What follows belongs to an exercise in optimizing a design on an open flow for small area and a short achievable clock period; a production flow would make more cautious choices. Where RTL was checked, it was by simulation tests only, not by an equivalence proof against the original. Not every run is shown, and edits may drop behaviour that the tests do not exercise. Function not checked in runs 2 to 9: the RTL went through the layout flow alone.

==> flow/design.v <==
module DSP (a,b,c,d,clk,rst_n,p);
    parameter OPERATION = "ADD" ;
    input [17:0]a,b,d;
    input [47:0]c;
    input clk,rst_n;
    output reg [47:0]p;
    reg [17:0] a0,a1,b0,d0,adder1out;
    reg [47:0] c0,multiout;
    always @(posedge clk or negedge rst_n) begin
        if(!rst_n)begin
            p<=0;
            a0<=0;
            a1<=0;
            b0<=0;
            d0<=0;
            c0<=0;
            adder1out<=0;
            multiout<=0;
        end
        else begin
            a0<=a;
            a1<=a0;
            b0<=b;
            c0<=c;
            d0<=d;
            multiout <= adder1out*a1;
            if (OPERATION == "ADD")begin
                adder1out<= b0+d0;
                p<= c0+multiout;
            end
            else if(OPERATION =="SUBTRACT") begin
                adder1out <= d0-b0;
                p <= multiout - c0;
            end
        end
    end
endmodule
==> flow/run.sh <==
#!/bin/bash
# synth_recipe.tcl (not shown) runs the flow's synth.tcl, then flattens the netlist and writes it again
# the make line also repeats each setting of config.mk as NAME=value (left out here)
make -C /OpenROAD-flow-scripts/flow DESIGN_CONFIG=/design/flow/config.mk WORK_HOME=/design/flow/orfs CLKGATE_MAP_FILE= SYNTH_SCRIPT=/design/flow/synth_recipe.tcl finish
==> flow/config.mk <==
export PLATFORM = sky130hd
export DESIGN_NAME = DSP
export DESIGN_NICKNAME = DSP
export VERILOG_FILES = /design/flow/design.v
export SDC_FILE = /design/flow/constraint.sdc
export NUM_CORES = 4
export LEC_CHECK = 0
export CAP_MARGIN = 20
export CORE_MARGIN = 2
export CORE_UTILIZATION = 40
export SLEW_MARGIN = 20
==> flow/constraint.sdc <==
create_clock -name core_clock -period 7.0 [get_ports {clk}]
set_input_delay 1.4000 -clock core_clock [delete_from_list [all_inputs] [get_ports {clk}]]
set_output_delay 1.4000 -clock core_clock [all_outputs]
set_load 0.01 [all_outputs]
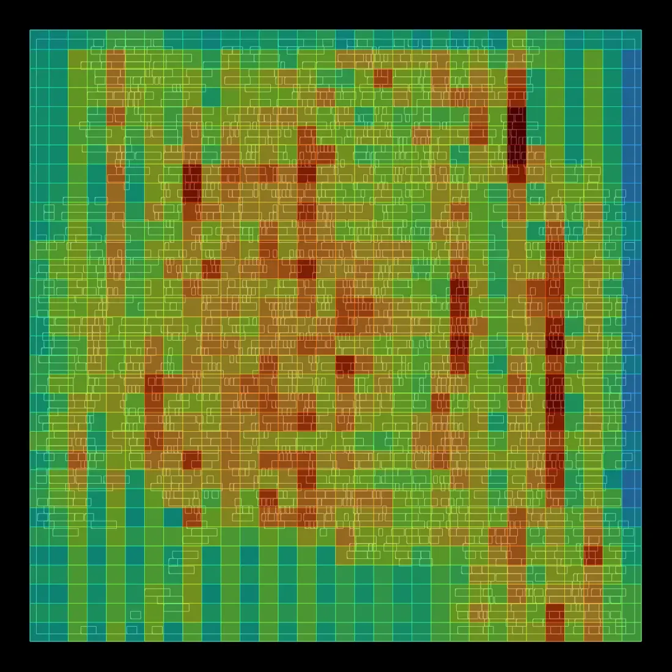
*Routing congestion, run 1*
met2 GRT Util: 29.00%
met3 global-route usage: 2.669%
Tot GR Track Use: 18.15%
Layout Utilization: 46.91%
M1 GR Usage: 25.90%

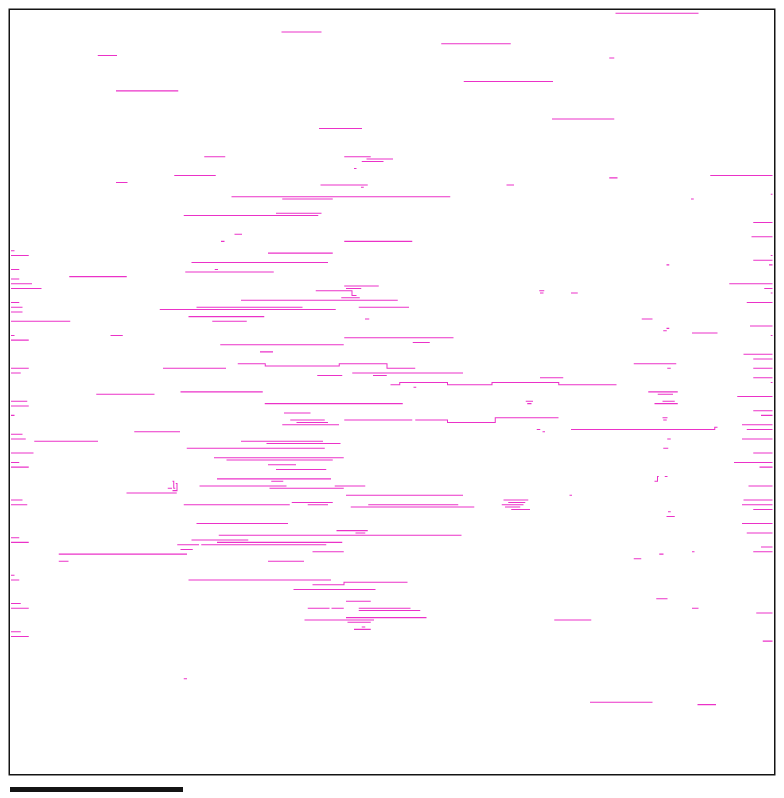
*Signal wires on met3, run 1*
The bar under the picture is 50 µm long.
longest straight run: 69.9 µm
share of all routed wire: 5.9%
main direction: horizontal
wire length on this layer: 2520 µm
via count: 12613
final wirelength: 43.07 mm

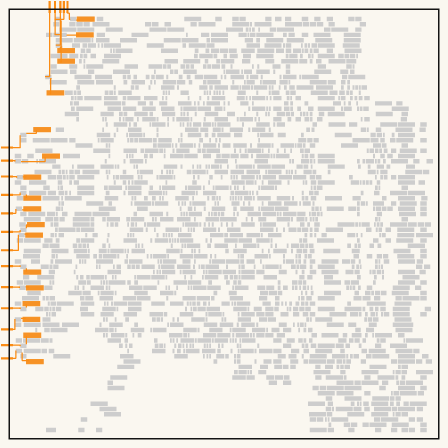
*Nets reached from selected ports, run 1*
| port | color | bits | direction | end cells | buffers | wire |
|---|---|---|---|---|---|---|
| b | orange | 18 | input | 18 | 18 | 260 µm |
Port-buffer cells: 151
IO Pins: 152

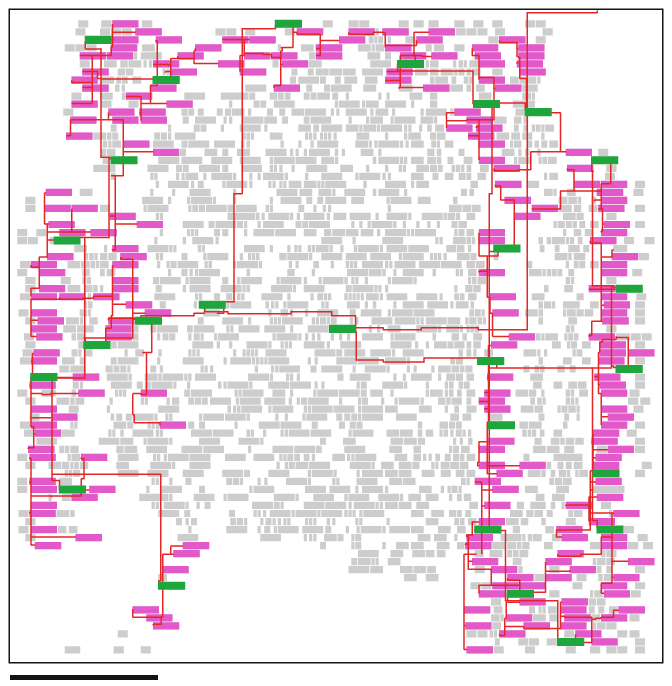
*Clock network drawn from the DEF, run 1*
The bar under the picture is 50 µm long.
[flip-flops] magenta | count: 222
[cells driving clock nets] green | count: 26
[clock wires] red | length: 3070 µm
flops lie: spread over the die
routed clock nets: 27
Layout Skew: 0.01538 ns
latest clock arrival within the worst-skew pair: 0.56 ns

==> run 1: cell families after synthesis <==
group	share of synthesized area (%)
simple gates	12.53
buf+inv	7.551
fa+ha+maj	38.27
flops	29.51
compound gates	7.944
xor+xnor	4.188
==> run 1: flip-flops by register name (all words and copies together), names as in the netlist <==
register   cells
a1            18
p             48
d0            18
b0            18
adder1out     18
multiout      36
c0            48
a0            18
==> run 1: per-stage QoR <==
| stage | worst slack, ns | cells | hold WS [ns] | utilization (%) |
|---|---|---|---|---|
| after detailed placement | 0.5392 | 2523 | 0.3355 | 45.08 |
| after global placement | 0.6127 | 2523 | 0.3341 | 45.08 |
| after floorplan | 1.067 | 1816 | 0.3312 | - |
| after global routing | 0.06809 | 2569 | 0.3518 | 46.91 |
| final | 0.5314 | 2570 | 0.3464 | 46.91 |
| after CTS | 0.5520 | 2569 | 0.3475 | 46.91 |
==> run 1: area by class of cell <==
| cell class | instances | area (µm²) | area share, % |
|---|---|---|---|
| multi-input cells | 1219 | 11850 | 54.36 |
| flip-flops and latches | 222 | 5555 | 25.49 |
| well taps | 607 | 759.5 | 3.485 |
| diodes | 1 | 2.502 | 0.01148 |
| repair buffers | 161 | 1604 | 7.360 |
| clock buffers | 37 | 752.0 | 3.450 |
| inverters | 314 | 1179 | 5.408 |
| clock inverters | 9 | 95.09 | 0.4363 |
==> run 1: metal layers <==
layer / routed length (µm) / vias up / GRT usage, % / part of all wire [%]
li1: - / 5912 / - / -
met1: 19850 / 6277 / 25.90 / 46
met2: 19580 / 360 / 29.00 / 45
met3: 2518 / 64 / 2.669 / 5.8
met4: 1122 / 0 / 4.893 / 2.6
met5: 0 / - / 0 / 0
==> run 1: how the worst min path moves through the flow <==
stage | from | end | slack, ns | cells past startpoint
2_1_floorplan | a0[0] | a1[0] | 0.33 | 0
3_3_place_gp | a0[7] | a1[7] | 0.33 | 0
3_5_place_dp | a0[7] | a1[7] | 0.34 | 0
4_1_cts | a0[2] | a1[2] | 0.35 | 0
5_1_grt | a0[7] | a1[7] | 0.35 | 0
6_report | a0[7] | a1[7] | 0.35 | 0
==> run 1: cells in the final DEF, fill, tap and decap left out, drive strengths merged, types with 34 or more instances in the layout <==
cell             n
inv            315
fa             258
nand2          239
dfrtp          222
ha             163
clkdlybuf4s50  150
and2           135
a21oi           65
xnor2           64
nor2            45
o21ai           43
clkbuf          37
a21o            34
==> run_results.csv, run 1 <==
group,metric,value,unit
status,status,"finished clean",
run,maxCapViolCount,0,
synth,synth_edf_count,0,
placement,globalplace.congestion,0.9466,
sta,tightest_slew,0.8924,ns
placement,placed_cell_area,20940,µm²
sta,relSlewSlack,40.50,%
critical_path,max_stage_delay,0.88,ns
critical_path,crit_required,7.47,ns
cells_and_area,layout-drive-gt1-share,4.179,%
cts,cts_root_buf,"clkbuf_16",
cells_and_area,finalNetCount,2469,
critical_path,crit_arrival,6.94,ns
critical_path,crit_end,"multiout[35]",
cts,cts_made_buffers,26,
synth,synth_common_cells,"inv_1, fa_1, nand2_1",
critical_path,crit_buf_inv,3,
grt,grt_max_degree,118,
cells_and_area,design_area,21790,µm²
synth,async_flop_share,100.0,%
drt,drtPass1Iterations,5,
synth,synth_ff_type,"dfrtp_1",
synth,syn_nets,2341,
synth,ys_warn_count,1,
synth,synth_top_area_share,29.51,%
grt,grt_pass1_vias,13525,
critical_path,cp_num_cells,20,
sta,slew_viol_final,0,
critical_path,critPathLaunchType,"flop",
floorplan,rows,79,
critical_path,critical_path.endpoint_type,"flop",
drt,drc_errors,0,
floorplan,coreArea,46460,µm²
cts,postCtsHoldBufs,0,
critical_path,cp_cell_sequence,"nand2_1 > fa_1 > fa_1 > fa_1 > inv_1 > fa_1 > fa_1 > inv_1 > fa_1 > inv_1 > ha_1 > o21ai_0 > o21ai_0 > a211oi_1 > or2_2 > a311o_1 > a21oi_1 > o21ai_0 > a21oi_1 > xnor2_1",
cts,cts.sinks,222,
drt,drt-wirelength-per-cell,16.76,µm
drt,vias_per_cell,4.908,
floorplan,die-area,48810,µm²
synth,yosysSeqAreaShare,29.51,%
synth,synth_area_leader_cell,"dfrtp_1",
floorplan,start_util,40.52,%
critical_path,r2r-end,"multiout[35]",
sta,setup_violations,0,
critical_path,crit_family,"adder cells",
sta,rsz0062_at_grt,"false",
sta,finalWorstPathRequiredPeriod,6.469,ns
==> run 2: a larger rewrite; changed files in full <==
==> flow/design.v <==
module fa (input a, input b, input c, output s, output co);
    assign s  = a ^ b ^ c;
    assign co = (a & b) | (a & c) | (b & c);
endmodule
module ha (input a, input b, output s, output co);
    assign s  = a ^ b;
    assign co = a & b;
endmodule
module DSP (a,b,c,d,clk,rst_n,p);
    parameter OPERATION = "ADD" ;
    input [17:0] a,b,d;
    input [47:0] c;
    input clk,rst_n;
    output reg [47:0] p;
    reg [17:0] a1, s1;
    reg [35:0] csx, csy;
    reg [35:0] prod;
    reg [47:0] c0;
    wire [323:0] pp;
    genvar gi, gj;
    generate for (gi = 0; gi < 18; gi = gi + 1) begin : g_i
        for (gj = 0; gj < 18; gj = gj + 1) begin : g_j
            assign pp[gi*18+gj] = a1[gi] & s1[gj];
        end
    end endgenerate
    wire fs1, fc1;
    wire fs2, fc2;
    wire fs3, fc3;
    wire fs4, fc4;
    wire fs5, fc5;
    wire fs6, fc6;
    wire fs7, fc7;
    wire fs8, fc8;
    wire fs9, fc9;
    wire fs10, fc10;
    wire fs11, fc11;
    wire fs12, fc12;
    wire fs13, fc13;
    wire fs14, fc14;
    wire fs15, fc15;
    wire fs16, fc16;
    wire fs17, fc17;
    wire fs18, fc18;
    wire fs19, fc19;
    wire fs20, fc20;
    wire fs21, fc21;
    wire fs22, fc22;
    wire fs23, fc23;
    wire fs24, fc24;
    wire fs25, fc25;
    wire fs26, fc26;
    wire fs27, fc27;
    wire fs28, fc28;
    wire fs29, fc29;
    wire fs30, fc30;
    wire fs31, fc31;
    wire fs32, fc32;
    wire fs33, fc33;
    wire fs34, fc34;
    wire fs35, fc35;
    wire fs36, fc36;
    wire fs37, fc37;
    wire fs38, fc38;
    wire fs39, fc39;
    wire fs40, fc40;
    wire fs41, fc41;
    wire fs42, fc42;
    wire fs43, fc43;
    wire fs44, fc44;
    wire fs45, fc45;
    wire fs46, fc46;
    wire fs47, fc47;
    wire fs48, fc48;
    wire fs49, fc49;
    wire fs50, fc50;
    wire fs51, fc51;
    wire fs52, fc52;
    wire fs53, fc53;
    wire fs54, fc54;
    wire fs55, fc55;
    wire fs56, fc56;
    wire fs57, fc57;
    wire fs58, fc58;
    wire fs59, fc59;
    wire fs60, fc60;
    wire fs61, fc61;
    wire fs62, fc62;
    wire fs63, fc63;
    wire fs64, fc64;
    wire fs65, fc65;
    wire fs66, fc66;
    wire fs67, fc67;
    wire fs68, fc68;
    wire fs69, fc69;
    wire fs70, fc70;
    wire fs71, fc71;
    wire fs72, fc72;
    wire fs73, fc73;
    wire fs74, fc74;
    wire fs75, fc75;
    wire fs76, fc76;
    wire fs77, fc77;
    wire fs78, fc78;
    wire fs79, fc79;
    wire fs80, fc80;
    wire fs81, fc81;
    wire fs82, fc82;
    wire fs83, fc83;
    wire fs84, fc84;
    wire fs85, fc85;
    wire fs86, fc86;
    wire fs87, fc87;
    wire fs88, fc88;
    wire fs89, fc89;
    wire fs90, fc90;
    wire fs91, fc91;
    wire fs92, fc92;
    wire fs93, fc93;
    wire fs94, fc94;
    wire fs95, fc95;
    wire fs96, fc96;
    wire fs97, fc97;
    wire fs98, fc98;
    wire fs99, fc99;
    wire fs100, fc100;
    wire fs101, fc101;
    wire fs102, fc102;
    wire fs103, fc103;
    wire fs104, fc104;
    wire fs105, fc105;
    wire fs106, fc106;
    wire fs107, fc107;
    wire fs108, fc108;
    wire fs109, fc109;
    wire fs110, fc110;
    wire fs111, fc111;
    wire fs112, fc112;
    wire fs113, fc113;
    wire fs114, fc114;
    wire fs115, fc115;
    wire fs116, fc116;
    wire fs117, fc117;
    wire fs118, fc118;
    wire fs119, fc119;
    wire fs120, fc120;
    wire fs121, fc121;
    wire fs122, fc122;
    wire fs123, fc123;
    wire fs124, fc124;
    wire fs125, fc125;
    wire fs126, fc126;
    wire fs127, fc127;
    wire fs128, fc128;
    wire fs129, fc129;
    wire fs130, fc130;
    wire fs131, fc131;
    wire fs132, fc132;
    wire fs133, fc133;
    wire fs134, fc134;
    wire fs135, fc135;
    wire fs136, fc136;
    wire fs137, fc137;
    wire fs138, fc138;
    wire fs139, fc139;
    wire fs140, fc140;
    wire fs141, fc141;
    wire fs142, fc142;
    wire fs143, fc143;
    wire fs144, fc144;
    wire fs145, fc145;
    wire fs146, fc146;
    wire fs147, fc147;
    wire fs148, fc148;
    wire fs149, fc149;
    wire fs150, fc150;
    wire fs151, fc151;
    wire fs152, fc152;
    wire fs153, fc153;
    wire fs154, fc154;
    wire fs155, fc155;
    wire fs156, fc156;
    wire fs157, fc157;
    wire fs158, fc158;
    wire fs159, fc159;
    wire fs160, fc160;
    wire fs161, fc161;
    wire fs162, fc162;
    wire fs163, fc163;
    wire fs164, fc164;
    wire fs165, fc165;
    wire fs166, fc166;
    wire fs167, fc167;
    wire fs168, fc168;
    wire fs169, fc169;
    wire fs170, fc170;
    wire fs171, fc171;
    wire fs172, fc172;
    wire fs173, fc173;
    wire fs174, fc174;
    wire fs175, fc175;
    wire fs176, fc176;
    wire fs177, fc177;
    wire fs178, fc178;
    wire fs179, fc179;
    wire fs180, fc180;
    wire fs181, fc181;
    wire fs182, fc182;
    wire fs183, fc183;
    wire fs184, fc184;
    wire fs185, fc185;
    wire fs186, fc186;
    wire fs187, fc187;
    wire fs188, fc188;
    wire fs189, fc189;
    wire fs190, fc190;
    wire fs191, fc191;
    wire fs192, fc192;
    wire fs193, fc193;
    wire fs194, fc194;
    wire fs195, fc195;
    wire fs196, fc196;
    wire fs197, fc197;
    wire fs198, fc198;
    wire fs199, fc199;
    wire fs200, fc200;
    wire fs201, fc201;
    wire fs202, fc202;
    wire fs203, fc203;
    wire fs204, fc204;
    wire fs205, fc205;
    wire fs206, fc206;
    wire fs207, fc207;
    wire fs208, fc208;
    wire fs209, fc209;
    wire fs210, fc210;
    wire fs211, fc211;
    wire fs212, fc212;
    wire fs213, fc213;
    wire fs214, fc214;
    wire fs215, fc215;
    wire fs216, fc216;
    wire fs217, fc217;
    wire fs218, fc218;
    wire fs219, fc219;
    wire fs220, fc220;
    wire fs221, fc221;
    wire fs222, fc222;
    wire fs223, fc223;
    wire fs224, fc224;
    wire fs225, fc225;
    wire fs226, fc226;
    wire fs227, fc227;
    wire fs228, fc228;
    wire fs229, fc229;
    wire fs230, fc230;
    wire fs231, fc231;
    wire fs232, fc232;
    wire fs233, fc233;
    wire fs234, fc234;
    wire fs235, fc235;
    wire fs236, fc236;
    wire fs237, fc237;
    wire fs238, fc238;
    wire fs239, fc239;
    wire fs240, fc240;
    wire fs241, fc241;
    wire fs242, fc242;
    wire fs243, fc243;
    wire fs244, fc244;
    wire fs245, fc245;
    wire fs246, fc246;
    wire fs247, fc247;
    wire fs248, fc248;
    wire fs249, fc249;
    wire fs250, fc250;
    wire fs251, fc251;
    wire fs252, fc252;
    wire fs253, fc253;
    wire fs254, fc254;
    wire fs255, fc255;
    wire hs1, hc1;
    wire hs2, hc2;
    wire hs3, hc3;
    wire hs4, hc4;
    wire hs5, hc5;
    wire hs6, hc6;
    wire hs7, hc7;
    wire hs8, hc8;
    wire hs9, hc9;
    wire hs10, hc10;
    wire hs11, hc11;
    wire hs12, hc12;
    wire hs13, hc13;
    wire hs14, hc14;
    wire hs15, hc15;
    wire hs16, hc16;
    wire hs17, hc17;
    ha u_ha1 (.a(pp[13]), .b(pp[30]), .s(hs1), .co(hc1));
    fa u_fa1 (.a(pp[14]), .b(pp[31]), .c(pp[48]), .s(fs1), .co(fc1));
    ha u_ha2 (.a(pp[65]), .b(pp[82]), .s(hs2), .co(hc2));
    fa u_fa2 (.a(pp[15]), .b(pp[32]), .c(pp[49]), .s(fs2), .co(fc2));
    fa u_fa3 (.a(pp[66]), .b(pp[83]), .c(pp[100]), .s(fs3), .co(fc3));
    ha u_ha3 (.a(pp[117]), .b(pp[134]), .s(hs3), .co(hc3));
    fa u_fa4 (.a(pp[16]), .b(pp[33]), .c(pp[50]), .s(fs4), .co(fc4));
    fa u_fa5 (.a(pp[67]), .b(pp[84]), .c(pp[101]), .s(fs5), .co(fc5));
    fa u_fa6 (.a(pp[118]), .b(pp[135]), .c(pp[152]), .s(fs6), .co(fc6));
    ha u_ha4 (.a(pp[169]), .b(pp[186]), .s(hs4), .co(hc4));
    fa u_fa7 (.a(pp[17]), .b(pp[34]), .c(pp[51]), .s(fs7), .co(fc7));
    fa u_fa8 (.a(pp[68]), .b(pp[85]), .c(pp[102]), .s(fs8), .co(fc8));
    fa u_fa9 (.a(pp[119]), .b(pp[136]), .c(pp[153]), .s(fs9), .co(fc9));
    fa u_fa10 (.a(pp[170]), .b(pp[187]), .c(pp[204]), .s(fs10), .co(fc10));
    ha u_ha5 (.a(pp[221]), .b(pp[238]), .s(hs5), .co(hc5));
    fa u_fa11 (.a(pp[35]), .b(pp[52]), .c(pp[69]), .s(fs11), .co(fc11));
    fa u_fa12 (.a(pp[86]), .b(pp[103]), .c(pp[120]), .s(fs12), .co(fc12));
    fa u_fa13 (.a(pp[137]), .b(pp[154]), .c(pp[171]), .s(fs13), .co(fc13));
    fa u_fa14 (.a(pp[188]), .b(pp[205]), .c(pp[222]), .s(fs14), .co(fc14));
    ha u_ha6 (.a(pp[239]), .b(pp[256]), .s(hs6), .co(hc6));
    fa u_fa15 (.a(pp[53]), .b(pp[70]), .c(pp[87]), .s(fs15), .co(fc15));
    fa u_fa16 (.a(pp[104]), .b(pp[121]), .c(pp[138]), .s(fs16), .co(fc16));
    fa u_fa17 (.a(pp[155]), .b(pp[172]), .c(pp[189]), .s(fs17), .co(fc17));
    fa u_fa18 (.a(pp[206]), .b(pp[223]), .c(pp[240]), .s(fs18), .co(fc18));
    fa u_fa19 (.a(pp[71]), .b(pp[88]), .c(pp[105]), .s(fs19), .co(fc19));
    fa u_fa20 (.a(pp[122]), .b(pp[139]), .c(pp[156]), .s(fs20), .co(fc20));
    fa u_fa21 (.a(pp[173]), .b(pp[190]), .c(pp[207]), .s(fs21), .co(fc21));
    fa u_fa22 (.a(pp[89]), .b(pp[106]), .c(pp[123]), .s(fs22), .co(fc22));
    fa u_fa23 (.a(pp[140]), .b(pp[157]), .c(pp[174]), .s(fs23), .co(fc23));
    fa u_fa24 (.a(pp[107]), .b(pp[124]), .c(pp[141]), .s(fs24), .co(fc24));
    ha u_ha7 (.a(pp[9]), .b(pp[26]), .s(hs7), .co(hc7));
    fa u_fa25 (.a(pp[10]), .b(pp[27]), .c(pp[44]), .s(fs25), .co(fc25));
    ha u_ha8 (.a(pp[61]), .b(pp[78]), .s(hs8), .co(hc8));
    fa u_fa26 (.a(pp[11]), .b(pp[28]), .c(pp[45]), .s(fs26), .co(fc26));
    fa u_fa27 (.a(pp[62]), .b(pp[79]), .c(pp[96]), .s(fs27), .co(fc27));
    ha u_ha9 (.a(pp[113]), .b(pp[130]), .s(hs9), .co(hc9));
    fa u_fa28 (.a(pp[12]), .b(pp[29]), .c(pp[46]), .s(fs28), .co(fc28));
    fa u_fa29 (.a(pp[63]), .b(pp[80]), .c(pp[97]), .s(fs29), .co(fc29));
    fa u_fa30 (.a(pp[114]), .b(pp[131]), .c(pp[148]), .s(fs30), .co(fc30));
    ha u_ha10 (.a(pp[165]), .b(pp[182]), .s(hs10), .co(hc10));
    fa u_fa31 (.a(pp[47]), .b(pp[64]), .c(pp[81]), .s(fs31), .co(fc31));
    fa u_fa32 (.a(pp[98]), .b(pp[115]), .c(pp[132]), .s(fs32), .co(fc32));
    fa u_fa33 (.a(pp[149]), .b(pp[166]), .c(pp[183]), .s(fs33), .co(fc33));
    fa u_fa34 (.a(pp[200]), .b(pp[217]), .c(pp[234]), .s(fs34), .co(fc34));
    fa u_fa35 (.a(pp[99]), .b(pp[116]), .c(pp[133]), .s(fs35), .co(fc35));
    fa u_fa36 (.a(pp[150]), .b(pp[167]), .c(pp[184]), .s(fs36), .co(fc36));
    fa u_fa37 (.a(pp[201]), .b(pp[218]), .c(pp[235]), .s(fs37), .co(fc37));
    fa u_fa38 (.a(pp[252]), .b(hc1), .c(fs1), .s(fs38), .co(fc38));
    fa u_fa39 (.a(pp[151]), .b(pp[168]), .c(pp[185]), .s(fs39), .co(fc39));
    fa u_fa40 (.a(pp[202]), .b(pp[219]), .c(pp[236]), .s(fs40), .co(fc40));
    fa u_fa41 (.a(pp[253]), .b(pp[270]), .c(fc1), .s(fs41), .co(fc41));
    fa u_fa42 (.a(hc2), .b(fs2), .c(fs3), .s(fs42), .co(fc42));
    fa u_fa43 (.a(pp[203]), .b(pp[220]), .c(pp[237]), .s(fs43), .co(fc43));
    fa u_fa44 (.a(pp[254]), .b(pp[271]), .c(pp[288]), .s(fs44), .co(fc44));
    fa u_fa45 (.a(fc2), .b(fc3), .c(hc3), .s(fs45), .co(fc45));
    fa u_fa46 (.a(fs4), .b(fs5), .c(fs6), .s(fs46), .co(fc46));
    fa u_fa47 (.a(pp[255]), .b(pp[272]), .c(pp[289]), .s(fs47), .co(fc47));
    fa u_fa48 (.a(pp[306]), .b(fc4), .c(fc5), .s(fs48), .co(fc48));
    fa u_fa49 (.a(fc6), .b(hc4), .c(fs7), .s(fs49), .co(fc49));
    fa u_fa50 (.a(fs8), .b(fs9), .c(fs10), .s(fs50), .co(fc50));
    fa u_fa51 (.a(pp[273]), .b(pp[290]), .c(pp[307]), .s(fs51), .co(fc51));
    fa u_fa52 (.a(fc7), .b(fc8), .c(fc9), .s(fs52), .co(fc52));
    fa u_fa53 (.a(fc10), .b(hc5), .c(fs11), .s(fs53), .co(fc53));
    fa u_fa54 (.a(fs12), .b(fs13), .c(fs14), .s(fs54), .co(fc54));
    fa u_fa55 (.a(pp[257]), .b(pp[274]), .c(pp[291]), .s(fs55), .co(fc55));
    fa u_fa56 (.a(pp[308]), .b(fc11), .c(fc12), .s(fs56), .co(fc56));
    fa u_fa57 (.a(fc13), .b(fc14), .c(hc6), .s(fs57), .co(fc57));
    fa u_fa58 (.a(fs15), .b(fs16), .c(fs17), .s(fs58), .co(fc58));
    fa u_fa59 (.a(pp[224]), .b(pp[241]), .c(pp[258]), .s(fs59), .co(fc59));
    fa u_fa60 (.a(pp[275]), .b(pp[292]), .c(pp[309]), .s(fs60), .co(fc60));
    fa u_fa61 (.a(fc15), .b(fc16), .c(fc17), .s(fs61), .co(fc61));
    fa u_fa62 (.a(fc18), .b(fs19), .c(fs20), .s(fs62), .co(fc62));
    fa u_fa63 (.a(pp[191]), .b(pp[208]), .c(pp[225]), .s(fs63), .co(fc63));
    fa u_fa64 (.a(pp[242]), .b(pp[259]), .c(pp[276]), .s(fs64), .co(fc64));
    fa u_fa65 (.a(pp[293]), .b(pp[310]), .c(fc19), .s(fs65), .co(fc65));
    fa u_fa66 (.a(fc20), .b(fc21), .c(fs22), .s(fs66), .co(fc66));
    fa u_fa67 (.a(pp[158]), .b(pp[175]), .c(pp[192]), .s(fs67), .co(fc67));
    fa u_fa68 (.a(pp[209]), .b(pp[226]), .c(pp[243]), .s(fs68), .co(fc68));
    fa u_fa69 (.a(pp[260]), .b(pp[277]), .c(pp[294]), .s(fs69), .co(fc69));
    fa u_fa70 (.a(pp[311]), .b(fc22), .c(fc23), .s(fs70), .co(fc70));
    fa u_fa71 (.a(pp[125]), .b(pp[142]), .c(pp[159]), .s(fs71), .co(fc71));
    fa u_fa72 (.a(pp[176]), .b(pp[193]), .c(pp[210]), .s(fs72), .co(fc72));
    fa u_fa73 (.a(pp[227]), .b(pp[244]), .c(pp[261]), .s(fs73), .co(fc73));
    fa u_fa74 (.a(pp[278]), .b(pp[295]), .c(pp[312]), .s(fs74), .co(fc74));
    fa u_fa75 (.a(pp[143]), .b(pp[160]), .c(pp[177]), .s(fs75), .co(fc75));
    fa u_fa76 (.a(pp[194]), .b(pp[211]), .c(pp[228]), .s(fs76), .co(fc76));
    fa u_fa77 (.a(pp[245]), .b(pp[262]), .c(pp[279]), .s(fs77), .co(fc77));
    fa u_fa78 (.a(pp[161]), .b(pp[178]), .c(pp[195]), .s(fs78), .co(fc78));
    fa u_fa79 (.a(pp[212]), .b(pp[229]), .c(pp[246]), .s(fs79), .co(fc79));
    fa u_fa80 (.a(pp[179]), .b(pp[196]), .c(pp[213]), .s(fs80), .co(fc80));
    ha u_ha11 (.a(pp[6]), .b(pp[23]), .s(hs11), .co(hc11));
    fa u_fa81 (.a(pp[7]), .b(pp[24]), .c(pp[41]), .s(fs81), .co(fc81));
    ha u_ha12 (.a(pp[58]), .b(pp[75]), .s(hs12), .co(hc12));
    fa u_fa82 (.a(pp[8]), .b(pp[25]), .c(pp[42]), .s(fs82), .co(fc82));
    fa u_fa83 (.a(pp[59]), .b(pp[76]), .c(pp[93]), .s(fs83), .co(fc83));
    ha u_ha13 (.a(pp[110]), .b(pp[127]), .s(hs13), .co(hc13));
    fa u_fa84 (.a(pp[43]), .b(pp[60]), .c(pp[77]), .s(fs84), .co(fc84));
    fa u_fa85 (.a(pp[94]), .b(pp[111]), .c(pp[128]), .s(fs85), .co(fc85));
    fa u_fa86 (.a(pp[145]), .b(pp[162]), .c(hs7), .s(fs86), .co(fc86));
    fa u_fa87 (.a(pp[95]), .b(pp[112]), .c(pp[129]), .s(fs87), .co(fc87));
    fa u_fa88 (.a(pp[146]), .b(pp[163]), .c(pp[180]), .s(fs88), .co(fc88));
    fa u_fa89 (.a(hc7), .b(fs25), .c(hs8), .s(fs89), .co(fc89));
    fa u_fa90 (.a(pp[147]), .b(pp[164]), .c(pp[181]), .s(fs90), .co(fc90));
    fa u_fa91 (.a(pp[198]), .b(fc25), .c(hc8), .s(fs91), .co(fc91));
    fa u_fa92 (.a(fs26), .b(fs27), .c(hs9), .s(fs92), .co(fc92));
    fa u_fa93 (.a(pp[199]), .b(pp[216]), .c(fc26), .s(fs93), .co(fc93));
    fa u_fa94 (.a(fc27), .b(hc9), .c(fs28), .s(fs94), .co(fc94));
    fa u_fa95 (.a(fs29), .b(fs30), .c(hs10), .s(fs95), .co(fc95));
    fa u_fa96 (.a(hs1), .b(fc28), .c(fc29), .s(fs96), .co(fc96));
    fa u_fa97 (.a(fc30), .b(hc10), .c(fs31), .s(fs97), .co(fc97));
    fa u_fa98 (.a(fs32), .b(fs33), .c(fs34), .s(fs98), .co(fc98));
    fa u_fa99 (.a(hs2), .b(fc31), .c(fc32), .s(fs99), .co(fc99));
    fa u_fa100 (.a(fc33), .b(fc34), .c(fs35), .s(fs100), .co(fc100));
    fa u_fa101 (.a(fs36), .b(fs37), .c(fs38), .s(fs101), .co(fc101));
    fa u_fa102 (.a(hs3), .b(fc35), .c(fc36), .s(fs102), .co(fc102));
    fa u_fa103 (.a(fc37), .b(fc38), .c(fs39), .s(fs103), .co(fc103));
    fa u_fa104 (.a(fs40), .b(fs41), .c(fs42), .s(fs104), .co(fc104));
    fa u_fa105 (.a(hs4), .b(fc39), .c(fc40), .s(fs105), .co(fc105));
    fa u_fa106 (.a(fc41), .b(fc42), .c(fs43), .s(fs106), .co(fc106));
    fa u_fa107 (.a(fs44), .b(fs45), .c(fs46), .s(fs107), .co(fc107));
    fa u_fa108 (.a(hs5), .b(fc43), .c(fc44), .s(fs108), .co(fc108));
    fa u_fa109 (.a(fc45), .b(fc46), .c(fs47), .s(fs109), .co(fc109));
    fa u_fa110 (.a(fs48), .b(fs49), .c(fs50), .s(fs110), .co(fc110));
    fa u_fa111 (.a(hs6), .b(fc47), .c(fc48), .s(fs111), .co(fc111));
    fa u_fa112 (.a(fc49), .b(fc50), .c(fs51), .s(fs112), .co(fc112));
    fa u_fa113 (.a(fs52), .b(fs53), .c(fs54), .s(fs113), .co(fc113));
    fa u_fa114 (.a(fs18), .b(fc51), .c(fc52), .s(fs114), .co(fc114));
    fa u_fa115 (.a(fc53), .b(fc54), .c(fs55), .s(fs115), .co(fc115));
    fa u_fa116 (.a(fs56), .b(fs57), .c(fs58), .s(fs116), .co(fc116));
    fa u_fa117 (.a(fs21), .b(fc55), .c(fc56), .s(fs117), .co(fc117));
    fa u_fa118 (.a(fc57), .b(fc58), .c(fs59), .s(fs118), .co(fc118));
    fa u_fa119 (.a(fs60), .b(fs61), .c(fs62), .s(fs119), .co(fc119));
    fa u_fa120 (.a(fs23), .b(fc59), .c(fc60), .s(fs120), .co(fc120));
    fa u_fa121 (.a(fc61), .b(fc62), .c(fs63), .s(fs121), .co(fc121));
    fa u_fa122 (.a(fs64), .b(fs65), .c(fs66), .s(fs122), .co(fc122));
    fa u_fa123 (.a(fs24), .b(fc63), .c(fc64), .s(fs123), .co(fc123));
    fa u_fa124 (.a(fc65), .b(fc66), .c(fs67), .s(fs124), .co(fc124));
    fa u_fa125 (.a(fs68), .b(fs69), .c(fs70), .s(fs125), .co(fc125));
    fa u_fa126 (.a(fc24), .b(fc67), .c(fc68), .s(fs126), .co(fc126));
    fa u_fa127 (.a(fc69), .b(fc70), .c(fs71), .s(fs127), .co(fc127));
    fa u_fa128 (.a(fs72), .b(fs73), .c(fs74), .s(fs128), .co(fc128));
    fa u_fa129 (.a(pp[296]), .b(pp[313]), .c(fc71), .s(fs129), .co(fc129));
    fa u_fa130 (.a(fc72), .b(fc73), .c(fc74), .s(fs130), .co(fc130));
    fa u_fa131 (.a(fs75), .b(fs76), .c(fs77), .s(fs131), .co(fc131));
    fa u_fa132 (.a(pp[263]), .b(pp[280]), .c(pp[297]), .s(fs132), .co(fc132));
    fa u_fa133 (.a(pp[314]), .b(fc75), .c(fc76), .s(fs133), .co(fc133));
    fa u_fa134 (.a(fc77), .b(fs78), .c(fs79), .s(fs134), .co(fc134));
    fa u_fa135 (.a(pp[230]), .b(pp[247]), .c(pp[264]), .s(fs135), .co(fc135));
    fa u_fa136 (.a(pp[281]), .b(pp[298]), .c(pp[315]), .s(fs136), .co(fc136));
    fa u_fa137 (.a(fc78), .b(fc79), .c(fs80), .s(fs137), .co(fc137));
    fa u_fa138 (.a(pp[197]), .b(pp[214]), .c(pp[231]), .s(fs138), .co(fc138));
    fa u_fa139 (.a(pp[248]), .b(pp[265]), .c(pp[282]), .s(fs139), .co(fc139));
    fa u_fa140 (.a(pp[299]), .b(pp[316]), .c(fc80), .s(fs140), .co(fc140));
    fa u_fa141 (.a(pp[215]), .b(pp[232]), .c(pp[249]), .s(fs141), .co(fc141));
    fa u_fa142 (.a(pp[266]), .b(pp[283]), .c(pp[300]), .s(fs142), .co(fc142));
    fa u_fa143 (.a(pp[233]), .b(pp[250]), .c(pp[267]), .s(fs143), .co(fc143));
    ha u_ha14 (.a(pp[4]), .b(pp[21]), .s(hs14), .co(hc14));
    fa u_fa144 (.a(pp[5]), .b(pp[22]), .c(pp[39]), .s(fs144), .co(fc144));
    ha u_ha15 (.a(pp[56]), .b(pp[73]), .s(hs15), .co(hc15));
    fa u_fa145 (.a(pp[40]), .b(pp[57]), .c(pp[74]), .s(fs145), .co(fc145));
    fa u_fa146 (.a(pp[91]), .b(pp[108]), .c(hs11), .s(fs146), .co(fc146));
    fa u_fa147 (.a(pp[92]), .b(pp[109]), .c(pp[126]), .s(fs147), .co(fc147));
    fa u_fa148 (.a(hc11), .b(fs81), .c(hs12), .s(fs148), .co(fc148));
    fa u_fa149 (.a(pp[144]), .b(fc81), .c(hc12), .s(fs149), .co(fc149));
    fa u_fa150 (.a(fs82), .b(fs83), .c(hs13), .s(fs150), .co(fc150));
    fa u_fa151 (.a(fc82), .b(fc83), .c(hc13), .s(fs151), .co(fc151));
    fa u_fa152 (.a(fs84), .b(fs85), .c(fs86), .s(fs152), .co(fc152));
    fa u_fa153 (.a(fc84), .b(fc85), .c(fc86), .s(fs153), .co(fc153));
    fa u_fa154 (.a(fs87), .b(fs88), .c(fs89), .s(fs154), .co(fc154));
    fa u_fa155 (.a(fc87), .b(fc88), .c(fc89), .s(fs155), .co(fc155));
    fa u_fa156 (.a(fs90), .b(fs91), .c(fs92), .s(fs156), .co(fc156));
    fa u_fa157 (.a(fc90), .b(fc91), .c(fc92), .s(fs157), .co(fc157));
    fa u_fa158 (.a(fs93), .b(fs94), .c(fs95), .s(fs158), .co(fc158));
    fa u_fa159 (.a(fc93), .b(fc94), .c(fc95), .s(fs159), .co(fc159));
    fa u_fa160 (.a(fs96), .b(fs97), .c(fs98), .s(fs160), .co(fc160));
    fa u_fa161 (.a(fc96), .b(fc97), .c(fc98), .s(fs161), .co(fc161));
    fa u_fa162 (.a(fs99), .b(fs100), .c(fs101), .s(fs162), .co(fc162));
    fa u_fa163 (.a(fc99), .b(fc100), .c(fc101), .s(fs163), .co(fc163));
    fa u_fa164 (.a(fs102), .b(fs103), .c(fs104), .s(fs164), .co(fc164));
    fa u_fa165 (.a(fc102), .b(fc103), .c(fc104), .s(fs165), .co(fc165));
    fa u_fa166 (.a(fs105), .b(fs106), .c(fs107), .s(fs166), .co(fc166));
    fa u_fa167 (.a(fc105), .b(fc106), .c(fc107), .s(fs167), .co(fc167));
    fa u_fa168 (.a(fs108), .b(fs109), .c(fs110), .s(fs168), .co(fc168));
    fa u_fa169 (.a(fc108), .b(fc109), .c(fc110), .s(fs169), .co(fc169));
    fa u_fa170 (.a(fs111), .b(fs112), .c(fs113), .s(fs170), .co(fc170));
    fa u_fa171 (.a(fc111), .b(fc112), .c(fc113), .s(fs171), .co(fc171));
    fa u_fa172 (.a(fs114), .b(fs115), .c(fs116), .s(fs172), .co(fc172));
    fa u_fa173 (.a(fc114), .b(fc115), .c(fc116), .s(fs173), .co(fc173));
    fa u_fa174 (.a(fs117), .b(fs118), .c(fs119), .s(fs174), .co(fc174));
    fa u_fa175 (.a(fc117), .b(fc118), .c(fc119), .s(fs175), .co(fc175));
    fa u_fa176 (.a(fs120), .b(fs121), .c(fs122), .s(fs176), .co(fc176));
    fa u_fa177 (.a(fc120), .b(fc121), .c(fc122), .s(fs177), .co(fc177));
    fa u_fa178 (.a(fs123), .b(fs124), .c(fs125), .s(fs178), .co(fc178));
    fa u_fa179 (.a(fc123), .b(fc124), .c(fc125), .s(fs179), .co(fc179));
    fa u_fa180 (.a(fs126), .b(fs127), .c(fs128), .s(fs180), .co(fc180));
    fa u_fa181 (.a(fc126), .b(fc127), .c(fc128), .s(fs181), .co(fc181));
    fa u_fa182 (.a(fs129), .b(fs130), .c(fs131), .s(fs182), .co(fc182));
    fa u_fa183 (.a(fc129), .b(fc130), .c(fc131), .s(fs183), .co(fc183));
    fa u_fa184 (.a(fs132), .b(fs133), .c(fs134), .s(fs184), .co(fc184));
    fa u_fa185 (.a(fc132), .b(fc133), .c(fc134), .s(fs185), .co(fc185));
    fa u_fa186 (.a(fs135), .b(fs136), .c(fs137), .s(fs186), .co(fc186));
    fa u_fa187 (.a(fc135), .b(fc136), .c(fc137), .s(fs187), .co(fc187));
    fa u_fa188 (.a(fs138), .b(fs139), .c(fs140), .s(fs188), .co(fc188));
    fa u_fa189 (.a(pp[317]), .b(fc138), .c(fc139), .s(fs189), .co(fc189));
    fa u_fa190 (.a(fc140), .b(fs141), .c(fs142), .s(fs190), .co(fc190));
    fa u_fa191 (.a(pp[284]), .b(pp[301]), .c(pp[318]), .s(fs191), .co(fc191));
    fa u_fa192 (.a(fc141), .b(fc142), .c(fs143), .s(fs192), .co(fc192));
    fa u_fa193 (.a(pp[251]), .b(pp[268]), .c(pp[285]), .s(fs193), .co(fc193));
    fa u_fa194 (.a(pp[302]), .b(pp[319]), .c(fc143), .s(fs194), .co(fc194));
    fa u_fa195 (.a(pp[269]), .b(pp[286]), .c(pp[303]), .s(fs195), .co(fc195));
    ha u_ha16 (.a(pp[3]), .b(pp[20]), .s(hs16), .co(hc16));
    fa u_fa196 (.a(pp[38]), .b(pp[55]), .c(pp[72]), .s(fs196), .co(fc196));
    fa u_fa197 (.a(pp[90]), .b(hc14), .c(fs144), .s(fs197), .co(fc197));
    fa u_fa198 (.a(fc144), .b(hc15), .c(fs145), .s(fs198), .co(fc198));
    fa u_fa199 (.a(fc145), .b(fc146), .c(fs147), .s(fs199), .co(fc199));
    fa u_fa200 (.a(fc147), .b(fc148), .c(fs149), .s(fs200), .co(fc200));
    fa u_fa201 (.a(fc149), .b(fc150), .c(fs151), .s(fs201), .co(fc201));
    fa u_fa202 (.a(fc151), .b(fc152), .c(fs153), .s(fs202), .co(fc202));
    fa u_fa203 (.a(fc153), .b(fc154), .c(fs155), .s(fs203), .co(fc203));
    fa u_fa204 (.a(fc155), .b(fc156), .c(fs157), .s(fs204), .co(fc204));
    fa u_fa205 (.a(fc157), .b(fc158), .c(fs159), .s(fs205), .co(fc205));
    fa u_fa206 (.a(fc159), .b(fc160), .c(fs161), .s(fs206), .co(fc206));
    fa u_fa207 (.a(fc161), .b(fc162), .c(fs163), .s(fs207), .co(fc207));
    fa u_fa208 (.a(fc163), .b(fc164), .c(fs165), .s(fs208), .co(fc208));
    fa u_fa209 (.a(fc165), .b(fc166), .c(fs167), .s(fs209), .co(fc209));
    fa u_fa210 (.a(fc167), .b(fc168), .c(fs169), .s(fs210), .co(fc210));
    fa u_fa211 (.a(fc169), .b(fc170), .c(fs171), .s(fs211), .co(fc211));
    fa u_fa212 (.a(fc171), .b(fc172), .c(fs173), .s(fs212), .co(fc212));
    fa u_fa213 (.a(fc173), .b(fc174), .c(fs175), .s(fs213), .co(fc213));
    fa u_fa214 (.a(fc175), .b(fc176), .c(fs177), .s(fs214), .co(fc214));
    fa u_fa215 (.a(fc177), .b(fc178), .c(fs179), .s(fs215), .co(fc215));
    fa u_fa216 (.a(fc179), .b(fc180), .c(fs181), .s(fs216), .co(fc216));
    fa u_fa217 (.a(fc181), .b(fc182), .c(fs183), .s(fs217), .co(fc217));
    fa u_fa218 (.a(fc183), .b(fc184), .c(fs185), .s(fs218), .co(fc218));
    fa u_fa219 (.a(fc185), .b(fc186), .c(fs187), .s(fs219), .co(fc219));
    fa u_fa220 (.a(fc187), .b(fc188), .c(fs189), .s(fs220), .co(fc220));
    fa u_fa221 (.a(fc189), .b(fc190), .c(fs191), .s(fs221), .co(fc221));
    fa u_fa222 (.a(fc191), .b(fc192), .c(fs193), .s(fs222), .co(fc222));
    fa u_fa223 (.a(pp[320]), .b(fc193), .c(fc194), .s(fs223), .co(fc223));
    fa u_fa224 (.a(pp[287]), .b(pp[304]), .c(pp[321]), .s(fs224), .co(fc224));
    ha u_ha17 (.a(pp[2]), .b(pp[19]), .s(hs17), .co(hc17));
    fa u_fa225 (.a(pp[37]), .b(pp[54]), .c(hs16), .s(fs225), .co(fc225));
    fa u_fa226 (.a(hs14), .b(hc16), .c(fs196), .s(fs226), .co(fc226));
    fa u_fa227 (.a(hs15), .b(fc196), .c(fs197), .s(fs227), .co(fc227));
    fa u_fa228 (.a(fs146), .b(fc197), .c(fs198), .s(fs228), .co(fc228));
    fa u_fa229 (.a(fs148), .b(fc198), .c(fs199), .s(fs229), .co(fc229));
    fa u_fa230 (.a(fs150), .b(fc199), .c(fs200), .s(fs230), .co(fc230));
    fa u_fa231 (.a(fs152), .b(fc200), .c(fs201), .s(fs231), .co(fc231));
    fa u_fa232 (.a(fs154), .b(fc201), .c(fs202), .s(fs232), .co(fc232));
    fa u_fa233 (.a(fs156), .b(fc202), .c(fs203), .s(fs233), .co(fc233));
    fa u_fa234 (.a(fs158), .b(fc203), .c(fs204), .s(fs234), .co(fc234));
    fa u_fa235 (.a(fs160), .b(fc204), .c(fs205), .s(fs235), .co(fc235));
    fa u_fa236 (.a(fs162), .b(fc205), .c(fs206), .s(fs236), .co(fc236));
    fa u_fa237 (.a(fs164), .b(fc206), .c(fs207), .s(fs237), .co(fc237));
    fa u_fa238 (.a(fs166), .b(fc207), .c(fs208), .s(fs238), .co(fc238));
    fa u_fa239 (.a(fs168), .b(fc208), .c(fs209), .s(fs239), .co(fc239));
    fa u_fa240 (.a(fs170), .b(fc209), .c(fs210), .s(fs240), .co(fc240));
    fa u_fa241 (.a(fs172), .b(fc210), .c(fs211), .s(fs241), .co(fc241));
    fa u_fa242 (.a(fs174), .b(fc211), .c(fs212), .s(fs242), .co(fc242));
    fa u_fa243 (.a(fs176), .b(fc212), .c(fs213), .s(fs243), .co(fc243));
    fa u_fa244 (.a(fs178), .b(fc213), .c(fs214), .s(fs244), .co(fc244));
    fa u_fa245 (.a(fs180), .b(fc214), .c(fs215), .s(fs245), .co(fc245));
    fa u_fa246 (.a(fs182), .b(fc215), .c(fs216), .s(fs246), .co(fc246));
    fa u_fa247 (.a(fs184), .b(fc216), .c(fs217), .s(fs247), .co(fc247));
    fa u_fa248 (.a(fs186), .b(fc217), .c(fs218), .s(fs248), .co(fc248));
    fa u_fa249 (.a(fs188), .b(fc218), .c(fs219), .s(fs249), .co(fc249));
    fa u_fa250 (.a(fs190), .b(fc219), .c(fs220), .s(fs250), .co(fc250));
    fa u_fa251 (.a(fs192), .b(fc220), .c(fs221), .s(fs251), .co(fc251));
    fa u_fa252 (.a(fs194), .b(fc221), .c(fs222), .s(fs252), .co(fc252));
    fa u_fa253 (.a(fs195), .b(fc222), .c(fs223), .s(fs253), .co(fc253));
    fa u_fa254 (.a(fc195), .b(fc223), .c(fs224), .s(fs254), .co(fc254));
    fa u_fa255 (.a(pp[305]), .b(pp[322]), .c(fc224), .s(fs255), .co(fc255));
    wire [35:0] tx = {1'b0, pp[323], fc254, fc253, fc252, fc251, fc250, fc249, fc248, fc247, fc246, fc245, fc244, fc243, fc242, fc241, fc240, fc239, fc238, fc237, fc236, fc235, fc234, fc233, fc232, fc231, fc230, fc229, fc228, fc227, fc226, fc225, hc17, pp[36], pp[1], pp[0]};
    wire [35:0] ty = {1'b0, fc255, fs255, fs254, fs253, fs252, fs251, fs250, fs249, fs248, fs247, fs246, fs245, fs244, fs243, fs242, fs241, fs240, fs239, fs238, fs237, fs236, fs235, fs234, fs233, fs232, fs231, fs230, fs229, fs228, fs227, fs226, fs225, hs17, pp[18], 1'b0};
    always @(posedge clk or negedge rst_n) begin
        if (!rst_n) begin
            a1 <= 0; s1 <= 0; csx <= 0; csy <= 0; prod <= 0; c0 <= 0; p <= 0;
        end else begin
            a1 <= a;
            s1 <= b + d;
            csx <= tx;
            csy <= ty;
            prod <= csx + csy;
            c0 <= c;
            p <= c0 + {12'd0, prod};
        end
    end
endmodule
==> flow/config.mk <==
export PLATFORM = sky130hd
export DESIGN_NAME = DSP
export DESIGN_NICKNAME = DSP
export VERILOG_FILES = /design/flow/design.v
export SDC_FILE = /design/flow/constraint.sdc
export NUM_CORES = 4
export LEC_CHECK = 0
export CAP_MARGIN = 20
export CORE_MARGIN = 2
export CORE_UTILIZATION = 40
export SLEW_MARGIN = 20
export SYNTH_HIERARCHICAL = 1
export SYNTH_MINIMUM_KEEP_SIZE = 0
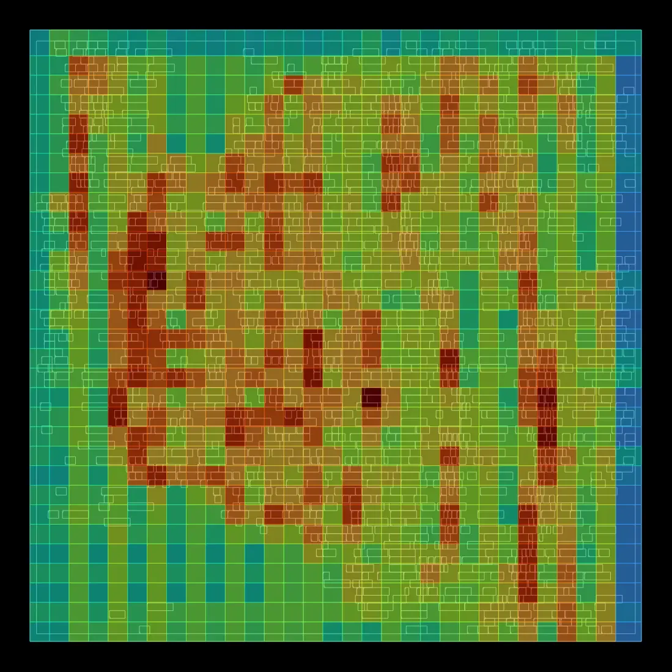
*Routing congestion, run 2*
met2 GRT Util: 31.34%
Tot GR Track Use: 18.96%
Layout Utilization: 47.21%
met3 global-route usage: 3.775%
routed len/inst: 19.12 µm

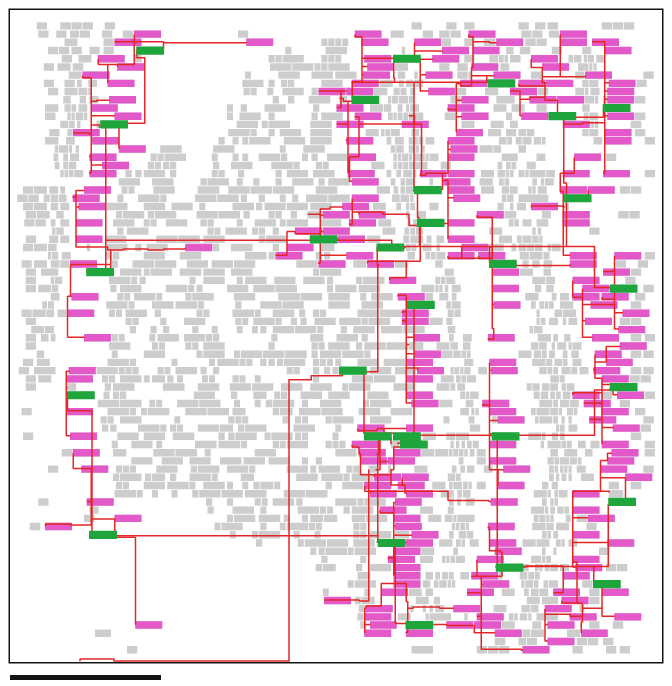
*Clock network drawn from the DEF, run 2*
The bar under the picture is 50 µm long.
Layout Skew: 0.01711 ns

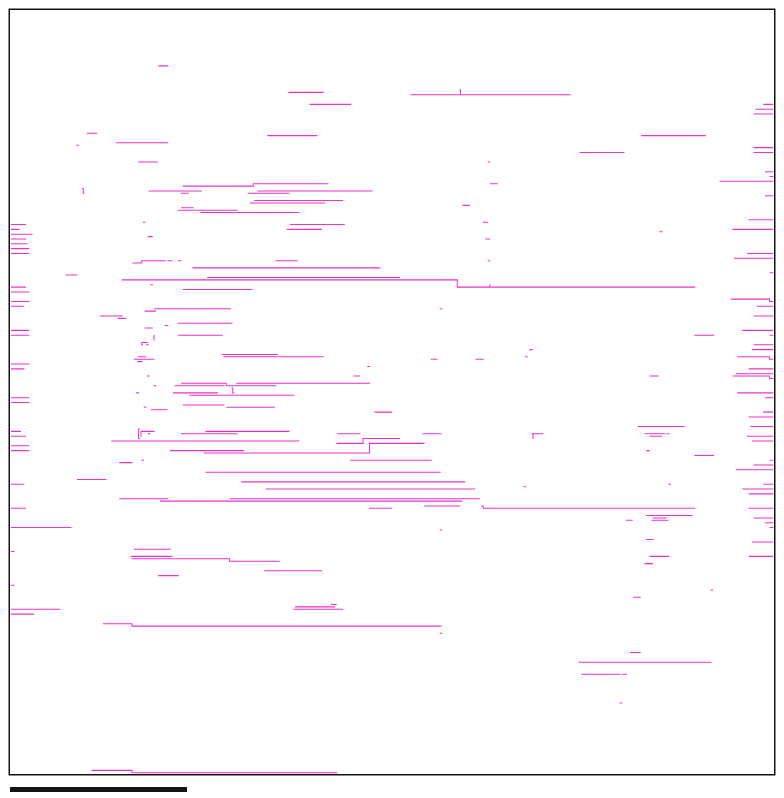
*Signal wires on met3, run 2*
The bar under the picture is 50 µm long.
main direction: horizontal
nets with wire on the layer: 139
share of all routed wire: 5.7%
final wirelength: 42.80 mm
via count: 11444

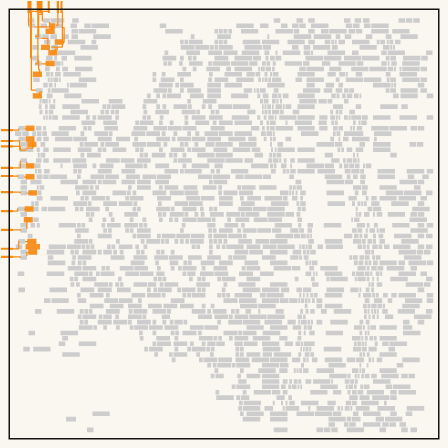
*Nets reached from selected ports, run 2*
| port | color | bits | direction | end cells | buffers | wire |
|---|---|---|---|---|---|---|
| b | orange | 18 | input | 19 | 18 | 334 µm |

==> run 2 against run 1 <==
Worst hold slack better by 0.0069 ns. Final area decreased by 4.0%. Synthesized cell count shrank 18%. Non-clock buffer count decreased by 9. Maximum frequency rose by 58%. Core utilization grew 0.29 points. Final cell count shrank 13%. Highest routed layer unchanged.
==> run_results.csv, run 2 <==
group,metric,value,unit
synth,synth_ff_type,"dfrtp_1",
synth,synth_edf_count,0,
critical_path,critical_path.endpoint_type,"flop",
cts,postCtsHoldBufs,0,
sta,fin_ws,2.915,ns
drt,drtPass1Iterations,5,
sta,whs,0.3534,ns
sta,rsz0062_at_grt,"false",
synth,ys_warn_count,7,
floorplan,pin_count,152,
cells_and_area,final_cell_mix,"and2_1, fa_1, dfrtp_1",
grt,grt_max_degree,135,
floorplan,rows,77,
run,maxCapViolCount,0,
cells_and_area,register_area,5931,µm²
cells_and_area,reg_top3,"c0: 48 flops, p: 48 flops, prod: 36 flops",
placement,globalplace.congestion,0.8644,
placement,placed_cell_area,20020,µm²
synth,synth_area_leader_cell,"dfrtp_1",
floorplan,start_util,40.59,%
status,status,"finished clean",
grt,grt_pass1_vias,12872,
cts,cts.sinks,237,
sta,setup_violations,0,
critical_path,critPathLaunchType,"flop",
cts,cts_made_buffers,29,
placement,pre_cts_slack,2.521,ns
cells_and_area,layout_commonest_cell,"and2_1",
critical_path,crit_arrival,4.52,ns
[run 2: kinds of logic after synthesis]
logic type	after synthesis	synth area share, %
buf+inv	78	1.871
simple gates	497	15.82
fa+ha+maj	362	35.94
flops	237	32.97
compound gates	237	9.146
mux	1	0.06259
xor+xnor	86	4.187
[run 2: worst max-delay path, cell delays in order, from the launching register on]
cell and delay (ns):
dfrtp_1 0.84, and2_1 0.25, fa_1 0.45, fa_1 0.60
fa_1 0.44, fa_1 0.42, fa_1 0.55, fa_1 0.41
[run 2: layer usage]
metal  track usage, %  vias up  wire (µm)
li1                 -     5230          -
met1            25.23     5822      19060
met4            5.959        0       1284
met3            3.775       87       2450
met5                0        -          0
met2            31.34      305      20000
[run 2: per-stage QoR]
step	instances
6_report	2239
5_1_grt	2239
4_1_cts	2239
3_5_place_dp	2187
3_3_place_gp	2187
2_1_floorplan	1498
[run 2: area by class of cell]
cell class / instances / area share, %
Inverter: 23 / 0.4127
Clock buffer: 43 / 4.007
Tap cell: 592 / 3.541
Sequential cell: 237 / 28.35
Multi-Input combinational cell: 1183 / 56.03
Timing Repair Buffer: 152 / 7.344
Clock inverter: 9 / 0.3110
[run 2: final timing paths]
kind	start	end	slack [ns]	depth (start not counted)
setup / recovery	s1[16]	csy[20]	2.92	7
hold / removal	csx[0]	prod[0]	0.35	0
setup reg to reg	s1[16]	csy[20]	2.92	7
hold reg to reg	csx[0]	prod[0]	0.35	0
max in group asynchronous	rst_n	p[42]	4.96	2
min in group asynchronous	rst_n	a1[3]	0.88	1
[run 2: Yosys stat by module, one instance, submodules excluded]
module / cells inside / copies in the design / cell area, µm² / flip-flops and latches
fa: 1 / 255 / 20.02 / 0
DSP: 1226 / 1 / 12670 / 237
ha: 1 / 17 / 12.51 / 0
==> run 3: too many edits to list; what changed since run 2 <==
flow/design.v: 585 -> 853 lines; modules unchanged: 2
  DSP: edited, 577 -> 845 lines
--- a/flow/config.mk
+++ b/flow/config.mk
@@ -8,5 +8,6 @@
 export CAP_MARGIN = 20
 export CORE_MARGIN = 2
-export CORE_UTILIZATION = 40
+export CORE_UTILIZATION = 50
+export SETUP_SLACK_MARGIN = 4.3
 export SLEW_MARGIN = 20
 export SYNTH_HIERARCHICAL = 1
==> run 3 against run 2 <==
Still clean on timing, DRC and antenna. Core utilization increased by 15 points. Maximum frequency increased by 38%. Sequential share of layout area increased by 3.0 points. Synthesized cell count decreased by 1.1%. Global-route usage increased by 5.0 points. First-iteration DRC count decreased by 19%. Critical path depth increased by 3. Highest routed layer unchanged.
==> run_results.csv, run 3 <==
group,metric,value,unit
critical_path,critical_path.endpoint_type,"flop",
floorplan,pin_count,152,
synth,synth_area_leader_cell,"dfrtp_1",
critical_path,crit_slowest_cell,"or4b_4",
worst_hold_path,holdPathStages,0,
sta,finalSetupTns,0,ns
worst_hold_path,hold_path_end,"p[0]",
cts,postCtsHoldBufs,0,
cts,cts_tree,"done",
cells_and_area,layout_commonest_cell,"and2_1",
critical_path,crit_family,"compound AO/OA/AOI/OAI gates",
cts,cts_root_buf,"clkbuf_16",
critical_path,rr_startpoint,"s1[14]",
critical_path,crit_arrival,3.41,ns
critical_path,crit_start,"d[0]",
synth,synth_ff_type,"dfrtp_1",
critical_path,crit_required,7.45,ns
cells_and_area,n_fill_cell,3046,
grt,grt_pass1_vias,13065,
critical_path,critPathLaunchType,"primary input",
synth,synth_cells,1481,
cells_and_area,register_area,7342,µm²
grt,grt_max_degree,140,
sta,setup_violations,0,
grt,antenna_found_initial,1,
status,status,"finished clean",
placement,globalplace.congestion,0.8459,
cells_and_area,instances_no_fill,2201,
floorplan,rows,71,
sta,rsz0062_at_grt,"true",
drt,drt-wirelength-per-cell,21.04,µm
placement,dp.cells,2099,
critical_path,r2r-end,"x[43]",
synth,ys_warn_count,7,
grt,grt_usage,23.99,%
worst_hold_path,min_from,"r0[0]",
floorplan,start_util,51.00,%
cts,cts_htree_levels,2,
run,maxCapViolCount,0,
critical_path,worst_r2r_path_depth,4,
drt,vias_per_cell,5.404,
sta,fin_ws,4.042,ns
cells_and_area,reg_top3,"x: 123 flops, p: 48 flops, r0: 48 flops",
cts,cts_made_buffers,35,
synth,synth_edf_count,0,
sta,fmax,338.0,MHz
critical_path,cp_cell_sequence,"buf_6 > ha_4 > fa_2 > a21o_1 > a21oi_2 > o21a_1 > nor3_4 > o31ai_4 > or4b_4 > o211ai_1",
drt,drtPass1Iterations,5,
sta,relSlewSlack,38.91,%
placement,pre_cts_slack,2.942,ns
cells_and_area,final_cell_mix,"and2_1, fa_1, dfrtp_1",
cts,cts.sinks,292,
sta,finalWorstPathRequiredPeriod,2.958,ns
critical_path,max_stage_delay,0.48,ns
critical_path,crit_buf_inv,1,
-- run 3: changes by cell type after synthesis, sizes merged, moves of 7 or more --
cell,before,now
dfrtp,237,292
fa,258,289
a21o,43,17
xor2,34,10
o21ai,40,22
xnor2,52,37
a21oi,66,53
nor2,56,46
ha,104,112
o21a,13,6
-- run 3: worst max path at each step --
stage / end / slack, ns / depth (start not counted)
CTS: s1[14] / 4.03 / 10
detailed placement: s1[14] / 2.94 / 10
global route: s1[14] / 4.00 / 10
finish: s1[14] / 4.04 / 10
floorplan: s1[14] / 3.62 / 9
global placement: s1[14] / 2.97 / 10
-- run 3: cell families (layout without fill, tap and decap cells) --
| kind of cell | Yosys count | in the layout | share of synthesized area (%) |
|---|---|---|---|
| XOR/XNOR | 47 | 47 | 2.133 |
| buffers and inverters | 70 | 279 | 1.407 |
| AO/OA/AOI/OAI | 167 | 167 | 6.145 |
| AND/OR/NAND/NOR | 502 | 502 | 15.12 |
| adder cells (fa/ha/maj) | 401 | 401 | 37.24 |
| multiplexers | 2 | 2 | 0.1037 |
| flip-flops | 292 | 292 | 37.86 |
-- run 3: final cells by class --
class / count / share of cell area [%]
sequential: 292 / 31.37
timing repair buffer: 192 / 7.608
clock buffer: 45 / 4.122
inverter: 24 / 0.3849
tap: 511 / 2.732
multi-input combinational: 1119 / 52.99
clock inverter: 18 / 0.7859
-- run 3: per-module statistics from Yosys (local to each module, per instance) --
module,times used,flip-flops and latches
DSP,1,292
fa,287,0
ha,58,0
-- run 3: layer usage --
metal  wire length (µm)  track usage (%)
met1              21360            34.88
met2              21360            37.38
met3               2326            4.269
met4               1255            7.143
met5                  0                0
-- run 3: worst reg2reg max path, stage by stage (launching register included) --
cell	delay, ns
dfrtp_1	0.68
and2_1	0.34
fa_1	0.45
fa_1	0.57
fa_1	0.52
-- run 3: through the flow --
stage	util (%)	area [µm²]	hold WS, ns
floorplan	-	19330	0.3312
global placement	56.38	21340	0.3334
detailed placement	56.38	21340	0.3603
CTS	60.71	22970	0.3707
global route	61.84	23400	0.3769
finish	61.84	23400	0.3642
-- run 3: what timing repair did --
action | in CTS | in global routing
resized for setup | 152 | 74
endpoints found under the setup margin | 82 | 63
pin swaps | 28 | 44
setup buffers | 22 | 17
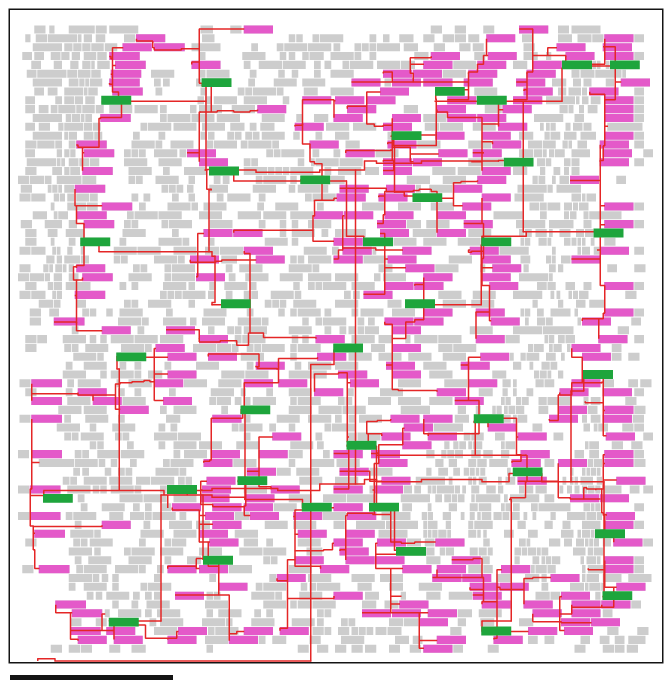
*Clock network drawn from the DEF, run 3*
The bar under the picture is 50 µm long.
latest clock arrival within the worst-skew pair: 0.55 ns
Layout Skew: 0.01595 ns

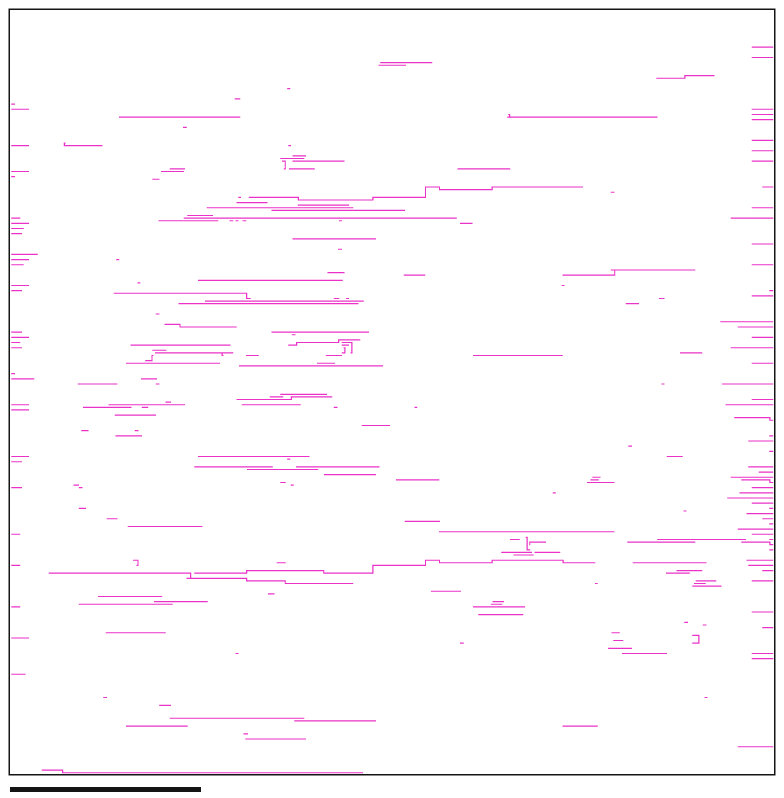
*Signal wires on met3, run 3*
The bar under the picture is 50 µm long.
share of all routed wire: 5.0%
nets with wire on the layer: 155
main direction: horizontal
longest straight run: 78.7 µm
wire length on this layer: 2330 µm
met3 global-route usage: 4.269%
final wirelength: 46.30 mm
via count: 11895

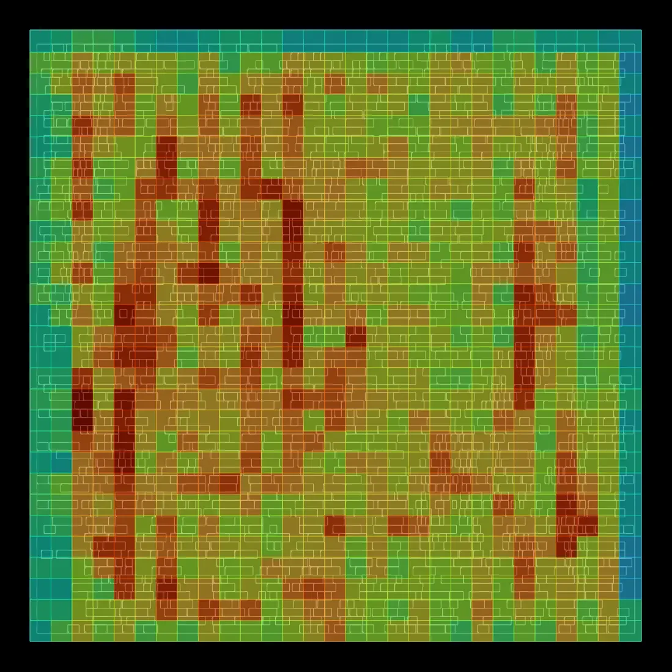
*Routing congestion, run 3*
met2 GRT Util: 37.38%
Top Usage Layer GRT: met2

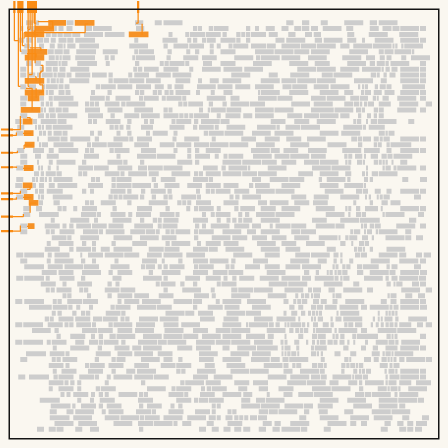
*Nets reached from selected ports, run 3*
| port | color | bits | direction | end cells | buffers | wire |
|---|---|---|---|---|---|---|
| b | orange | 18 | input | 19 | 18 | 387 µm |

==> run 4, diff against run 3 <==
--- a/flow/config.mk
+++ b/flow/config.mk
@@ -9,5 +9,4 @@
 export CORE_MARGIN = 2
 export CORE_UTILIZATION = 50
-export SETUP_SLACK_MARGIN = 4.3
 export SLEW_MARGIN = 20
 export SYNTH_HIERARCHICAL = 1
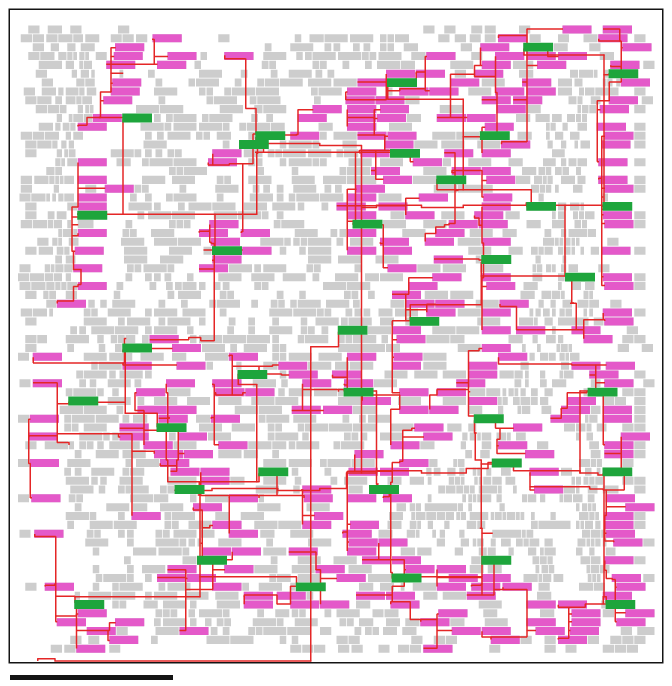
*Clock network drawn from the DEF, run 4*
The bar under the picture is 50 µm long.
[clock wires] red | length: 3960 µm
[cells driving clock nets] green | count: 36
[flip-flops] magenta | count: 292
routed clock nets: 37
Layout Skew: 0.01910 ns
latest clock arrival within the worst-skew pair: 0.54 ns

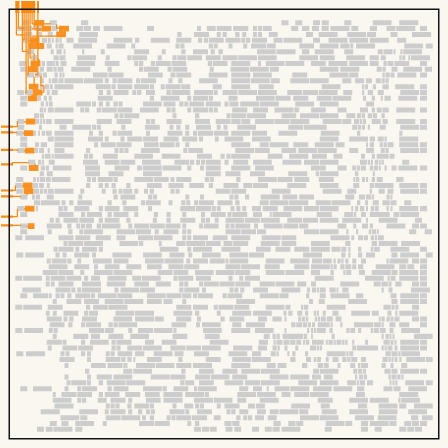
*Nets reached from selected ports, run 4*
| port | color | bits | direction | end cells | buffers | wire |
|---|---|---|---|---|---|---|
| b | orange | 18 | input | 19 | 18 | 354 µm |

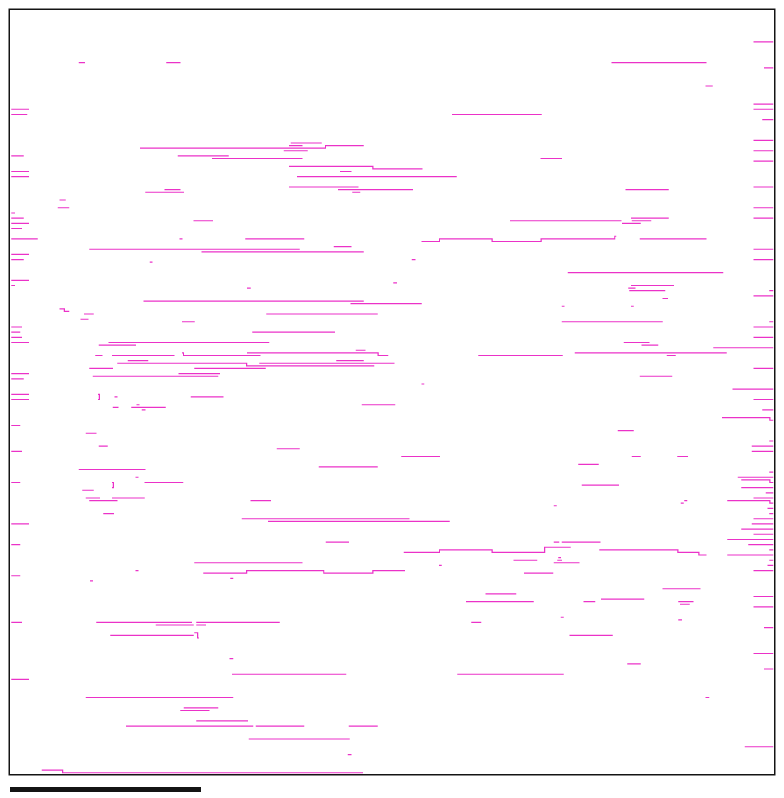
*Signal wires on met3, run 4*
The bar under the picture is 50 µm long.
via count: 11620
final wirelength: 44.20 mm
met3 global-route usage: 4.773%

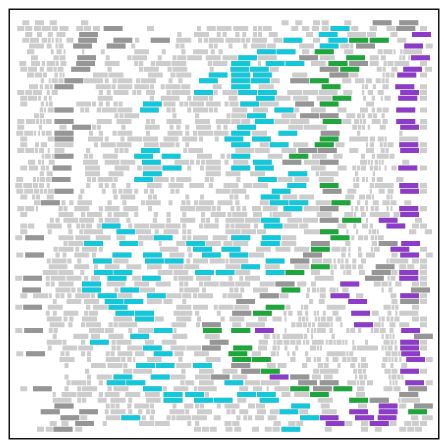
*Register map, names as in the netlist, run 4*
| netlist name | color | sequential cells |
|---|---|---|
| x | cyan | 123 |
| r1 | green | 37 |
| p | purple | 48 |
Layout Utilization: 59.35%
fraction of area in registers: 32.53%
Reg area: 7307 µm²

==> run 4 against run 3 <==
Wire length fell by 4.5%. Highest routed layer unchanged. Non-clock buffer count fell by 38. Critical path depth did not move. Critical endpoint unchanged. Register-to-register slack got worse by 0.10 ns.
==> run_results.csv, run 4 <==
group,metric,value,unit
sta,fin_ws,3.093,ns
cts,cts_htree_levels,2,
cells_and_area,layout_commonest_cell,"and2_1",
grt,antenna_found_initial,0,
placement,pre_cts_slack,2.574,ns
drt,wl_met1,20.09,mm
cells_and_area,reg_top3,"x: 123 flops, p: 48 flops, r0: 48 flops",
sta,setup_violations,0,
cells_and_area,n_fill_cell,3087,
cts,cts_root_buf,"clkbuf_16",
sta,finalWorstPathRequiredPeriod,3.907,ns
cts,cts_setup_buffers,0,
placement,placed_cell_area,21310,µm²
run,maxCapViolCount,0,
cts,cts_tree,"done",
drt,top_layer,"met4",
floorplan,start_util,51.00,%
cts,cts.sinks,292,
worst_hold_path,min_from,"r0[0]",
drt,drtPass1Iterations,5,
sta,rsz0062_at_grt,"false",
floorplan,pin_count,152,
cts,postCtsHoldBufs,0,
critical_path,crit_slowest_cell,"o31ai_1",
synth,ys_warn_count,7,
drt,drt-wirelength-per-cell,20.43,µm
cts,cts_made_buffers,36,
floorplan,rows,71,
synth,synth_area_leader_cell,"dfrtp_1",
drt,dr_wl_met2,20.58,mm
drt,wl_met3,2.433,mm
critical_path,crit_arrival,4.35,ns
cells_and_area,final_cell_mix,"and2_1, dfrtp_1, fa_1",
placement,dp.cells,2100,
critical_path,max_stage_delay,0.59,ns
critical_path,rr_startpoint,"r0[6]",
critical_path,crit_required,7.45,ns
status,status,"finished clean",
sta,relSlewSlack,39.05,%
synth,synth_cells,1481,
cells_and_area,design_area,22460,µm²
cells_and_area,instances_no_fill,2164,
grt,grt_max_degree,138,
critical_path,critPathLaunchType,"primary input",
critical_path,cp_cell_sequence,"clkdlybuf4s50_1 > ha_1 > fa_1 > a21o_1 > a21oi_1 > o21a_1 > nor3_1 > o31ai_1 > or4b_1 > o211ai_1",
synth,synth_ff_type,"dfrtp_1",
grt,grt_usage,23.03,%
grt,grt_pass1_vias,12772,
-- run 4: cell counts after synthesis --
Identical to the previous run, type by type.
-- run 4: final cells by class --
type	count	area, µm²	area share [%]
Multi-Input combinational cell	1119	11720	52.20
Clock inverter	17	133.9	0.5961
Clock buffer	47	1015	4.518
Inverter	24	90.09	0.4011
Sequential cell	292	7307	32.53
Tap cell	511	639.4	2.847
Timing Repair Buffer	154	1551	6.908
-- run 4: cells by family (layout without fill, tap and decap cells) --
logic type	after synthesis	count (layout)	share of synthesized area, %
AO/OA/AOI/OAI	167	167	6.145
XOR/XNOR	47	47	2.133
adder cells (fa/ha/maj)	401	401	37.24
buffers and inverters	70	242	1.407
flip-flops	292	292	37.86
multiplexers	2	2	0.1037
AND/OR/NAND/NOR	502	502	15.12
-- run 4: critical path: cells and delay by family --
| kind | cells | cell delay [ns] |
|---|---|---|
| AOI/OAI and AO/OA | 5 | 1.30 |
| adders and majority gates | 2 | 0.65 |
| and+or+nand+nor | 2 | 0.58 |
| buffers and inverters | 1 | 0.40 |
-- run 4: stage by stage --
step                util [%]  hold WS, ns
floorplan                  -       0.3312
global placement       56.31       0.3320
detailed placement     56.31       0.3419
CTS                    59.35       0.3541
global route           59.35       0.3628
finish                 59.35       0.3509
-- run 4: final timing paths --
| check | cells past startpoint | slack (ns) | endpoint |
|---|---|---|---|
| max in group asynchronous | 2 | 4.91 | a1[1] |
| min reg2reg | 0 | 0.35 | p[0] |
| max reg2reg | 8 | 4.19 | p[39] |
| min in group asynchronous | 1 | 0.88 | r1[37] |
| max | 10 | 3.09 | s1[14] |
| min | 0 | 0.35 | p[0] |
-- run 4: metal layers --
| metal | global-route usage [%] | up-vias |
|---|---|---|
| met1 | 32.73 | 5998 |
| li1 | - | 5187 |
| met2 | 36.22 | 348 |
| met5 | 0 | - |
| met4 | 6.667 | 0 |
| met3 | 4.773 | 87 |
-- run 4: per-module statistics from Yosys, one instance, submodules excluded --
module | copies in the design | cells | area, µm² | flip-flops and latches
fa | 287 | 1 | 20.02 | 0
ha | 58 | 1 | 12.51 | 0
DSP | 1 | 1136 | 12830 | 292
==> run 5, diff against run 4 <==
--- a/flow/config.mk
+++ b/flow/config.mk
@@ -6,7 +6,9 @@
 export NUM_CORES = 4
 export LEC_CHECK = 0
+export ABC_CLOCK_PERIOD_IN_PS = 1500
 export CAP_MARGIN = 20
 export CORE_MARGIN = 2
 export CORE_UTILIZATION = 50
+export SETUP_SLACK_MARGIN = 4.3
 export SLEW_MARGIN = 20
 export SYNTH_HIERARCHICAL = 1
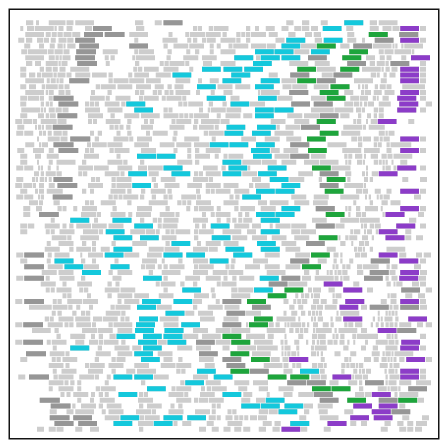
*Register map, names as in the netlist, run 5*
| netlist name | color | sequential cells |
|---|---|---|
| x | cyan | 123 |
| r1 | green | 37 |
| p | purple | 48 |
fraction of area in registers: 31.37%
Reg area: 7342 µm²

==> run 5 against run 4 <==
Still clean on timing, DRC and antenna. Count of clock-buffer cells in the layout decreased by 2. Synthesized cell count stayed put. Area after synthesis did not move. Flip-flop and latch count unchanged. Register-to-register slack better by 0.10 ns.
==> run_results.csv, run 5 <==
group,metric,value,unit
sta,rsz0062_at_grt,"true",
synth,synth_ff_type,"dfrtp_1",
grt,grt_pass1_vias,13065,
sta,fin_ws,4.042,ns
cts,cts_htree_levels,2,
cells_and_area,layout_commonest_cell,"and2_1",
critical_path,crit_slowest_cell,"or4b_4",
status,status,"finished clean",
cells_and_area,reg_top3,"x: 123 flops, p: 48 flops, r0: 48 flops",
synth,synth_cells,1481,
grt,grt_max_degree,140,
cts,cts_made_buffers,35,
sta,finalClockSkew,0.01595,ns
critical_path,cp_cell_sequence,"buf_6 > ha_4 > fa_2 > a21o_1 > a21oi_2 > o21a_1 > nor3_4 > o31ai_4 > or4b_4 > o211ai_1",
synth,yosys-top-cells-area,"dfrtp_1, fa_1, and2_1",
critical_path,crit_family,"compound AO/OA/AOI/OAI gates",
cts,cts_root_buf,"clkbuf_16",
drt,dr_total_vias,11895,
cts,cts_tree,"done",
drt,wirelength,46.30,mm
drt,drtPass1Iterations,5,
sta,setup_violations,0,
critical_path,crit_buf_inv,1,
floorplan,start_util,51.00,%
drt,drt-wirelength-per-cell,21.04,µm
sta,finalWorstPathRequiredPeriod,2.958,ns
cts,cts.sinks,292,
critical_path,max_stage_delay,0.48,ns
floorplan,rows,71,
critical_path,critPathLaunchType,"primary input",
grt,grt_first_pass_wirelength,74.15,mm
sta,relSlewSlack,38.91,%
floorplan,pin_count,152,
synth,ys_warn_count,7,
grt,grt_usage,23.99,%
run,maxCapViolCount,0,
critical_path,crit_arrival,3.41,ns
cells_and_area,final_cell_mix,"and2_1, fa_1, dfrtp_1",
==> run 5: worst paths after layout <==
path	startpoint	to	slack, ns	cells after the start
setup / recovery	d[0]	s1[14]	4.04	10
setup reg to reg	s1[14]	x[43]	4.29	4
max in group asynchronous	rst_n	x[38]	4.78	2
min in group asynchronous	rst_n	r1[37]	0.82	1
hold reg to reg	r0[0]	p[0]	0.36	0
hold / removal	r0[0]	p[0]	0.36	0
==> run 5: cell families (layout without fill, tap and decap cells) <==
logic type	after synthesis	after routing	synth area share, %
AO/OA/AOI/OAI	167	167	6.145
multiplexers	2	2	0.1037
XOR/XNOR	47	47	2.133
AND/OR/NAND/NOR	502	502	15.12
buffers and inverters	70	279	1.407
flip-flops	292	292	37.86
adder cells (fa/ha/maj)	401	401	37.24
==> run 5: worst reg2reg max path, delay by kind of cell, from the launching register on <==
family	cells	cell delay, ns
AND/OR/NAND/NOR	1	0.34
adder cells (fa/ha/maj)	3	1.54
flip-flops	1	0.68
==> run 5: per-stage QoR <==
step	hold slack (ns)	area (µm²)	instances	util, %
after floorplan	0.3312	19330	1481	-
after global placement	0.3334	21340	2099	56.38
after detailed placement	0.3603	21340	2099	56.38
after CTS	0.3707	22970	2184	60.71
after global routing	0.3769	23400	2201	61.84
final	0.3642	23400	2201	61.84
==> run 5: final cells by class <==
type	count	area, µm²
Tap cell	511	639.4
Multi-Input combinational cell	1119	12400
Inverter	24	90.09
Clock inverter	18	183.9
Fill cell	3046	14440
Timing Repair Buffer	192	1780
Sequential cell	292	7342
Clock buffer	45	964.7
==> run 5: routing by layer <==
metal  GRT usage [%]  routed length [µm]  vias to the layer above  share of wire, %
met3           4.269                2326                      103               5.0
met1           34.88               21360                     6196                46
met4           7.143                1255                        0               2.7
li1                -                   -                     5256                 -
met5               0                   0                        -                 0
met2           37.38               21360                      340                46
==> run 5: Yosys stat by module, one instance, submodules excluded <==
module	cells	area [µm²]	times used
ha	1	12.51	58
fa	1	20.02	287
DSP	1136	12830	1
==> run 5: timing repair <==
item                                   4_1_cts  5_1_grt
pin swaps                                   28       44
buffers inserted                            22       17
setup endpoints to repair                   82       63
endpoints found under the hold margin        0        0
gates cloned                                 0        0
gates resized for setup                    152       74
hold buffers                                 0        0
==> run 6, diff against run 5 <==
--- a/flow/config.mk
+++ b/flow/config.mk
@@ -9,5 +9,6 @@
 export CAP_MARGIN = 20
 export CORE_MARGIN = 2
-export CORE_UTILIZATION = 50
+export CORE_UTILIZATION = 60
+export CTS_BUF_LIST = sky130_fd_sc_hd__clkbuf_4
 export SETUP_SLACK_MARGIN = 4.3
 export SLEW_MARGIN = 20
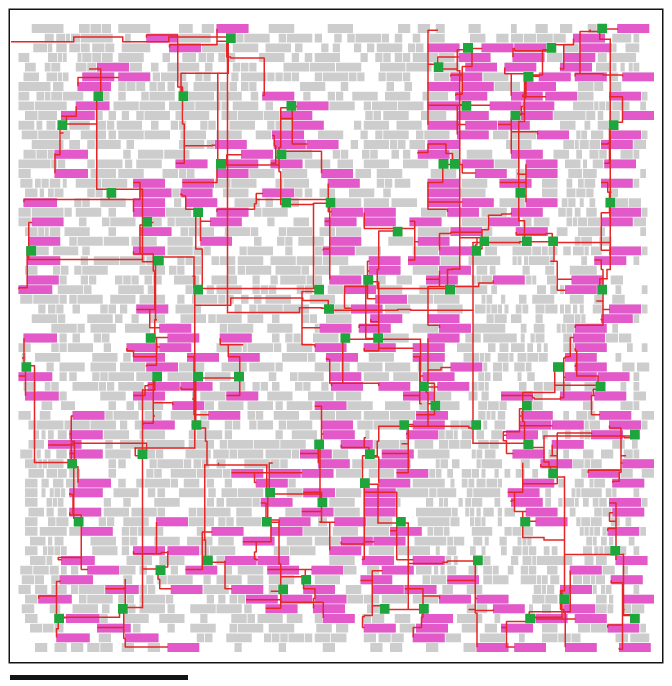
*Clock network drawn from the DEF, run 6*
The bar under the picture is 50 µm long.
[flip-flops] magenta | count: 292
[clock wires] red | length: 4050 µm
[cells driving clock nets] green | count: 79
flops lie: spread over the die
routed clock nets: 80
latest clock arrival within the worst-skew pair: 0.71 ns
Layout Skew: 0.04798 ns

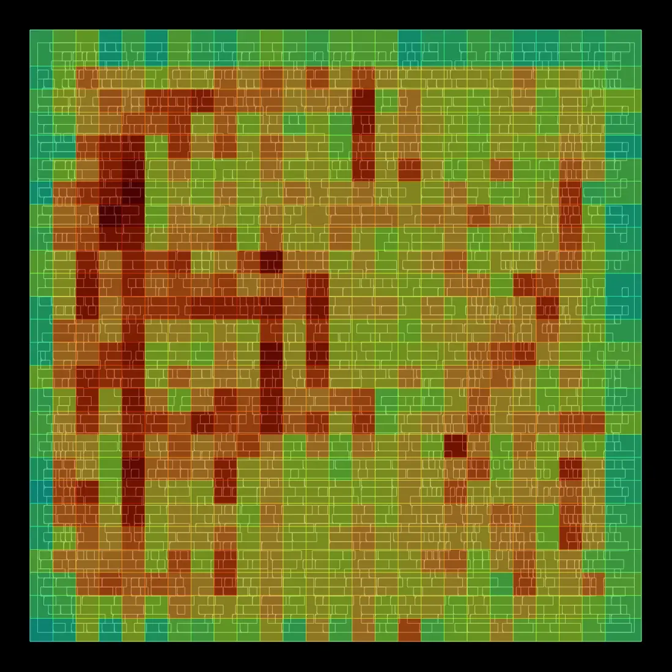
*Routing congestion, run 6*
routed len/inst: 21.04 µm
M1 GR Usage: 37.88%

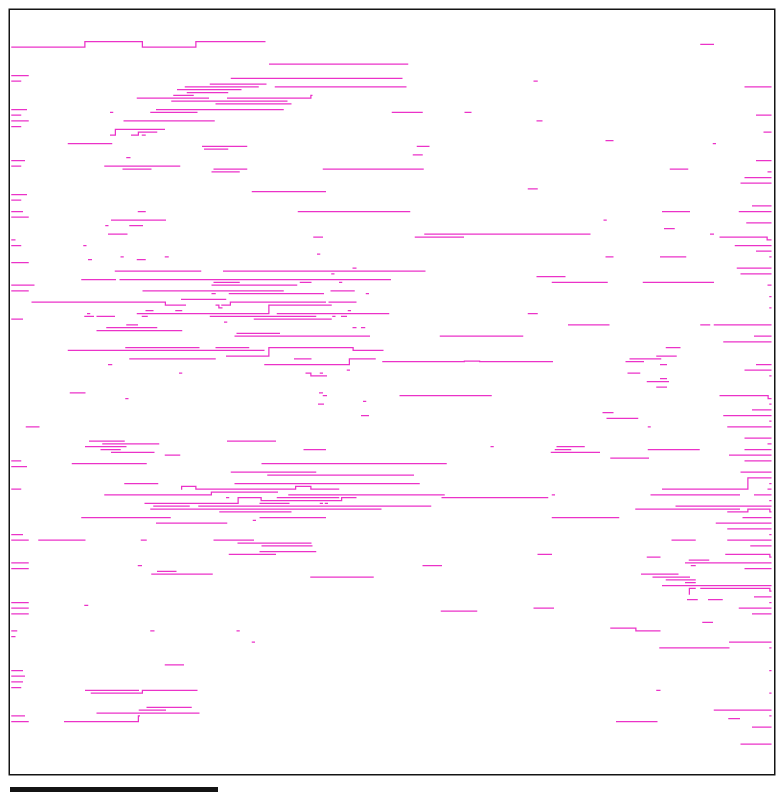
*Signal wires on met3, run 6*
The bar under the picture is 50 µm long.
main direction: horizontal
wire length on this layer: 3170 µm
nets with wire on the layer: 200
share of all routed wire: 7.1%
final wirelength: 44.91 mm
via count: 12404

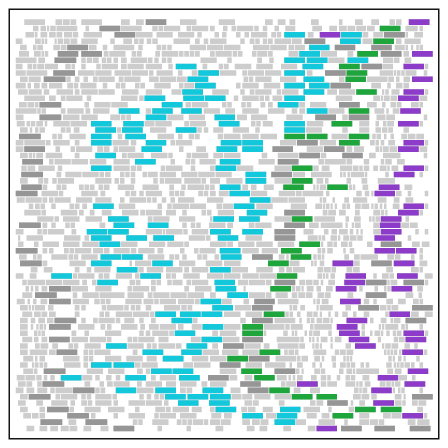
*Register map, names as in the netlist, run 6*
fraction of area in registers: 32.57%
Reg area: 7337 µm²

==> run 6 against run 5 <==
Still clean on timing, DRC and antenna. Count of clock-buffer cells in the layout up 68. Die area down 16%. First-iteration DRC count up 22%. Area after synthesis unchanged. Critical path depth unchanged. Non-clock buffer count down 19. Final area down 3.8%. Flip-flop and latch count unchanged. Worst hold slack worse by 0.0092 ns.
==> run_results.csv, run 6 <==
group,metric,value,unit
grt,grt_first_pass_wirelength,71.80,mm
cts,cts_root_buf,"clkbuf_4",
sta,relSlewSlack,37.07,%
critical_path,worst_r2r_path_depth,8,
cells_and_area,final_cell_mix,"and2_1, fa_1, dfrtp_1",
cells_and_area,instances_no_fill,2135,
drt,drtPass1Iterations,7,
grt,grt_max_degree,122,
floorplan,pin_count,152,
critical_path,crit_slowest_cell,"or4b_1",
critical_path,cp_num_cells,10,
cts,cts_htree_levels,3,
critical_path,max_stage_delay,0.46,ns
sta,fmax,356.0,MHz
sta,finalWorstPathRequiredPeriod,2.809,ns
sta,whs,0.3551,ns
worst_hold_path,hold_class,"flop to flop",
grt,grt_pass1_vias,13677,
floorplan,rows,65,
floorplan,start_util,61.01,%
critical_path,cp_cell_sequence,"buf_6 > ha_4 > fa_2 > a21o_1 > a21oi_2 > o21a_1 > nor3_4 > o31ai_4 > or4b_1 > o211ai_1",
synth,yosys-top-cells-area,"dfrtp_1, fa_1, and2_1",
sta,rsz0062_at_grt,"true",
critical_path,critPathLaunchType,"primary input",
cells_and_area,reg_top3,"x: 123 flops, p: 48 flops, r0: 48 flops",
worst_hold_path,holdPathStages,0,
placement,dp.cells,1991,
synth,ys_warn_count,7,
critical_path,crit_family,"compound AO/OA/AOI/OAI gates",
cells_and_area,layout_commonest_cell,"and2_1",
synth,synth_cells,1481,
cts,cts_tree,"done",
status,status,"finished clean",
cts,cts_made_buffers,79,
floorplan,fp.dieH,183.4,µm
## run 6: cell counts after synthesis
No cell type changed its count.
## run 6: metal layers
| layer | up-vias | track usage, % | routed length (µm) |
|---|---|---|---|
| met5 | - | 0 | 0 |
| met1 | 6442 | 37.88 | 18910 |
| met3 | 123 | 6.910 | 3173 |
| met4 | 0 | 10.24 | 1332 |
| li1 | 5359 | - | - |
| met2 | 480 | 45.32 | 21500 |
## run 6: per-stage QoR
stage          setup WS [ns]  instance area, µm²  util (%)
3_5_place_dp           2.883               21200     67.00
5_1_grt                4.144               22520     71.20
3_3_place_gp           2.936               21200     67.00
2_1_floorplan          3.619               19330         -
6_report               4.191               22520     71.20
4_1_cts                4.211               22300     70.48
## run 6: final timing paths
check                         end  slack, ns    from
hold / removal               p[0]       0.36   r0[0]
hold reg to reg              p[0]       0.36   r0[0]
max in group asynchronous   s1[5]       4.79   rst_n
setup reg to reg            p[43]       4.37  r0[11]
setup / recovery           s1[14]       4.19    d[0]
min in group asynchronous  r0[45]       0.74   rst_n
## run 6: cell families after synthesis
| group | Yosys count | synth area share, % |
|---|---|---|
| simple gates | 502 | 15.12 |
| fa+ha+maj | 401 | 37.24 |
| flops | 292 | 37.86 |
| compound gates | 167 | 6.145 |
| buf+inv | 70 | 1.407 |
| xor+xnor | 47 | 2.133 |
| mux | 2 | 0.1037 |
## run 6: area by class of cell
type / instances / area [µm²] / share of cell area [%]
Clock inverter: 11 / 71.32 / 0.3166
Timing Repair Buffer: 173 / 1445 / 6.416
Antenna cell: 1 / 2.502 / 0.01111
Clock buffer: 113 / 848.3 / 3.766
Tap cell: 402 / 503.0 / 2.233
Inverter: 24 / 90.09 / 0.4000
Multi-Input combinational cell: 1119 / 12230 / 54.28
Sequential cell: 292 / 7337 / 32.57
## run 6: timing repair
action,CTS,global route
pin swaps,26,19
buffers inserted,16,3
hold buffers,0,0
resized for setup,244,75
endpoints found under the setup margin,74,51
## run 6: per-module statistics from Yosys, one instance, submodules excluded
module / times used / area [µm²] / flip-flops and latches
DSP: 1 / 12830 / 292
fa: 287 / 20.02 / 0
ha: 58 / 12.51 / 0
==> run 7, diff against run 6 <==
--- a/flow/design.v
+++ b/flow/design.v
@@ -7,4 +7,25 @@
     assign co = a & b;
 endmodule
+module ks18 (input [17:0] a, input [17:0] b, output [17:0] s);
+    localparam W = 18;
+    localparam L = $clog2(W);
+    wire [W-1:0] g [0:L];
+    wire [W-1:0] p [0:L];
+    assign g[0] = a & b;
+    assign p[0] = a ^ b;
+    genvar l, i;
+    generate for (l = 0; l < L; l = l + 1) begin : g_l
+        for (i = 0; i < W; i = i + 1) begin : g_i
+            if (i >= (1 << l)) begin : g_m
+                assign g[l+1][i] = g[l][i] | (p[l][i] & g[l][i-(1<<l)]);
+                assign p[l+1][i] = p[l][i] & p[l][i-(1<<l)];
+            end else begin : g_k
+                assign g[l+1][i] = g[l][i];
+                assign p[l+1][i] = p[l][i];
+            end
+        end
+    end endgenerate
+    assign s = p[0] ^ {g[L][W-2:0], 1'b0};
+endmodule
 module DSP (a,b,c,d,clk,rst_n,p);
     parameter OPERATION = "ADD" ;
@@ -14,4 +35,6 @@
     output reg [47:0] p;
     reg [17:0] a1, s1;
+    wire [17:0] s0;
+    ks18 u_pre (.a(b), .b(d), .s(s0));
     reg [122:0] x;
     reg [47:0] r0, r1;
@@ -844,5 +867,5 @@
         end else begin
             a1 <= a;
-            s1 <= b + d;
+            s1 <= s0;
             x  <= xn;
             r0 <= r0n;
--- a/flow/config.mk
+++ b/flow/config.mk
@@ -6,9 +6,7 @@
 export NUM_CORES = 4
 export LEC_CHECK = 0
-export ABC_CLOCK_PERIOD_IN_PS = 1500
 export CAP_MARGIN = 20
 export CORE_MARGIN = 2
 export CORE_UTILIZATION = 60
-export CTS_BUF_LIST = sky130_fd_sc_hd__clkbuf_4
 export SETUP_SLACK_MARGIN = 4.3
 export SLEW_MARGIN = 20
==> run 7 against run 6 <==
Maximum frequency grew 6.2%. Global-route usage down 0.46 points. Count of clock-buffer cells in the layout decreased by 68. Register-to-register slack about the same. Sequential share of layout area up 0.060 points. Worst setup slack improved by 0.17 ns. Critical path depth fell by 4. Final cell count is 4.8% lower. Critical endpoint unchanged. Worst hold slack lost 0.0044 ns.
==> run_results.csv, run 7 <==
group,metric,value,unit
drt,drt-initial-drc-count,731,
critical_path,crit_start,"b[8]",
grt,grt_max_degree,139,
cts,cts_htree_levels,2,
cts,cts_root_buf,"clkbuf_16",
cells_and_area,largest_register_ffs,123,
critical_path,crit_buf_inv,1,
cts,clkTransAtPathRegs,0.06,ns
cells_and_area,multiInputGateArea,11960,µm²
sta,setup_violations,0,
drt,wirelength,44.12,mm
sta,relSlewSlack,44.81,%
critical_path,max_stage_delay,0.45,ns
floorplan,start_util,60.90,%
synth,synth_cells,1458,
critical_path,cp_cell_sequence,"clkdlybuf4s50_1 > ha_4 > nand2_1 > or3_1 > o31ai_1 > xor2_1",
sta,fmax,378.2,MHz
cts,cts_tree,"done",
sta,fin_crit_sh,37.77,%
synth,ys_warn_count,8,
floorplan,pin_count,152,
cells_and_area,largest-register,"x",
sta,finalWorstPathRequiredPeriod,2.644,ns
cells_and_area,layout_commonest_cell,"and2_1",
sta,whs,0.3507,ns
cells_and_area,final_cell_mix,"and2_1, fa_1, dfrtp_1",
placement,globalplace.congestion,0.8494,
drt,drtPass1Iterations,5,
cells_and_area,antenna_cells,0,
worst_hold_path,hold_class,"flop to flop",
sta,fin_ws,4.356,ns
floorplan,coreArea,31560,µm²
synth,syn_nets,1963,
floorplan,fp.dieH,183.0,µm
floorplan,rows,65,
critical_path,rrSetupSlack,4.36,ns
grt,grt_pass1_vias,12822,
placement,pre_cts_slack,3.556,ns
drt,ant_nets,0,
synth,syn_area,19220,µm²
cells_and_area,finalNetCount,2118,
critical_path,critPathLaunchType,"primary input",
sta,rsz0062_at_grt,"true",
cts,cts_made_buffers,34,
synth,avgSynthCellArea,13.18,µm²
drt,dr_total_vias,11675,
critical_path,crit_family,"buffers and inverters",
critical_path,rr_startpoint,"s1[2]",
grt,grt_first_pass_wirelength,70.77,mm
synth,yosys-top-cells-area,"dfrtp_1, fa_1, and2_1",
worst_hold_path,min_from,"r0[0]",
critical_path,crit_slowest_cell,"clkdlybuf4s50_1",
cells_and_area,reg_top3,"x: 123 flops, p: 48 flops, r0: 48 flops",
floorplan,die_w,183.0,µm
status,status,"finished clean",
synth,synth_common_cells,"and2_1, dfrtp_1, fa_1",
drt,vias_per_cell,5.746,
## run 7: worst paths after layout
kind | endpoint | cells after the start
max | s1[14] | 6
min | p[0] | 0
max reg2reg | x[34] | 4
min reg2reg | p[0] | 0
max in group asynchronous | s1[11] | 2
min in group asynchronous | p[39] | 1
## run 7: layer usage
layer	vias to the layer above	global-route usage (%)	part of all wire (%)
li1	5112	-	-
met1	6065	40.91	45
met2	421	43.27	46
met3	77	5.242	6.6
met4	0	6.976	2.3
met5	-	0	0
## run 7: logic make-up after synthesis
kind of cell / after synthesis / share of synthesized area, %
flip-flops: 292 / 38.03
AND/OR/NAND/NOR: 470 / 14.39
adder cells (fa/ha/maj): 401 / 37.40
multiplexers: 2 / 0.1107
AO/OA/AOI/OAI: 172 / 6.218
XOR/XNOR: 56 / 2.552
buffers and inverters: 65 / 1.302
## run 7: final cells by class
| type | instances | area share (%) |
|---|---|---|
| Timing Repair Buffer | 168 | 7.225 |
| Multi-Input combinational cell | 1101 | 53.17 |
| Inverter | 16 | 0.2670 |
| Sequential cell | 292 | 32.63 |
| Clock buffer | 45 | 4.239 |
| Tap cell | 402 | 2.236 |
| Clock inverter | 8 | 0.2281 |
## run 7: per-module statistics from Yosys, one instance, submodules excluded
module | area [µm²] | flip-flops and latches
ks18 | 840.8 | 0
DSP | 11900 | 292
ha | 12.51 | 0
fa | 20.02 | 0
## run 7: repair_timing
item,4_1_cts,5_1_grt
endpoints found under the hold margin,0,0
gates resized for setup,77,66
buffers inserted,6,9
hold buffers,0,0
gates cloned,0,0
endpoints found under the setup margin,78,43
pin swaps,8,23
## run 7: worst reg2reg max path, stage by stage, from the launching register on
cell and delay (ns):
dfrtp_1 0.80, and2_1 0.25, fa_1 0.44, fa_1 0.56
fa_1 0.45
## run 7: through the flow
step	instances	instance area, µm²
3_5_place_dp	1964	21110
4_1_cts	2023	22170
5_1_grt	2032	22490
2_1_floorplan	1458	19250
3_3_place_gp	1964	21110
6_report	2032	22490
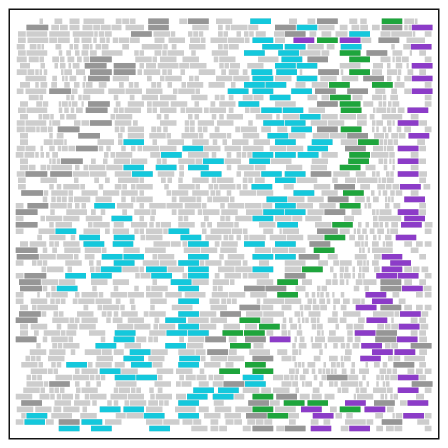
*Register map, names as in the netlist, run 7*
| netlist name | color | sequential cells |
|---|---|---|
| x | cyan | 123 |
| r1 | green | 37 |
| p | purple | 48 |
not colored: 84
fraction of area in registers: 32.63%
Layout Utilization: 71.28%
Reg area: 7341 µm²

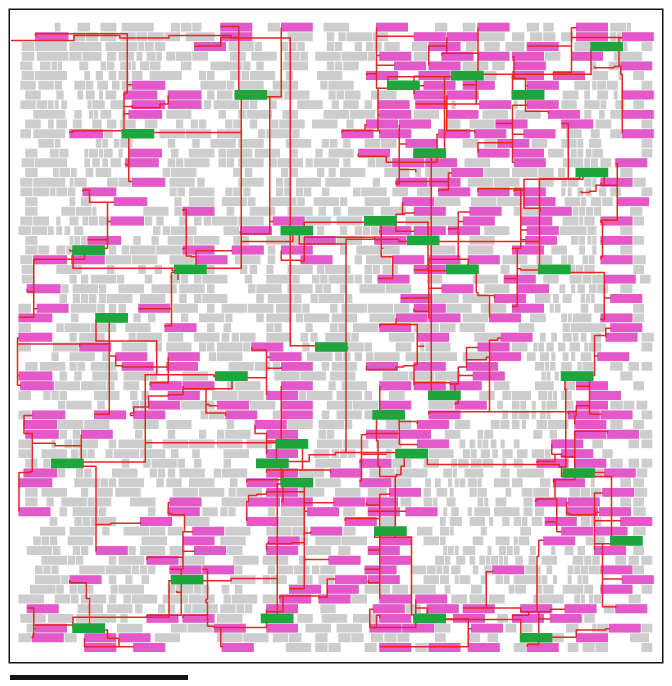
*Clock network drawn from the DEF, run 7*
The bar under the picture is 50 µm long.
[cells driving clock nets] green | count: 34
[flip-flops] magenta | count: 292
[clock wires] red | length: 3830 µm
routed clock nets: 35
flops lie: spread over the die
Layout Skew: 0.02061 ns
latest clock arrival within the worst-skew pair: 0.51 ns

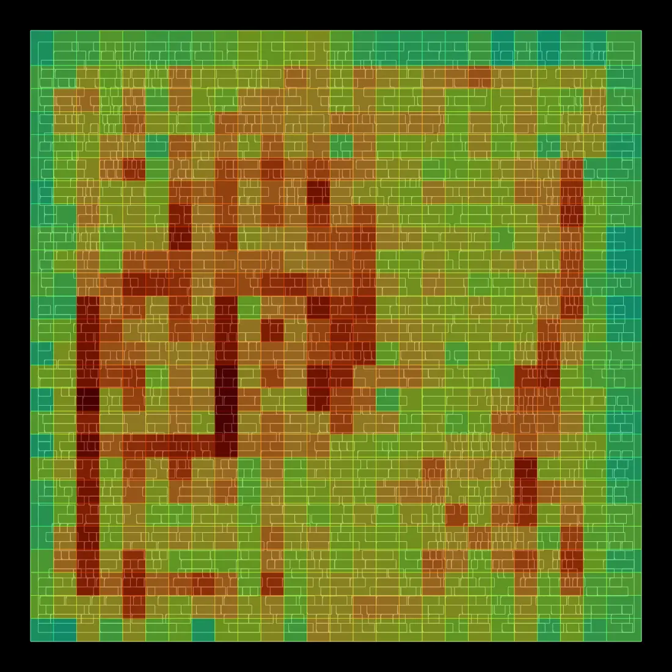
*Routing congestion, run 7*
routed len/inst: 21.71 µm
met3 global-route usage: 5.242%
met2 GRT Util: 43.27%

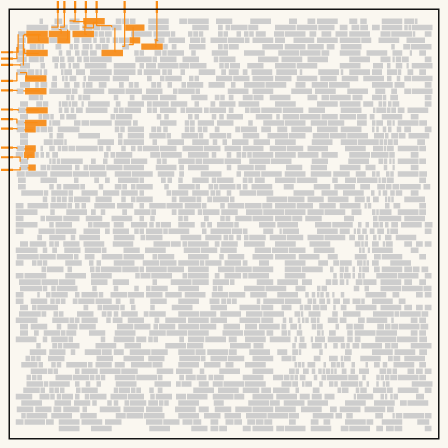
*Nets reached from selected ports, run 7*

==> run 8, diff against run 7 <==
==> flow/flow/run.sh (new file) <==
#!/bin/bash
# Standard ORFS layout (standard.sh, unchanged synthesis), except that the
# input and output ports are buffered with a plain buffer cell instead of the
# delay-type buffer that buffer_ports picks by default.
set -euo pipefail
bash standard.sh "BUFFER_PORTS_ARGS=-buffer_cell sky130_fd_sc_hd__buf_2" finish > orfs_make.log 2>&1
==> flow/standard.sh (new file) <==
#!/bin/bash
# synth_recipe.tcl (not shown) runs the flow's synth.tcl, then flattens the netlist and writes it again
# the make line also repeats each setting of config.mk as NAME=value (left out here)
make -C /OpenROAD-flow-scripts/flow DESIGN_CONFIG=/design/flow/config.mk WORK_HOME=/design/flow/orfs CLKGATE_MAP_FILE= SYNTH_SCRIPT=/design/flow/synth_recipe.tcl "${@:-finish}"
removed: flow/run.sh
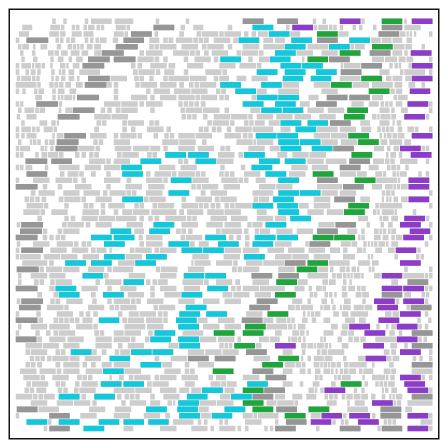
*Register map, names as in the netlist, run 8*
| netlist name | color | sequential cells |
|---|---|---|
| p | purple | 48 |
| x | cyan | 123 |
| r1 | green | 37 |
Reg area: 7340 µm²
fraction of area in registers: 33.76%

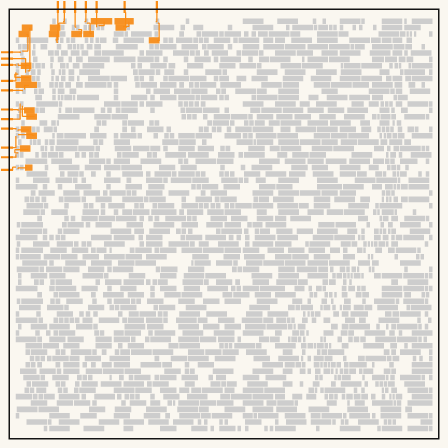
*Nets reached from selected ports, run 8*
| port | color | bits | direction | end cells | buffers | wire |
|---|---|---|---|---|---|---|
| b | orange | 18 | input | 19 | 18 | 233 µm |

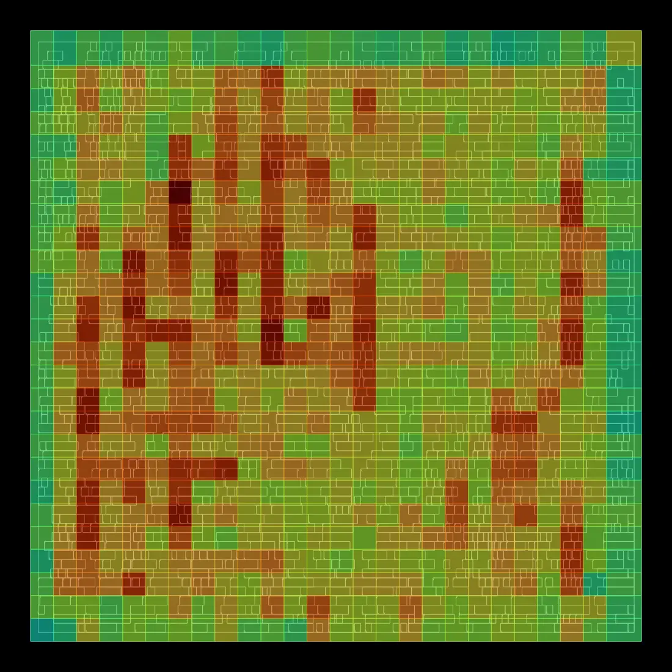
*Routing congestion, run 8*
Tot GR Track Use: 27.26%
Layout Utilization: 68.90%

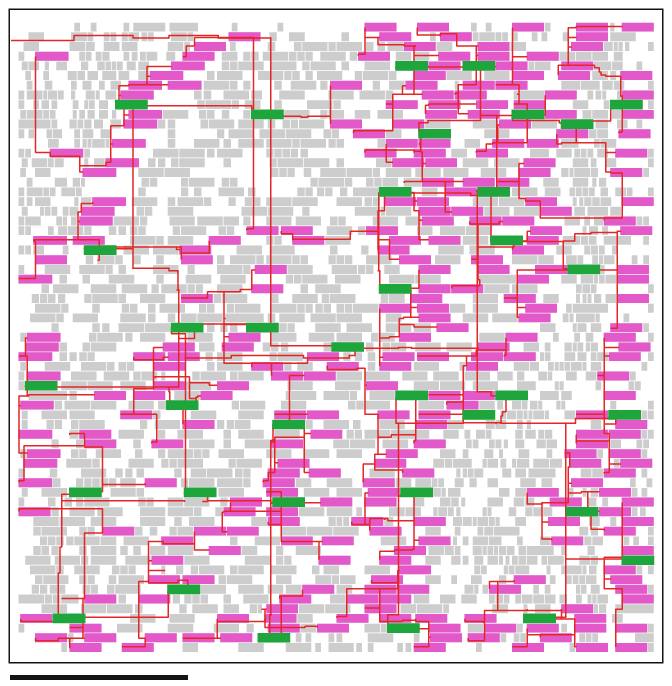
*Clock network drawn from the DEF, run 8*
The bar under the picture is 50 µm long.
[clock wires] red | length: 3720 µm
[flip-flops] magenta | count: 292
[cells driving clock nets] green | count: 35
flops lie: spread over the die

==> run 8 against run 7 <==
Core utilization fell by 2.4 points. Highest routed layer unchanged. Still clean. Count of clock-buffer cells in the layout rose by 5. Global-route usage down 0.46 points. Clock skew shrank 0.0069 ns. Critical endpoint is now x[34].
==> run_results.csv, run 8 <==
group,metric,value,unit
sta,finalWorstPathRequiredPeriod,2.644,ns
cts,cts_root_buf,"clkbuf_16",
critical_path,crit_end,"x[34]",
synth,yosys-top-cells-area,"dfrtp_1, fa_1, and2_1",
sta,finalClockSkew,0.01366,ns
cts,clkTransAtPathRegs,0.06,ns
drt,dr_total_vias,11575,
status,status,"finished clean",
critical_path,max_stage_delay,0.81,ns
synth,syn_nets,1963,
cells_and_area,antenna_cells,0,
cells_and_area,final_cell_mix,"and2_1, fa_1, dfrtp_1",
grt,grt_pass1_vias,12658,
cells_and_area,layout_commonest_cell,"and2_1",
synth,syn_area,19220,µm²
worst_hold_path,min_from,"r0[0]",
critical_path,worst_r2r_path_depth,4,
critical_path,rr_startpoint,"s1[2]",
sta,relSlewSlack,36.42,%
cts,cts_htree_levels,2,
floorplan,pin_count,152,
critical_path,cp_cell_sequence,"and2_1 > fa_1 > fa_1 > fa_1",
critical_path,crit_slowest_cell,"dfrtp_1",
cells_and_area,largest-register,"x",
cts,clk_latency,0.53,ns
drt,drt-initial-drc-count,660,
placement,globalplace.congestion,0.8647,
grt,grt_max_degree,166,
synth,synth_common_cells,"and2_1, dfrtp_1, fa_1",
floorplan,rows,65,
worst_hold_path,hold_class,"flop to flop",
critical_path,critPathLaunchType,"flop",
drt,drtPass1Iterations,5,
cells_and_area,finalNetCount,2105,
sta,fmax,378.2,MHz
drt,vias_per_cell,5.708,
floorplan,die_w,183.0,µm
cts,cts_made_buffers,35,
grt,grt_first_pass_wirelength,69.34,mm
synth,avgSynthCellArea,13.18,µm²
cts,cts_tree,"done",
critical_path,crit_start,"s1[2]",
drt,ant_nets,0,
critical_path,rrSetupSlack,4.36,ns
synth,ys_warn_count,8,
run 8: final cells by class:
| class | instances | area [µm²] | area share [%] |
|---|---|---|---|
| flip-flops and latches | 292 | 7340 | 33.76 |
| repair buffers | 154 | 800.8 | 3.683 |
| clock buffers | 50 | 1002 | 4.610 |
| inverters | 16 | 60.06 | 0.2762 |
| multi-input cells | 1101 | 11800 | 54.29 |
| clock inverters | 13 | 232.7 | 1.070 |
| well taps | 402 | 503.0 | 2.313 |
run 8: repair_timing:
item                       4_1_cts  5_1_grt
hold buffers                     0        0
gates resized for setup          9       41
pin swaps                        1        5
setup endpoints to repair       13       37
buffers inserted                 1        1
run 8: per-stage QoR:
step | area, µm² | setup slack, ns | hold slack [ns]
after floorplan | 19250 | 4.304 | 0.3312
after CTS | 21600 | 4.306 | 0.3499
after global routing | 21740 | 4.253 | 0.3547
final | 21740 | 4.356 | 0.3480
after detailed placement | 20350 | 3.934 | 0.3373
after global placement | 20350 | 3.975 | 0.3328
run 8: worst min path at each step:
stage | slack, ns | endpoint | cells past startpoint
floorplan | 0.33 | p[0] | 0
global placement | 0.33 | p[0] | 0
detailed placement | 0.34 | p[0] | 0
CTS | 0.35 | p[0] | 0
global route | 0.35 | p[0] | 0
finish | 0.35 | p[0] | 0
run 8: logic make-up (layout without fill, tap and decap cells):
group           count (synthesis)  in the layout  synth area share [%]
mux                             2              2                0.1107
simple gates                  470            470                 14.39
fa+ha+maj                     401            401                 37.40
flops                         292            292                 38.03
buf+inv                        65            233                 1.302
compound gates                172            172                 6.218
xor+xnor                       56             56                 2.552
run 8: modules after synthesis (local to each module, per instance):
| module | cells inside | area, µm² | copies in the design |
|---|---|---|---|
| DSP | 998 | 11900 | 1 |
| ha | 1 | 12.51 | 58 |
| ks18 | 115 | 840.8 | 1 |
| fa | 1 | 20.02 | 287 |
run 8: metal layers:
metal / up-vias / track usage [%] / share of wire (%)
met5: - / 0.1481 / 0
met2: 385 / 41.65 / 45
met4: 0 / 7.008 / 1.9
met3: 60 / 5.461 / 6.2
li1: 5105 / - / -
met1: 6025 / 40.75 / 46
run 8: worst max-delay path: cells and delay by family, from the launching register on:
kind                       cells  cell delay (ns)
DFF                            1             0.81
adders and majority gates      3             1.45
and+or+nand+nor                1             0.25
==> run 9, diff against run 8 <==
--- a/flow/config.mk
+++ b/flow/config.mk
@@ -9,5 +9,5 @@
 export CORE_MARGIN = 2
 export CORE_UTILIZATION = 60
-export SETUP_SLACK_MARGIN = 4.3
+export SETUP_SLACK_MARGIN = 4.5
 export SLEW_MARGIN = 20
 export SYNTH_HIERARCHICAL = 1
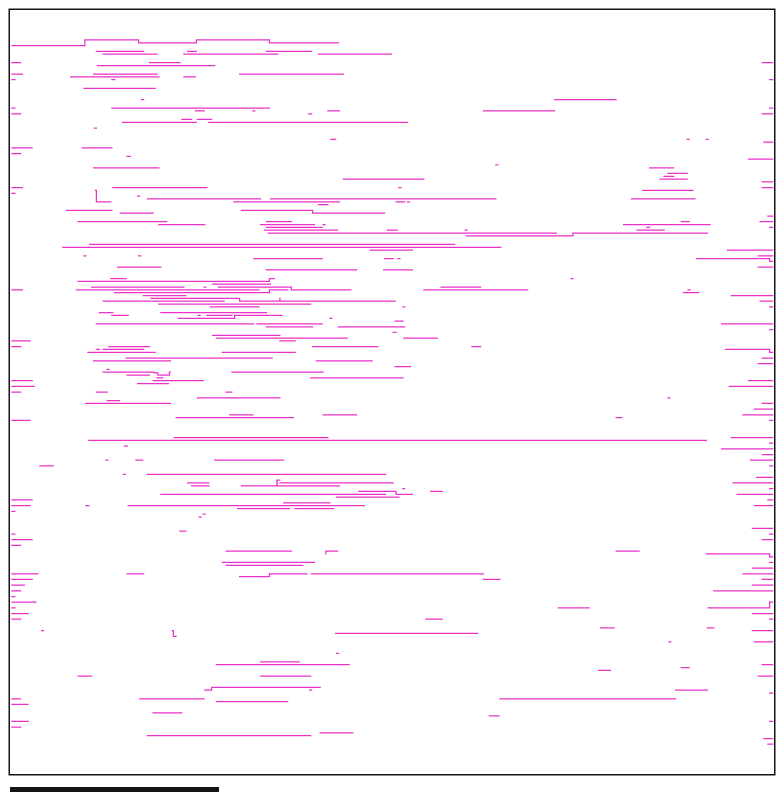
*Signal wires on met3, run 9*
The bar under the picture is 50 µm long.
main direction: horizontal
wire length on this layer: 3440 µm
longest straight run: 148 µm
nets with wire on the layer: 208
share of all routed wire: 7.5%
via count: 11882
final wirelength: 45.91 mm
met3 global-route usage: 5.342%

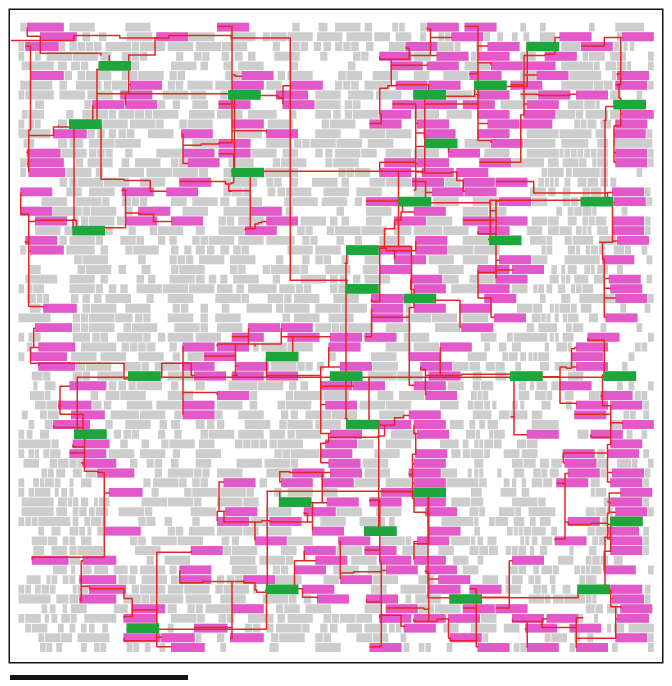
*Clock network drawn from the DEF, run 9*
The bar under the picture is 50 µm long.
latest clock arrival within the worst-skew pair: 0.56 ns
Layout Skew: 0.01203 ns

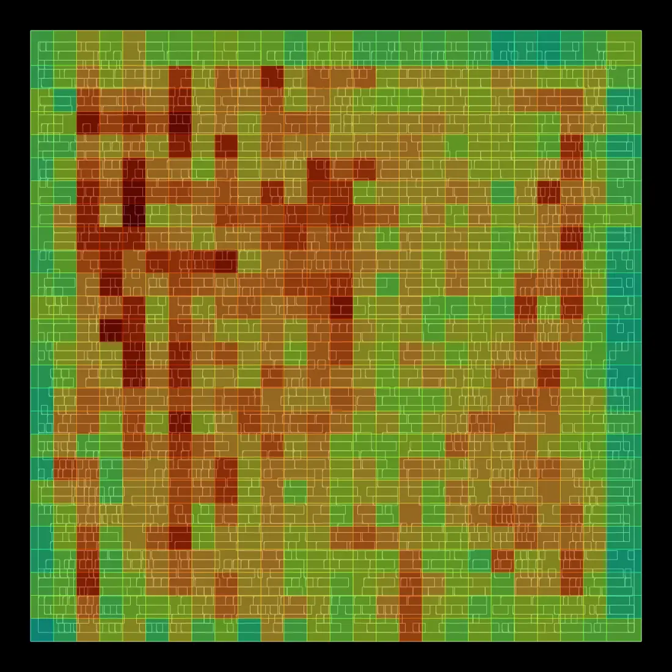
*Routing congestion, run 9*
routed len/inst: 22.21 µm
Tot GR Track Use: 27.54%
Layout Utilization: 71.26%

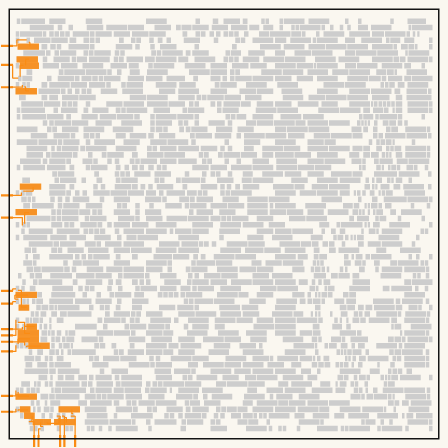
*Nets reached from selected ports, run 9*

==> run 9 against run 8 <==
Register-to-register slack better by 0.12 ns. Worst setup slack improved by 0.12 ns. Die area unchanged. Non-clock buffer count grew 48. Via count up 2.7%. Count of clock-buffer cells in the layout decreased by 4. Highest routed layer unchanged. Wire length grew 7.2%.
==> run_results.csv, run 9 <==
group,metric,value,unit
worst_hold_path,min_from,"r0[0]",
sta,finalWorstPathRequiredPeriod,2.522,ns
placement,globalplace.congestion,0.8764,
cts,clkTransAtPathRegs,0.06,ns
critical_path,critPathLaunchType,"flop",
synth,ys_warn_count,8,
cts,cts_made_buffers,31,
floorplan,rows,65,
cts,cts_tree,"done",
grt,grt_pass1_vias,12957,
cells_and_area,final_cell_mix,"and2_1, fa_1, dfrtp_1",
cts,cts_htree_levels,1,
critical_path,crit_start,"r0[1]",
worst_hold_path,hold_class,"flop to flop",
drt,drtPass1Iterations,5,
critical_path,worst_r2r_path_depth,12,
floorplan,die_w,183.0,µm
cts,cts_root_buf,"clkbuf_16",
synth,synth_common_cells,"and2_1, dfrtp_1, fa_1",
synth,syn_nets,1963,
status,status,"finished clean",
floorplan,pin_count,152,
critical_path,crit_end,"p[39]",
drt,ant_nets,0,
drt,vias_per_cell,5.748,
cts,postCtsHoldBufs,0,
worst_hold_path,holdPathStages,0,
critical_path,rr_startpoint,"r0[1]",
run 9: critical path, stage by stage, from the launching register on:
cell	delay (ns)
dfrtp_1	0.38
ha_2	0.20
inv_2	0.05
fa_2	0.20
nor2b_2	0.05
o2111a_2	0.30
o311ai_2	0.27
nand2_2	0.16
nor4_4	0.37
o31ai_4	0.15
buf_4	0.16
nand2_1	0.07
xnor2_1	0.10
run 9: worst min-delay path by stage:
stage / end / slack (ns)
after global routing: p[0] / 0.37
after detailed placement: p[0] / 0.34
after CTS: p[0] / 0.36
final: p[0] / 0.35
after floorplan: p[0] / 0.33
after global placement: p[0] / 0.33
run 9: per-stage QoR:
step	cell area [µm²]	hold WS, ns	setup WS [ns]
CTS	21840	0.3570	4.483
detailed placement	20510	0.3434	3.914
global placement	20510	0.3349	3.937
floorplan	19410	0.3312	4.394
finish	22490	0.3543	4.478
global route	22490	0.3676	4.375
run 9: cell families (layout without fill, tap and decap cells):
family	count (synthesis)	after routing	share of synthesized area [%]
fa+ha+maj	401	401	37.40
xor+xnor	56	56	2.552
flops	292	292	38.03
mux	2	2	0.1107
other cells	0	1	0
simple gates	470	470	14.39
compound gates	172	172	6.218
buf+inv	65	271	1.302
run 9: timing repair:
item                       4_1_cts  5_1_grt
pin swaps                       19       34
hold endpoints to repair         0        0
gates resized for setup         74       65
setup endpoints to repair      107      215
buffers inserted                 6       44
run 9: layout make-up:
type	count	area share [%]
inverters	16	0.2671
well taps	402	2.237
clock buffers	46	4.146
repair buffers	202	5.815
clock inverters	7	0.3116
flip-flops and latches	292	32.91
multi-input cells	1101	54.30
diodes	1	0.01113
run 9: per-module statistics from Yosys (local to each module, per instance):
module  cells  flops+latches  times used  area [µm²]
ks18      115              0           1       840.8
DSP       998            292           1       11900
fa          1              0         287       20.02
ha          1              0          58       12.51
run 9: layer usage:
metal | vias to the layer above | part of all wire, % | track usage (%)
li1 | 5177 | - | -
met1 | 6149 | 42 | 38.83
met2 | 457 | 47 | 44.73
met3 | 99 | 7.5 | 5.342
met4 | 0 | 2.9 | 7.104
met5 | - | 0 | 0

==> screenshots <==
Register map, names as in the netlist.
panel A
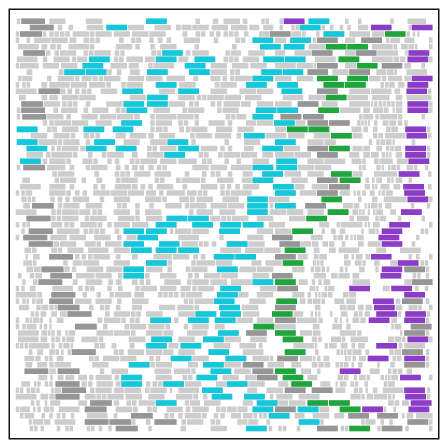
panel B
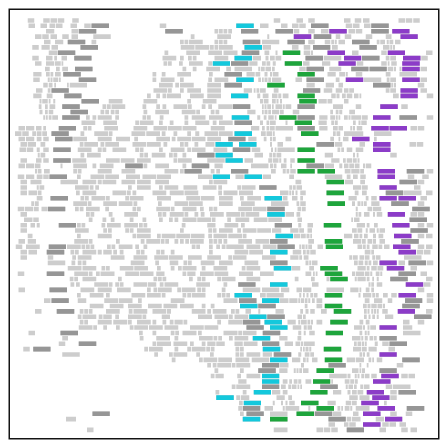
panel C
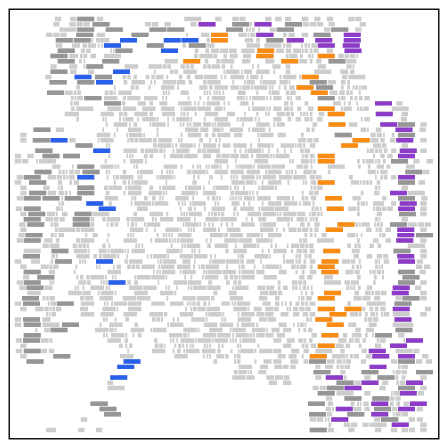
panel C: run 1
panel B: run 2
panel A: run 9

Key to panel A:
| netlist name | color | sequential cells |
|---|---|---|
| x | cyan | 123 |
| p | purple | 48 |
| r1 | green | 37 |

[port drivers added, routing unchanged]
How much do the figures lean on ideal ports? The routed layouts below were timed once more, with nothing changed but the port constraints.
Step 1: set_driving_cell puts a clkbuf_16 on clk and a buf_2 on each other input, an assumption about the parent block.
Step 2 also shifts input and output timing later by t, the mid clock arrival at the registers, as if the neighbouring blocks saw the same clock.
Three values: no drivers, after step 1, after step 2; two values: the first two.
run	t, ns	setup WS [ns]	worst setup path after step 2
run 1	0.604	0.531 / 0.531 / 0.531	register to register
run 2	0.599	2.915 / 2.915 / 2.496	input to register
run 3	0.587	4.042 / 4.057 / 3.470	input to register
run 4	0.583	3.093 / 3.114 / 2.531	input to register
run 5	0.587	4.042 / 4.057 / 3.470	input to register
run 6	0.730	4.191 / 4.206 / 3.476	input to register
run 7	0.557	4.356 / 4.358 / 3.829	input to register
run 8	0.581	4.356 / 4.356 / 3.957	input to register
run 9	0.601	4.478 / 4.478 / 4.017	input to register
After both steps every run listed still meets setup and hold. For run 6, which loses most, drivers alone change the setup slack by +0.015 ns; drivers and shift together by -0.715 ns.
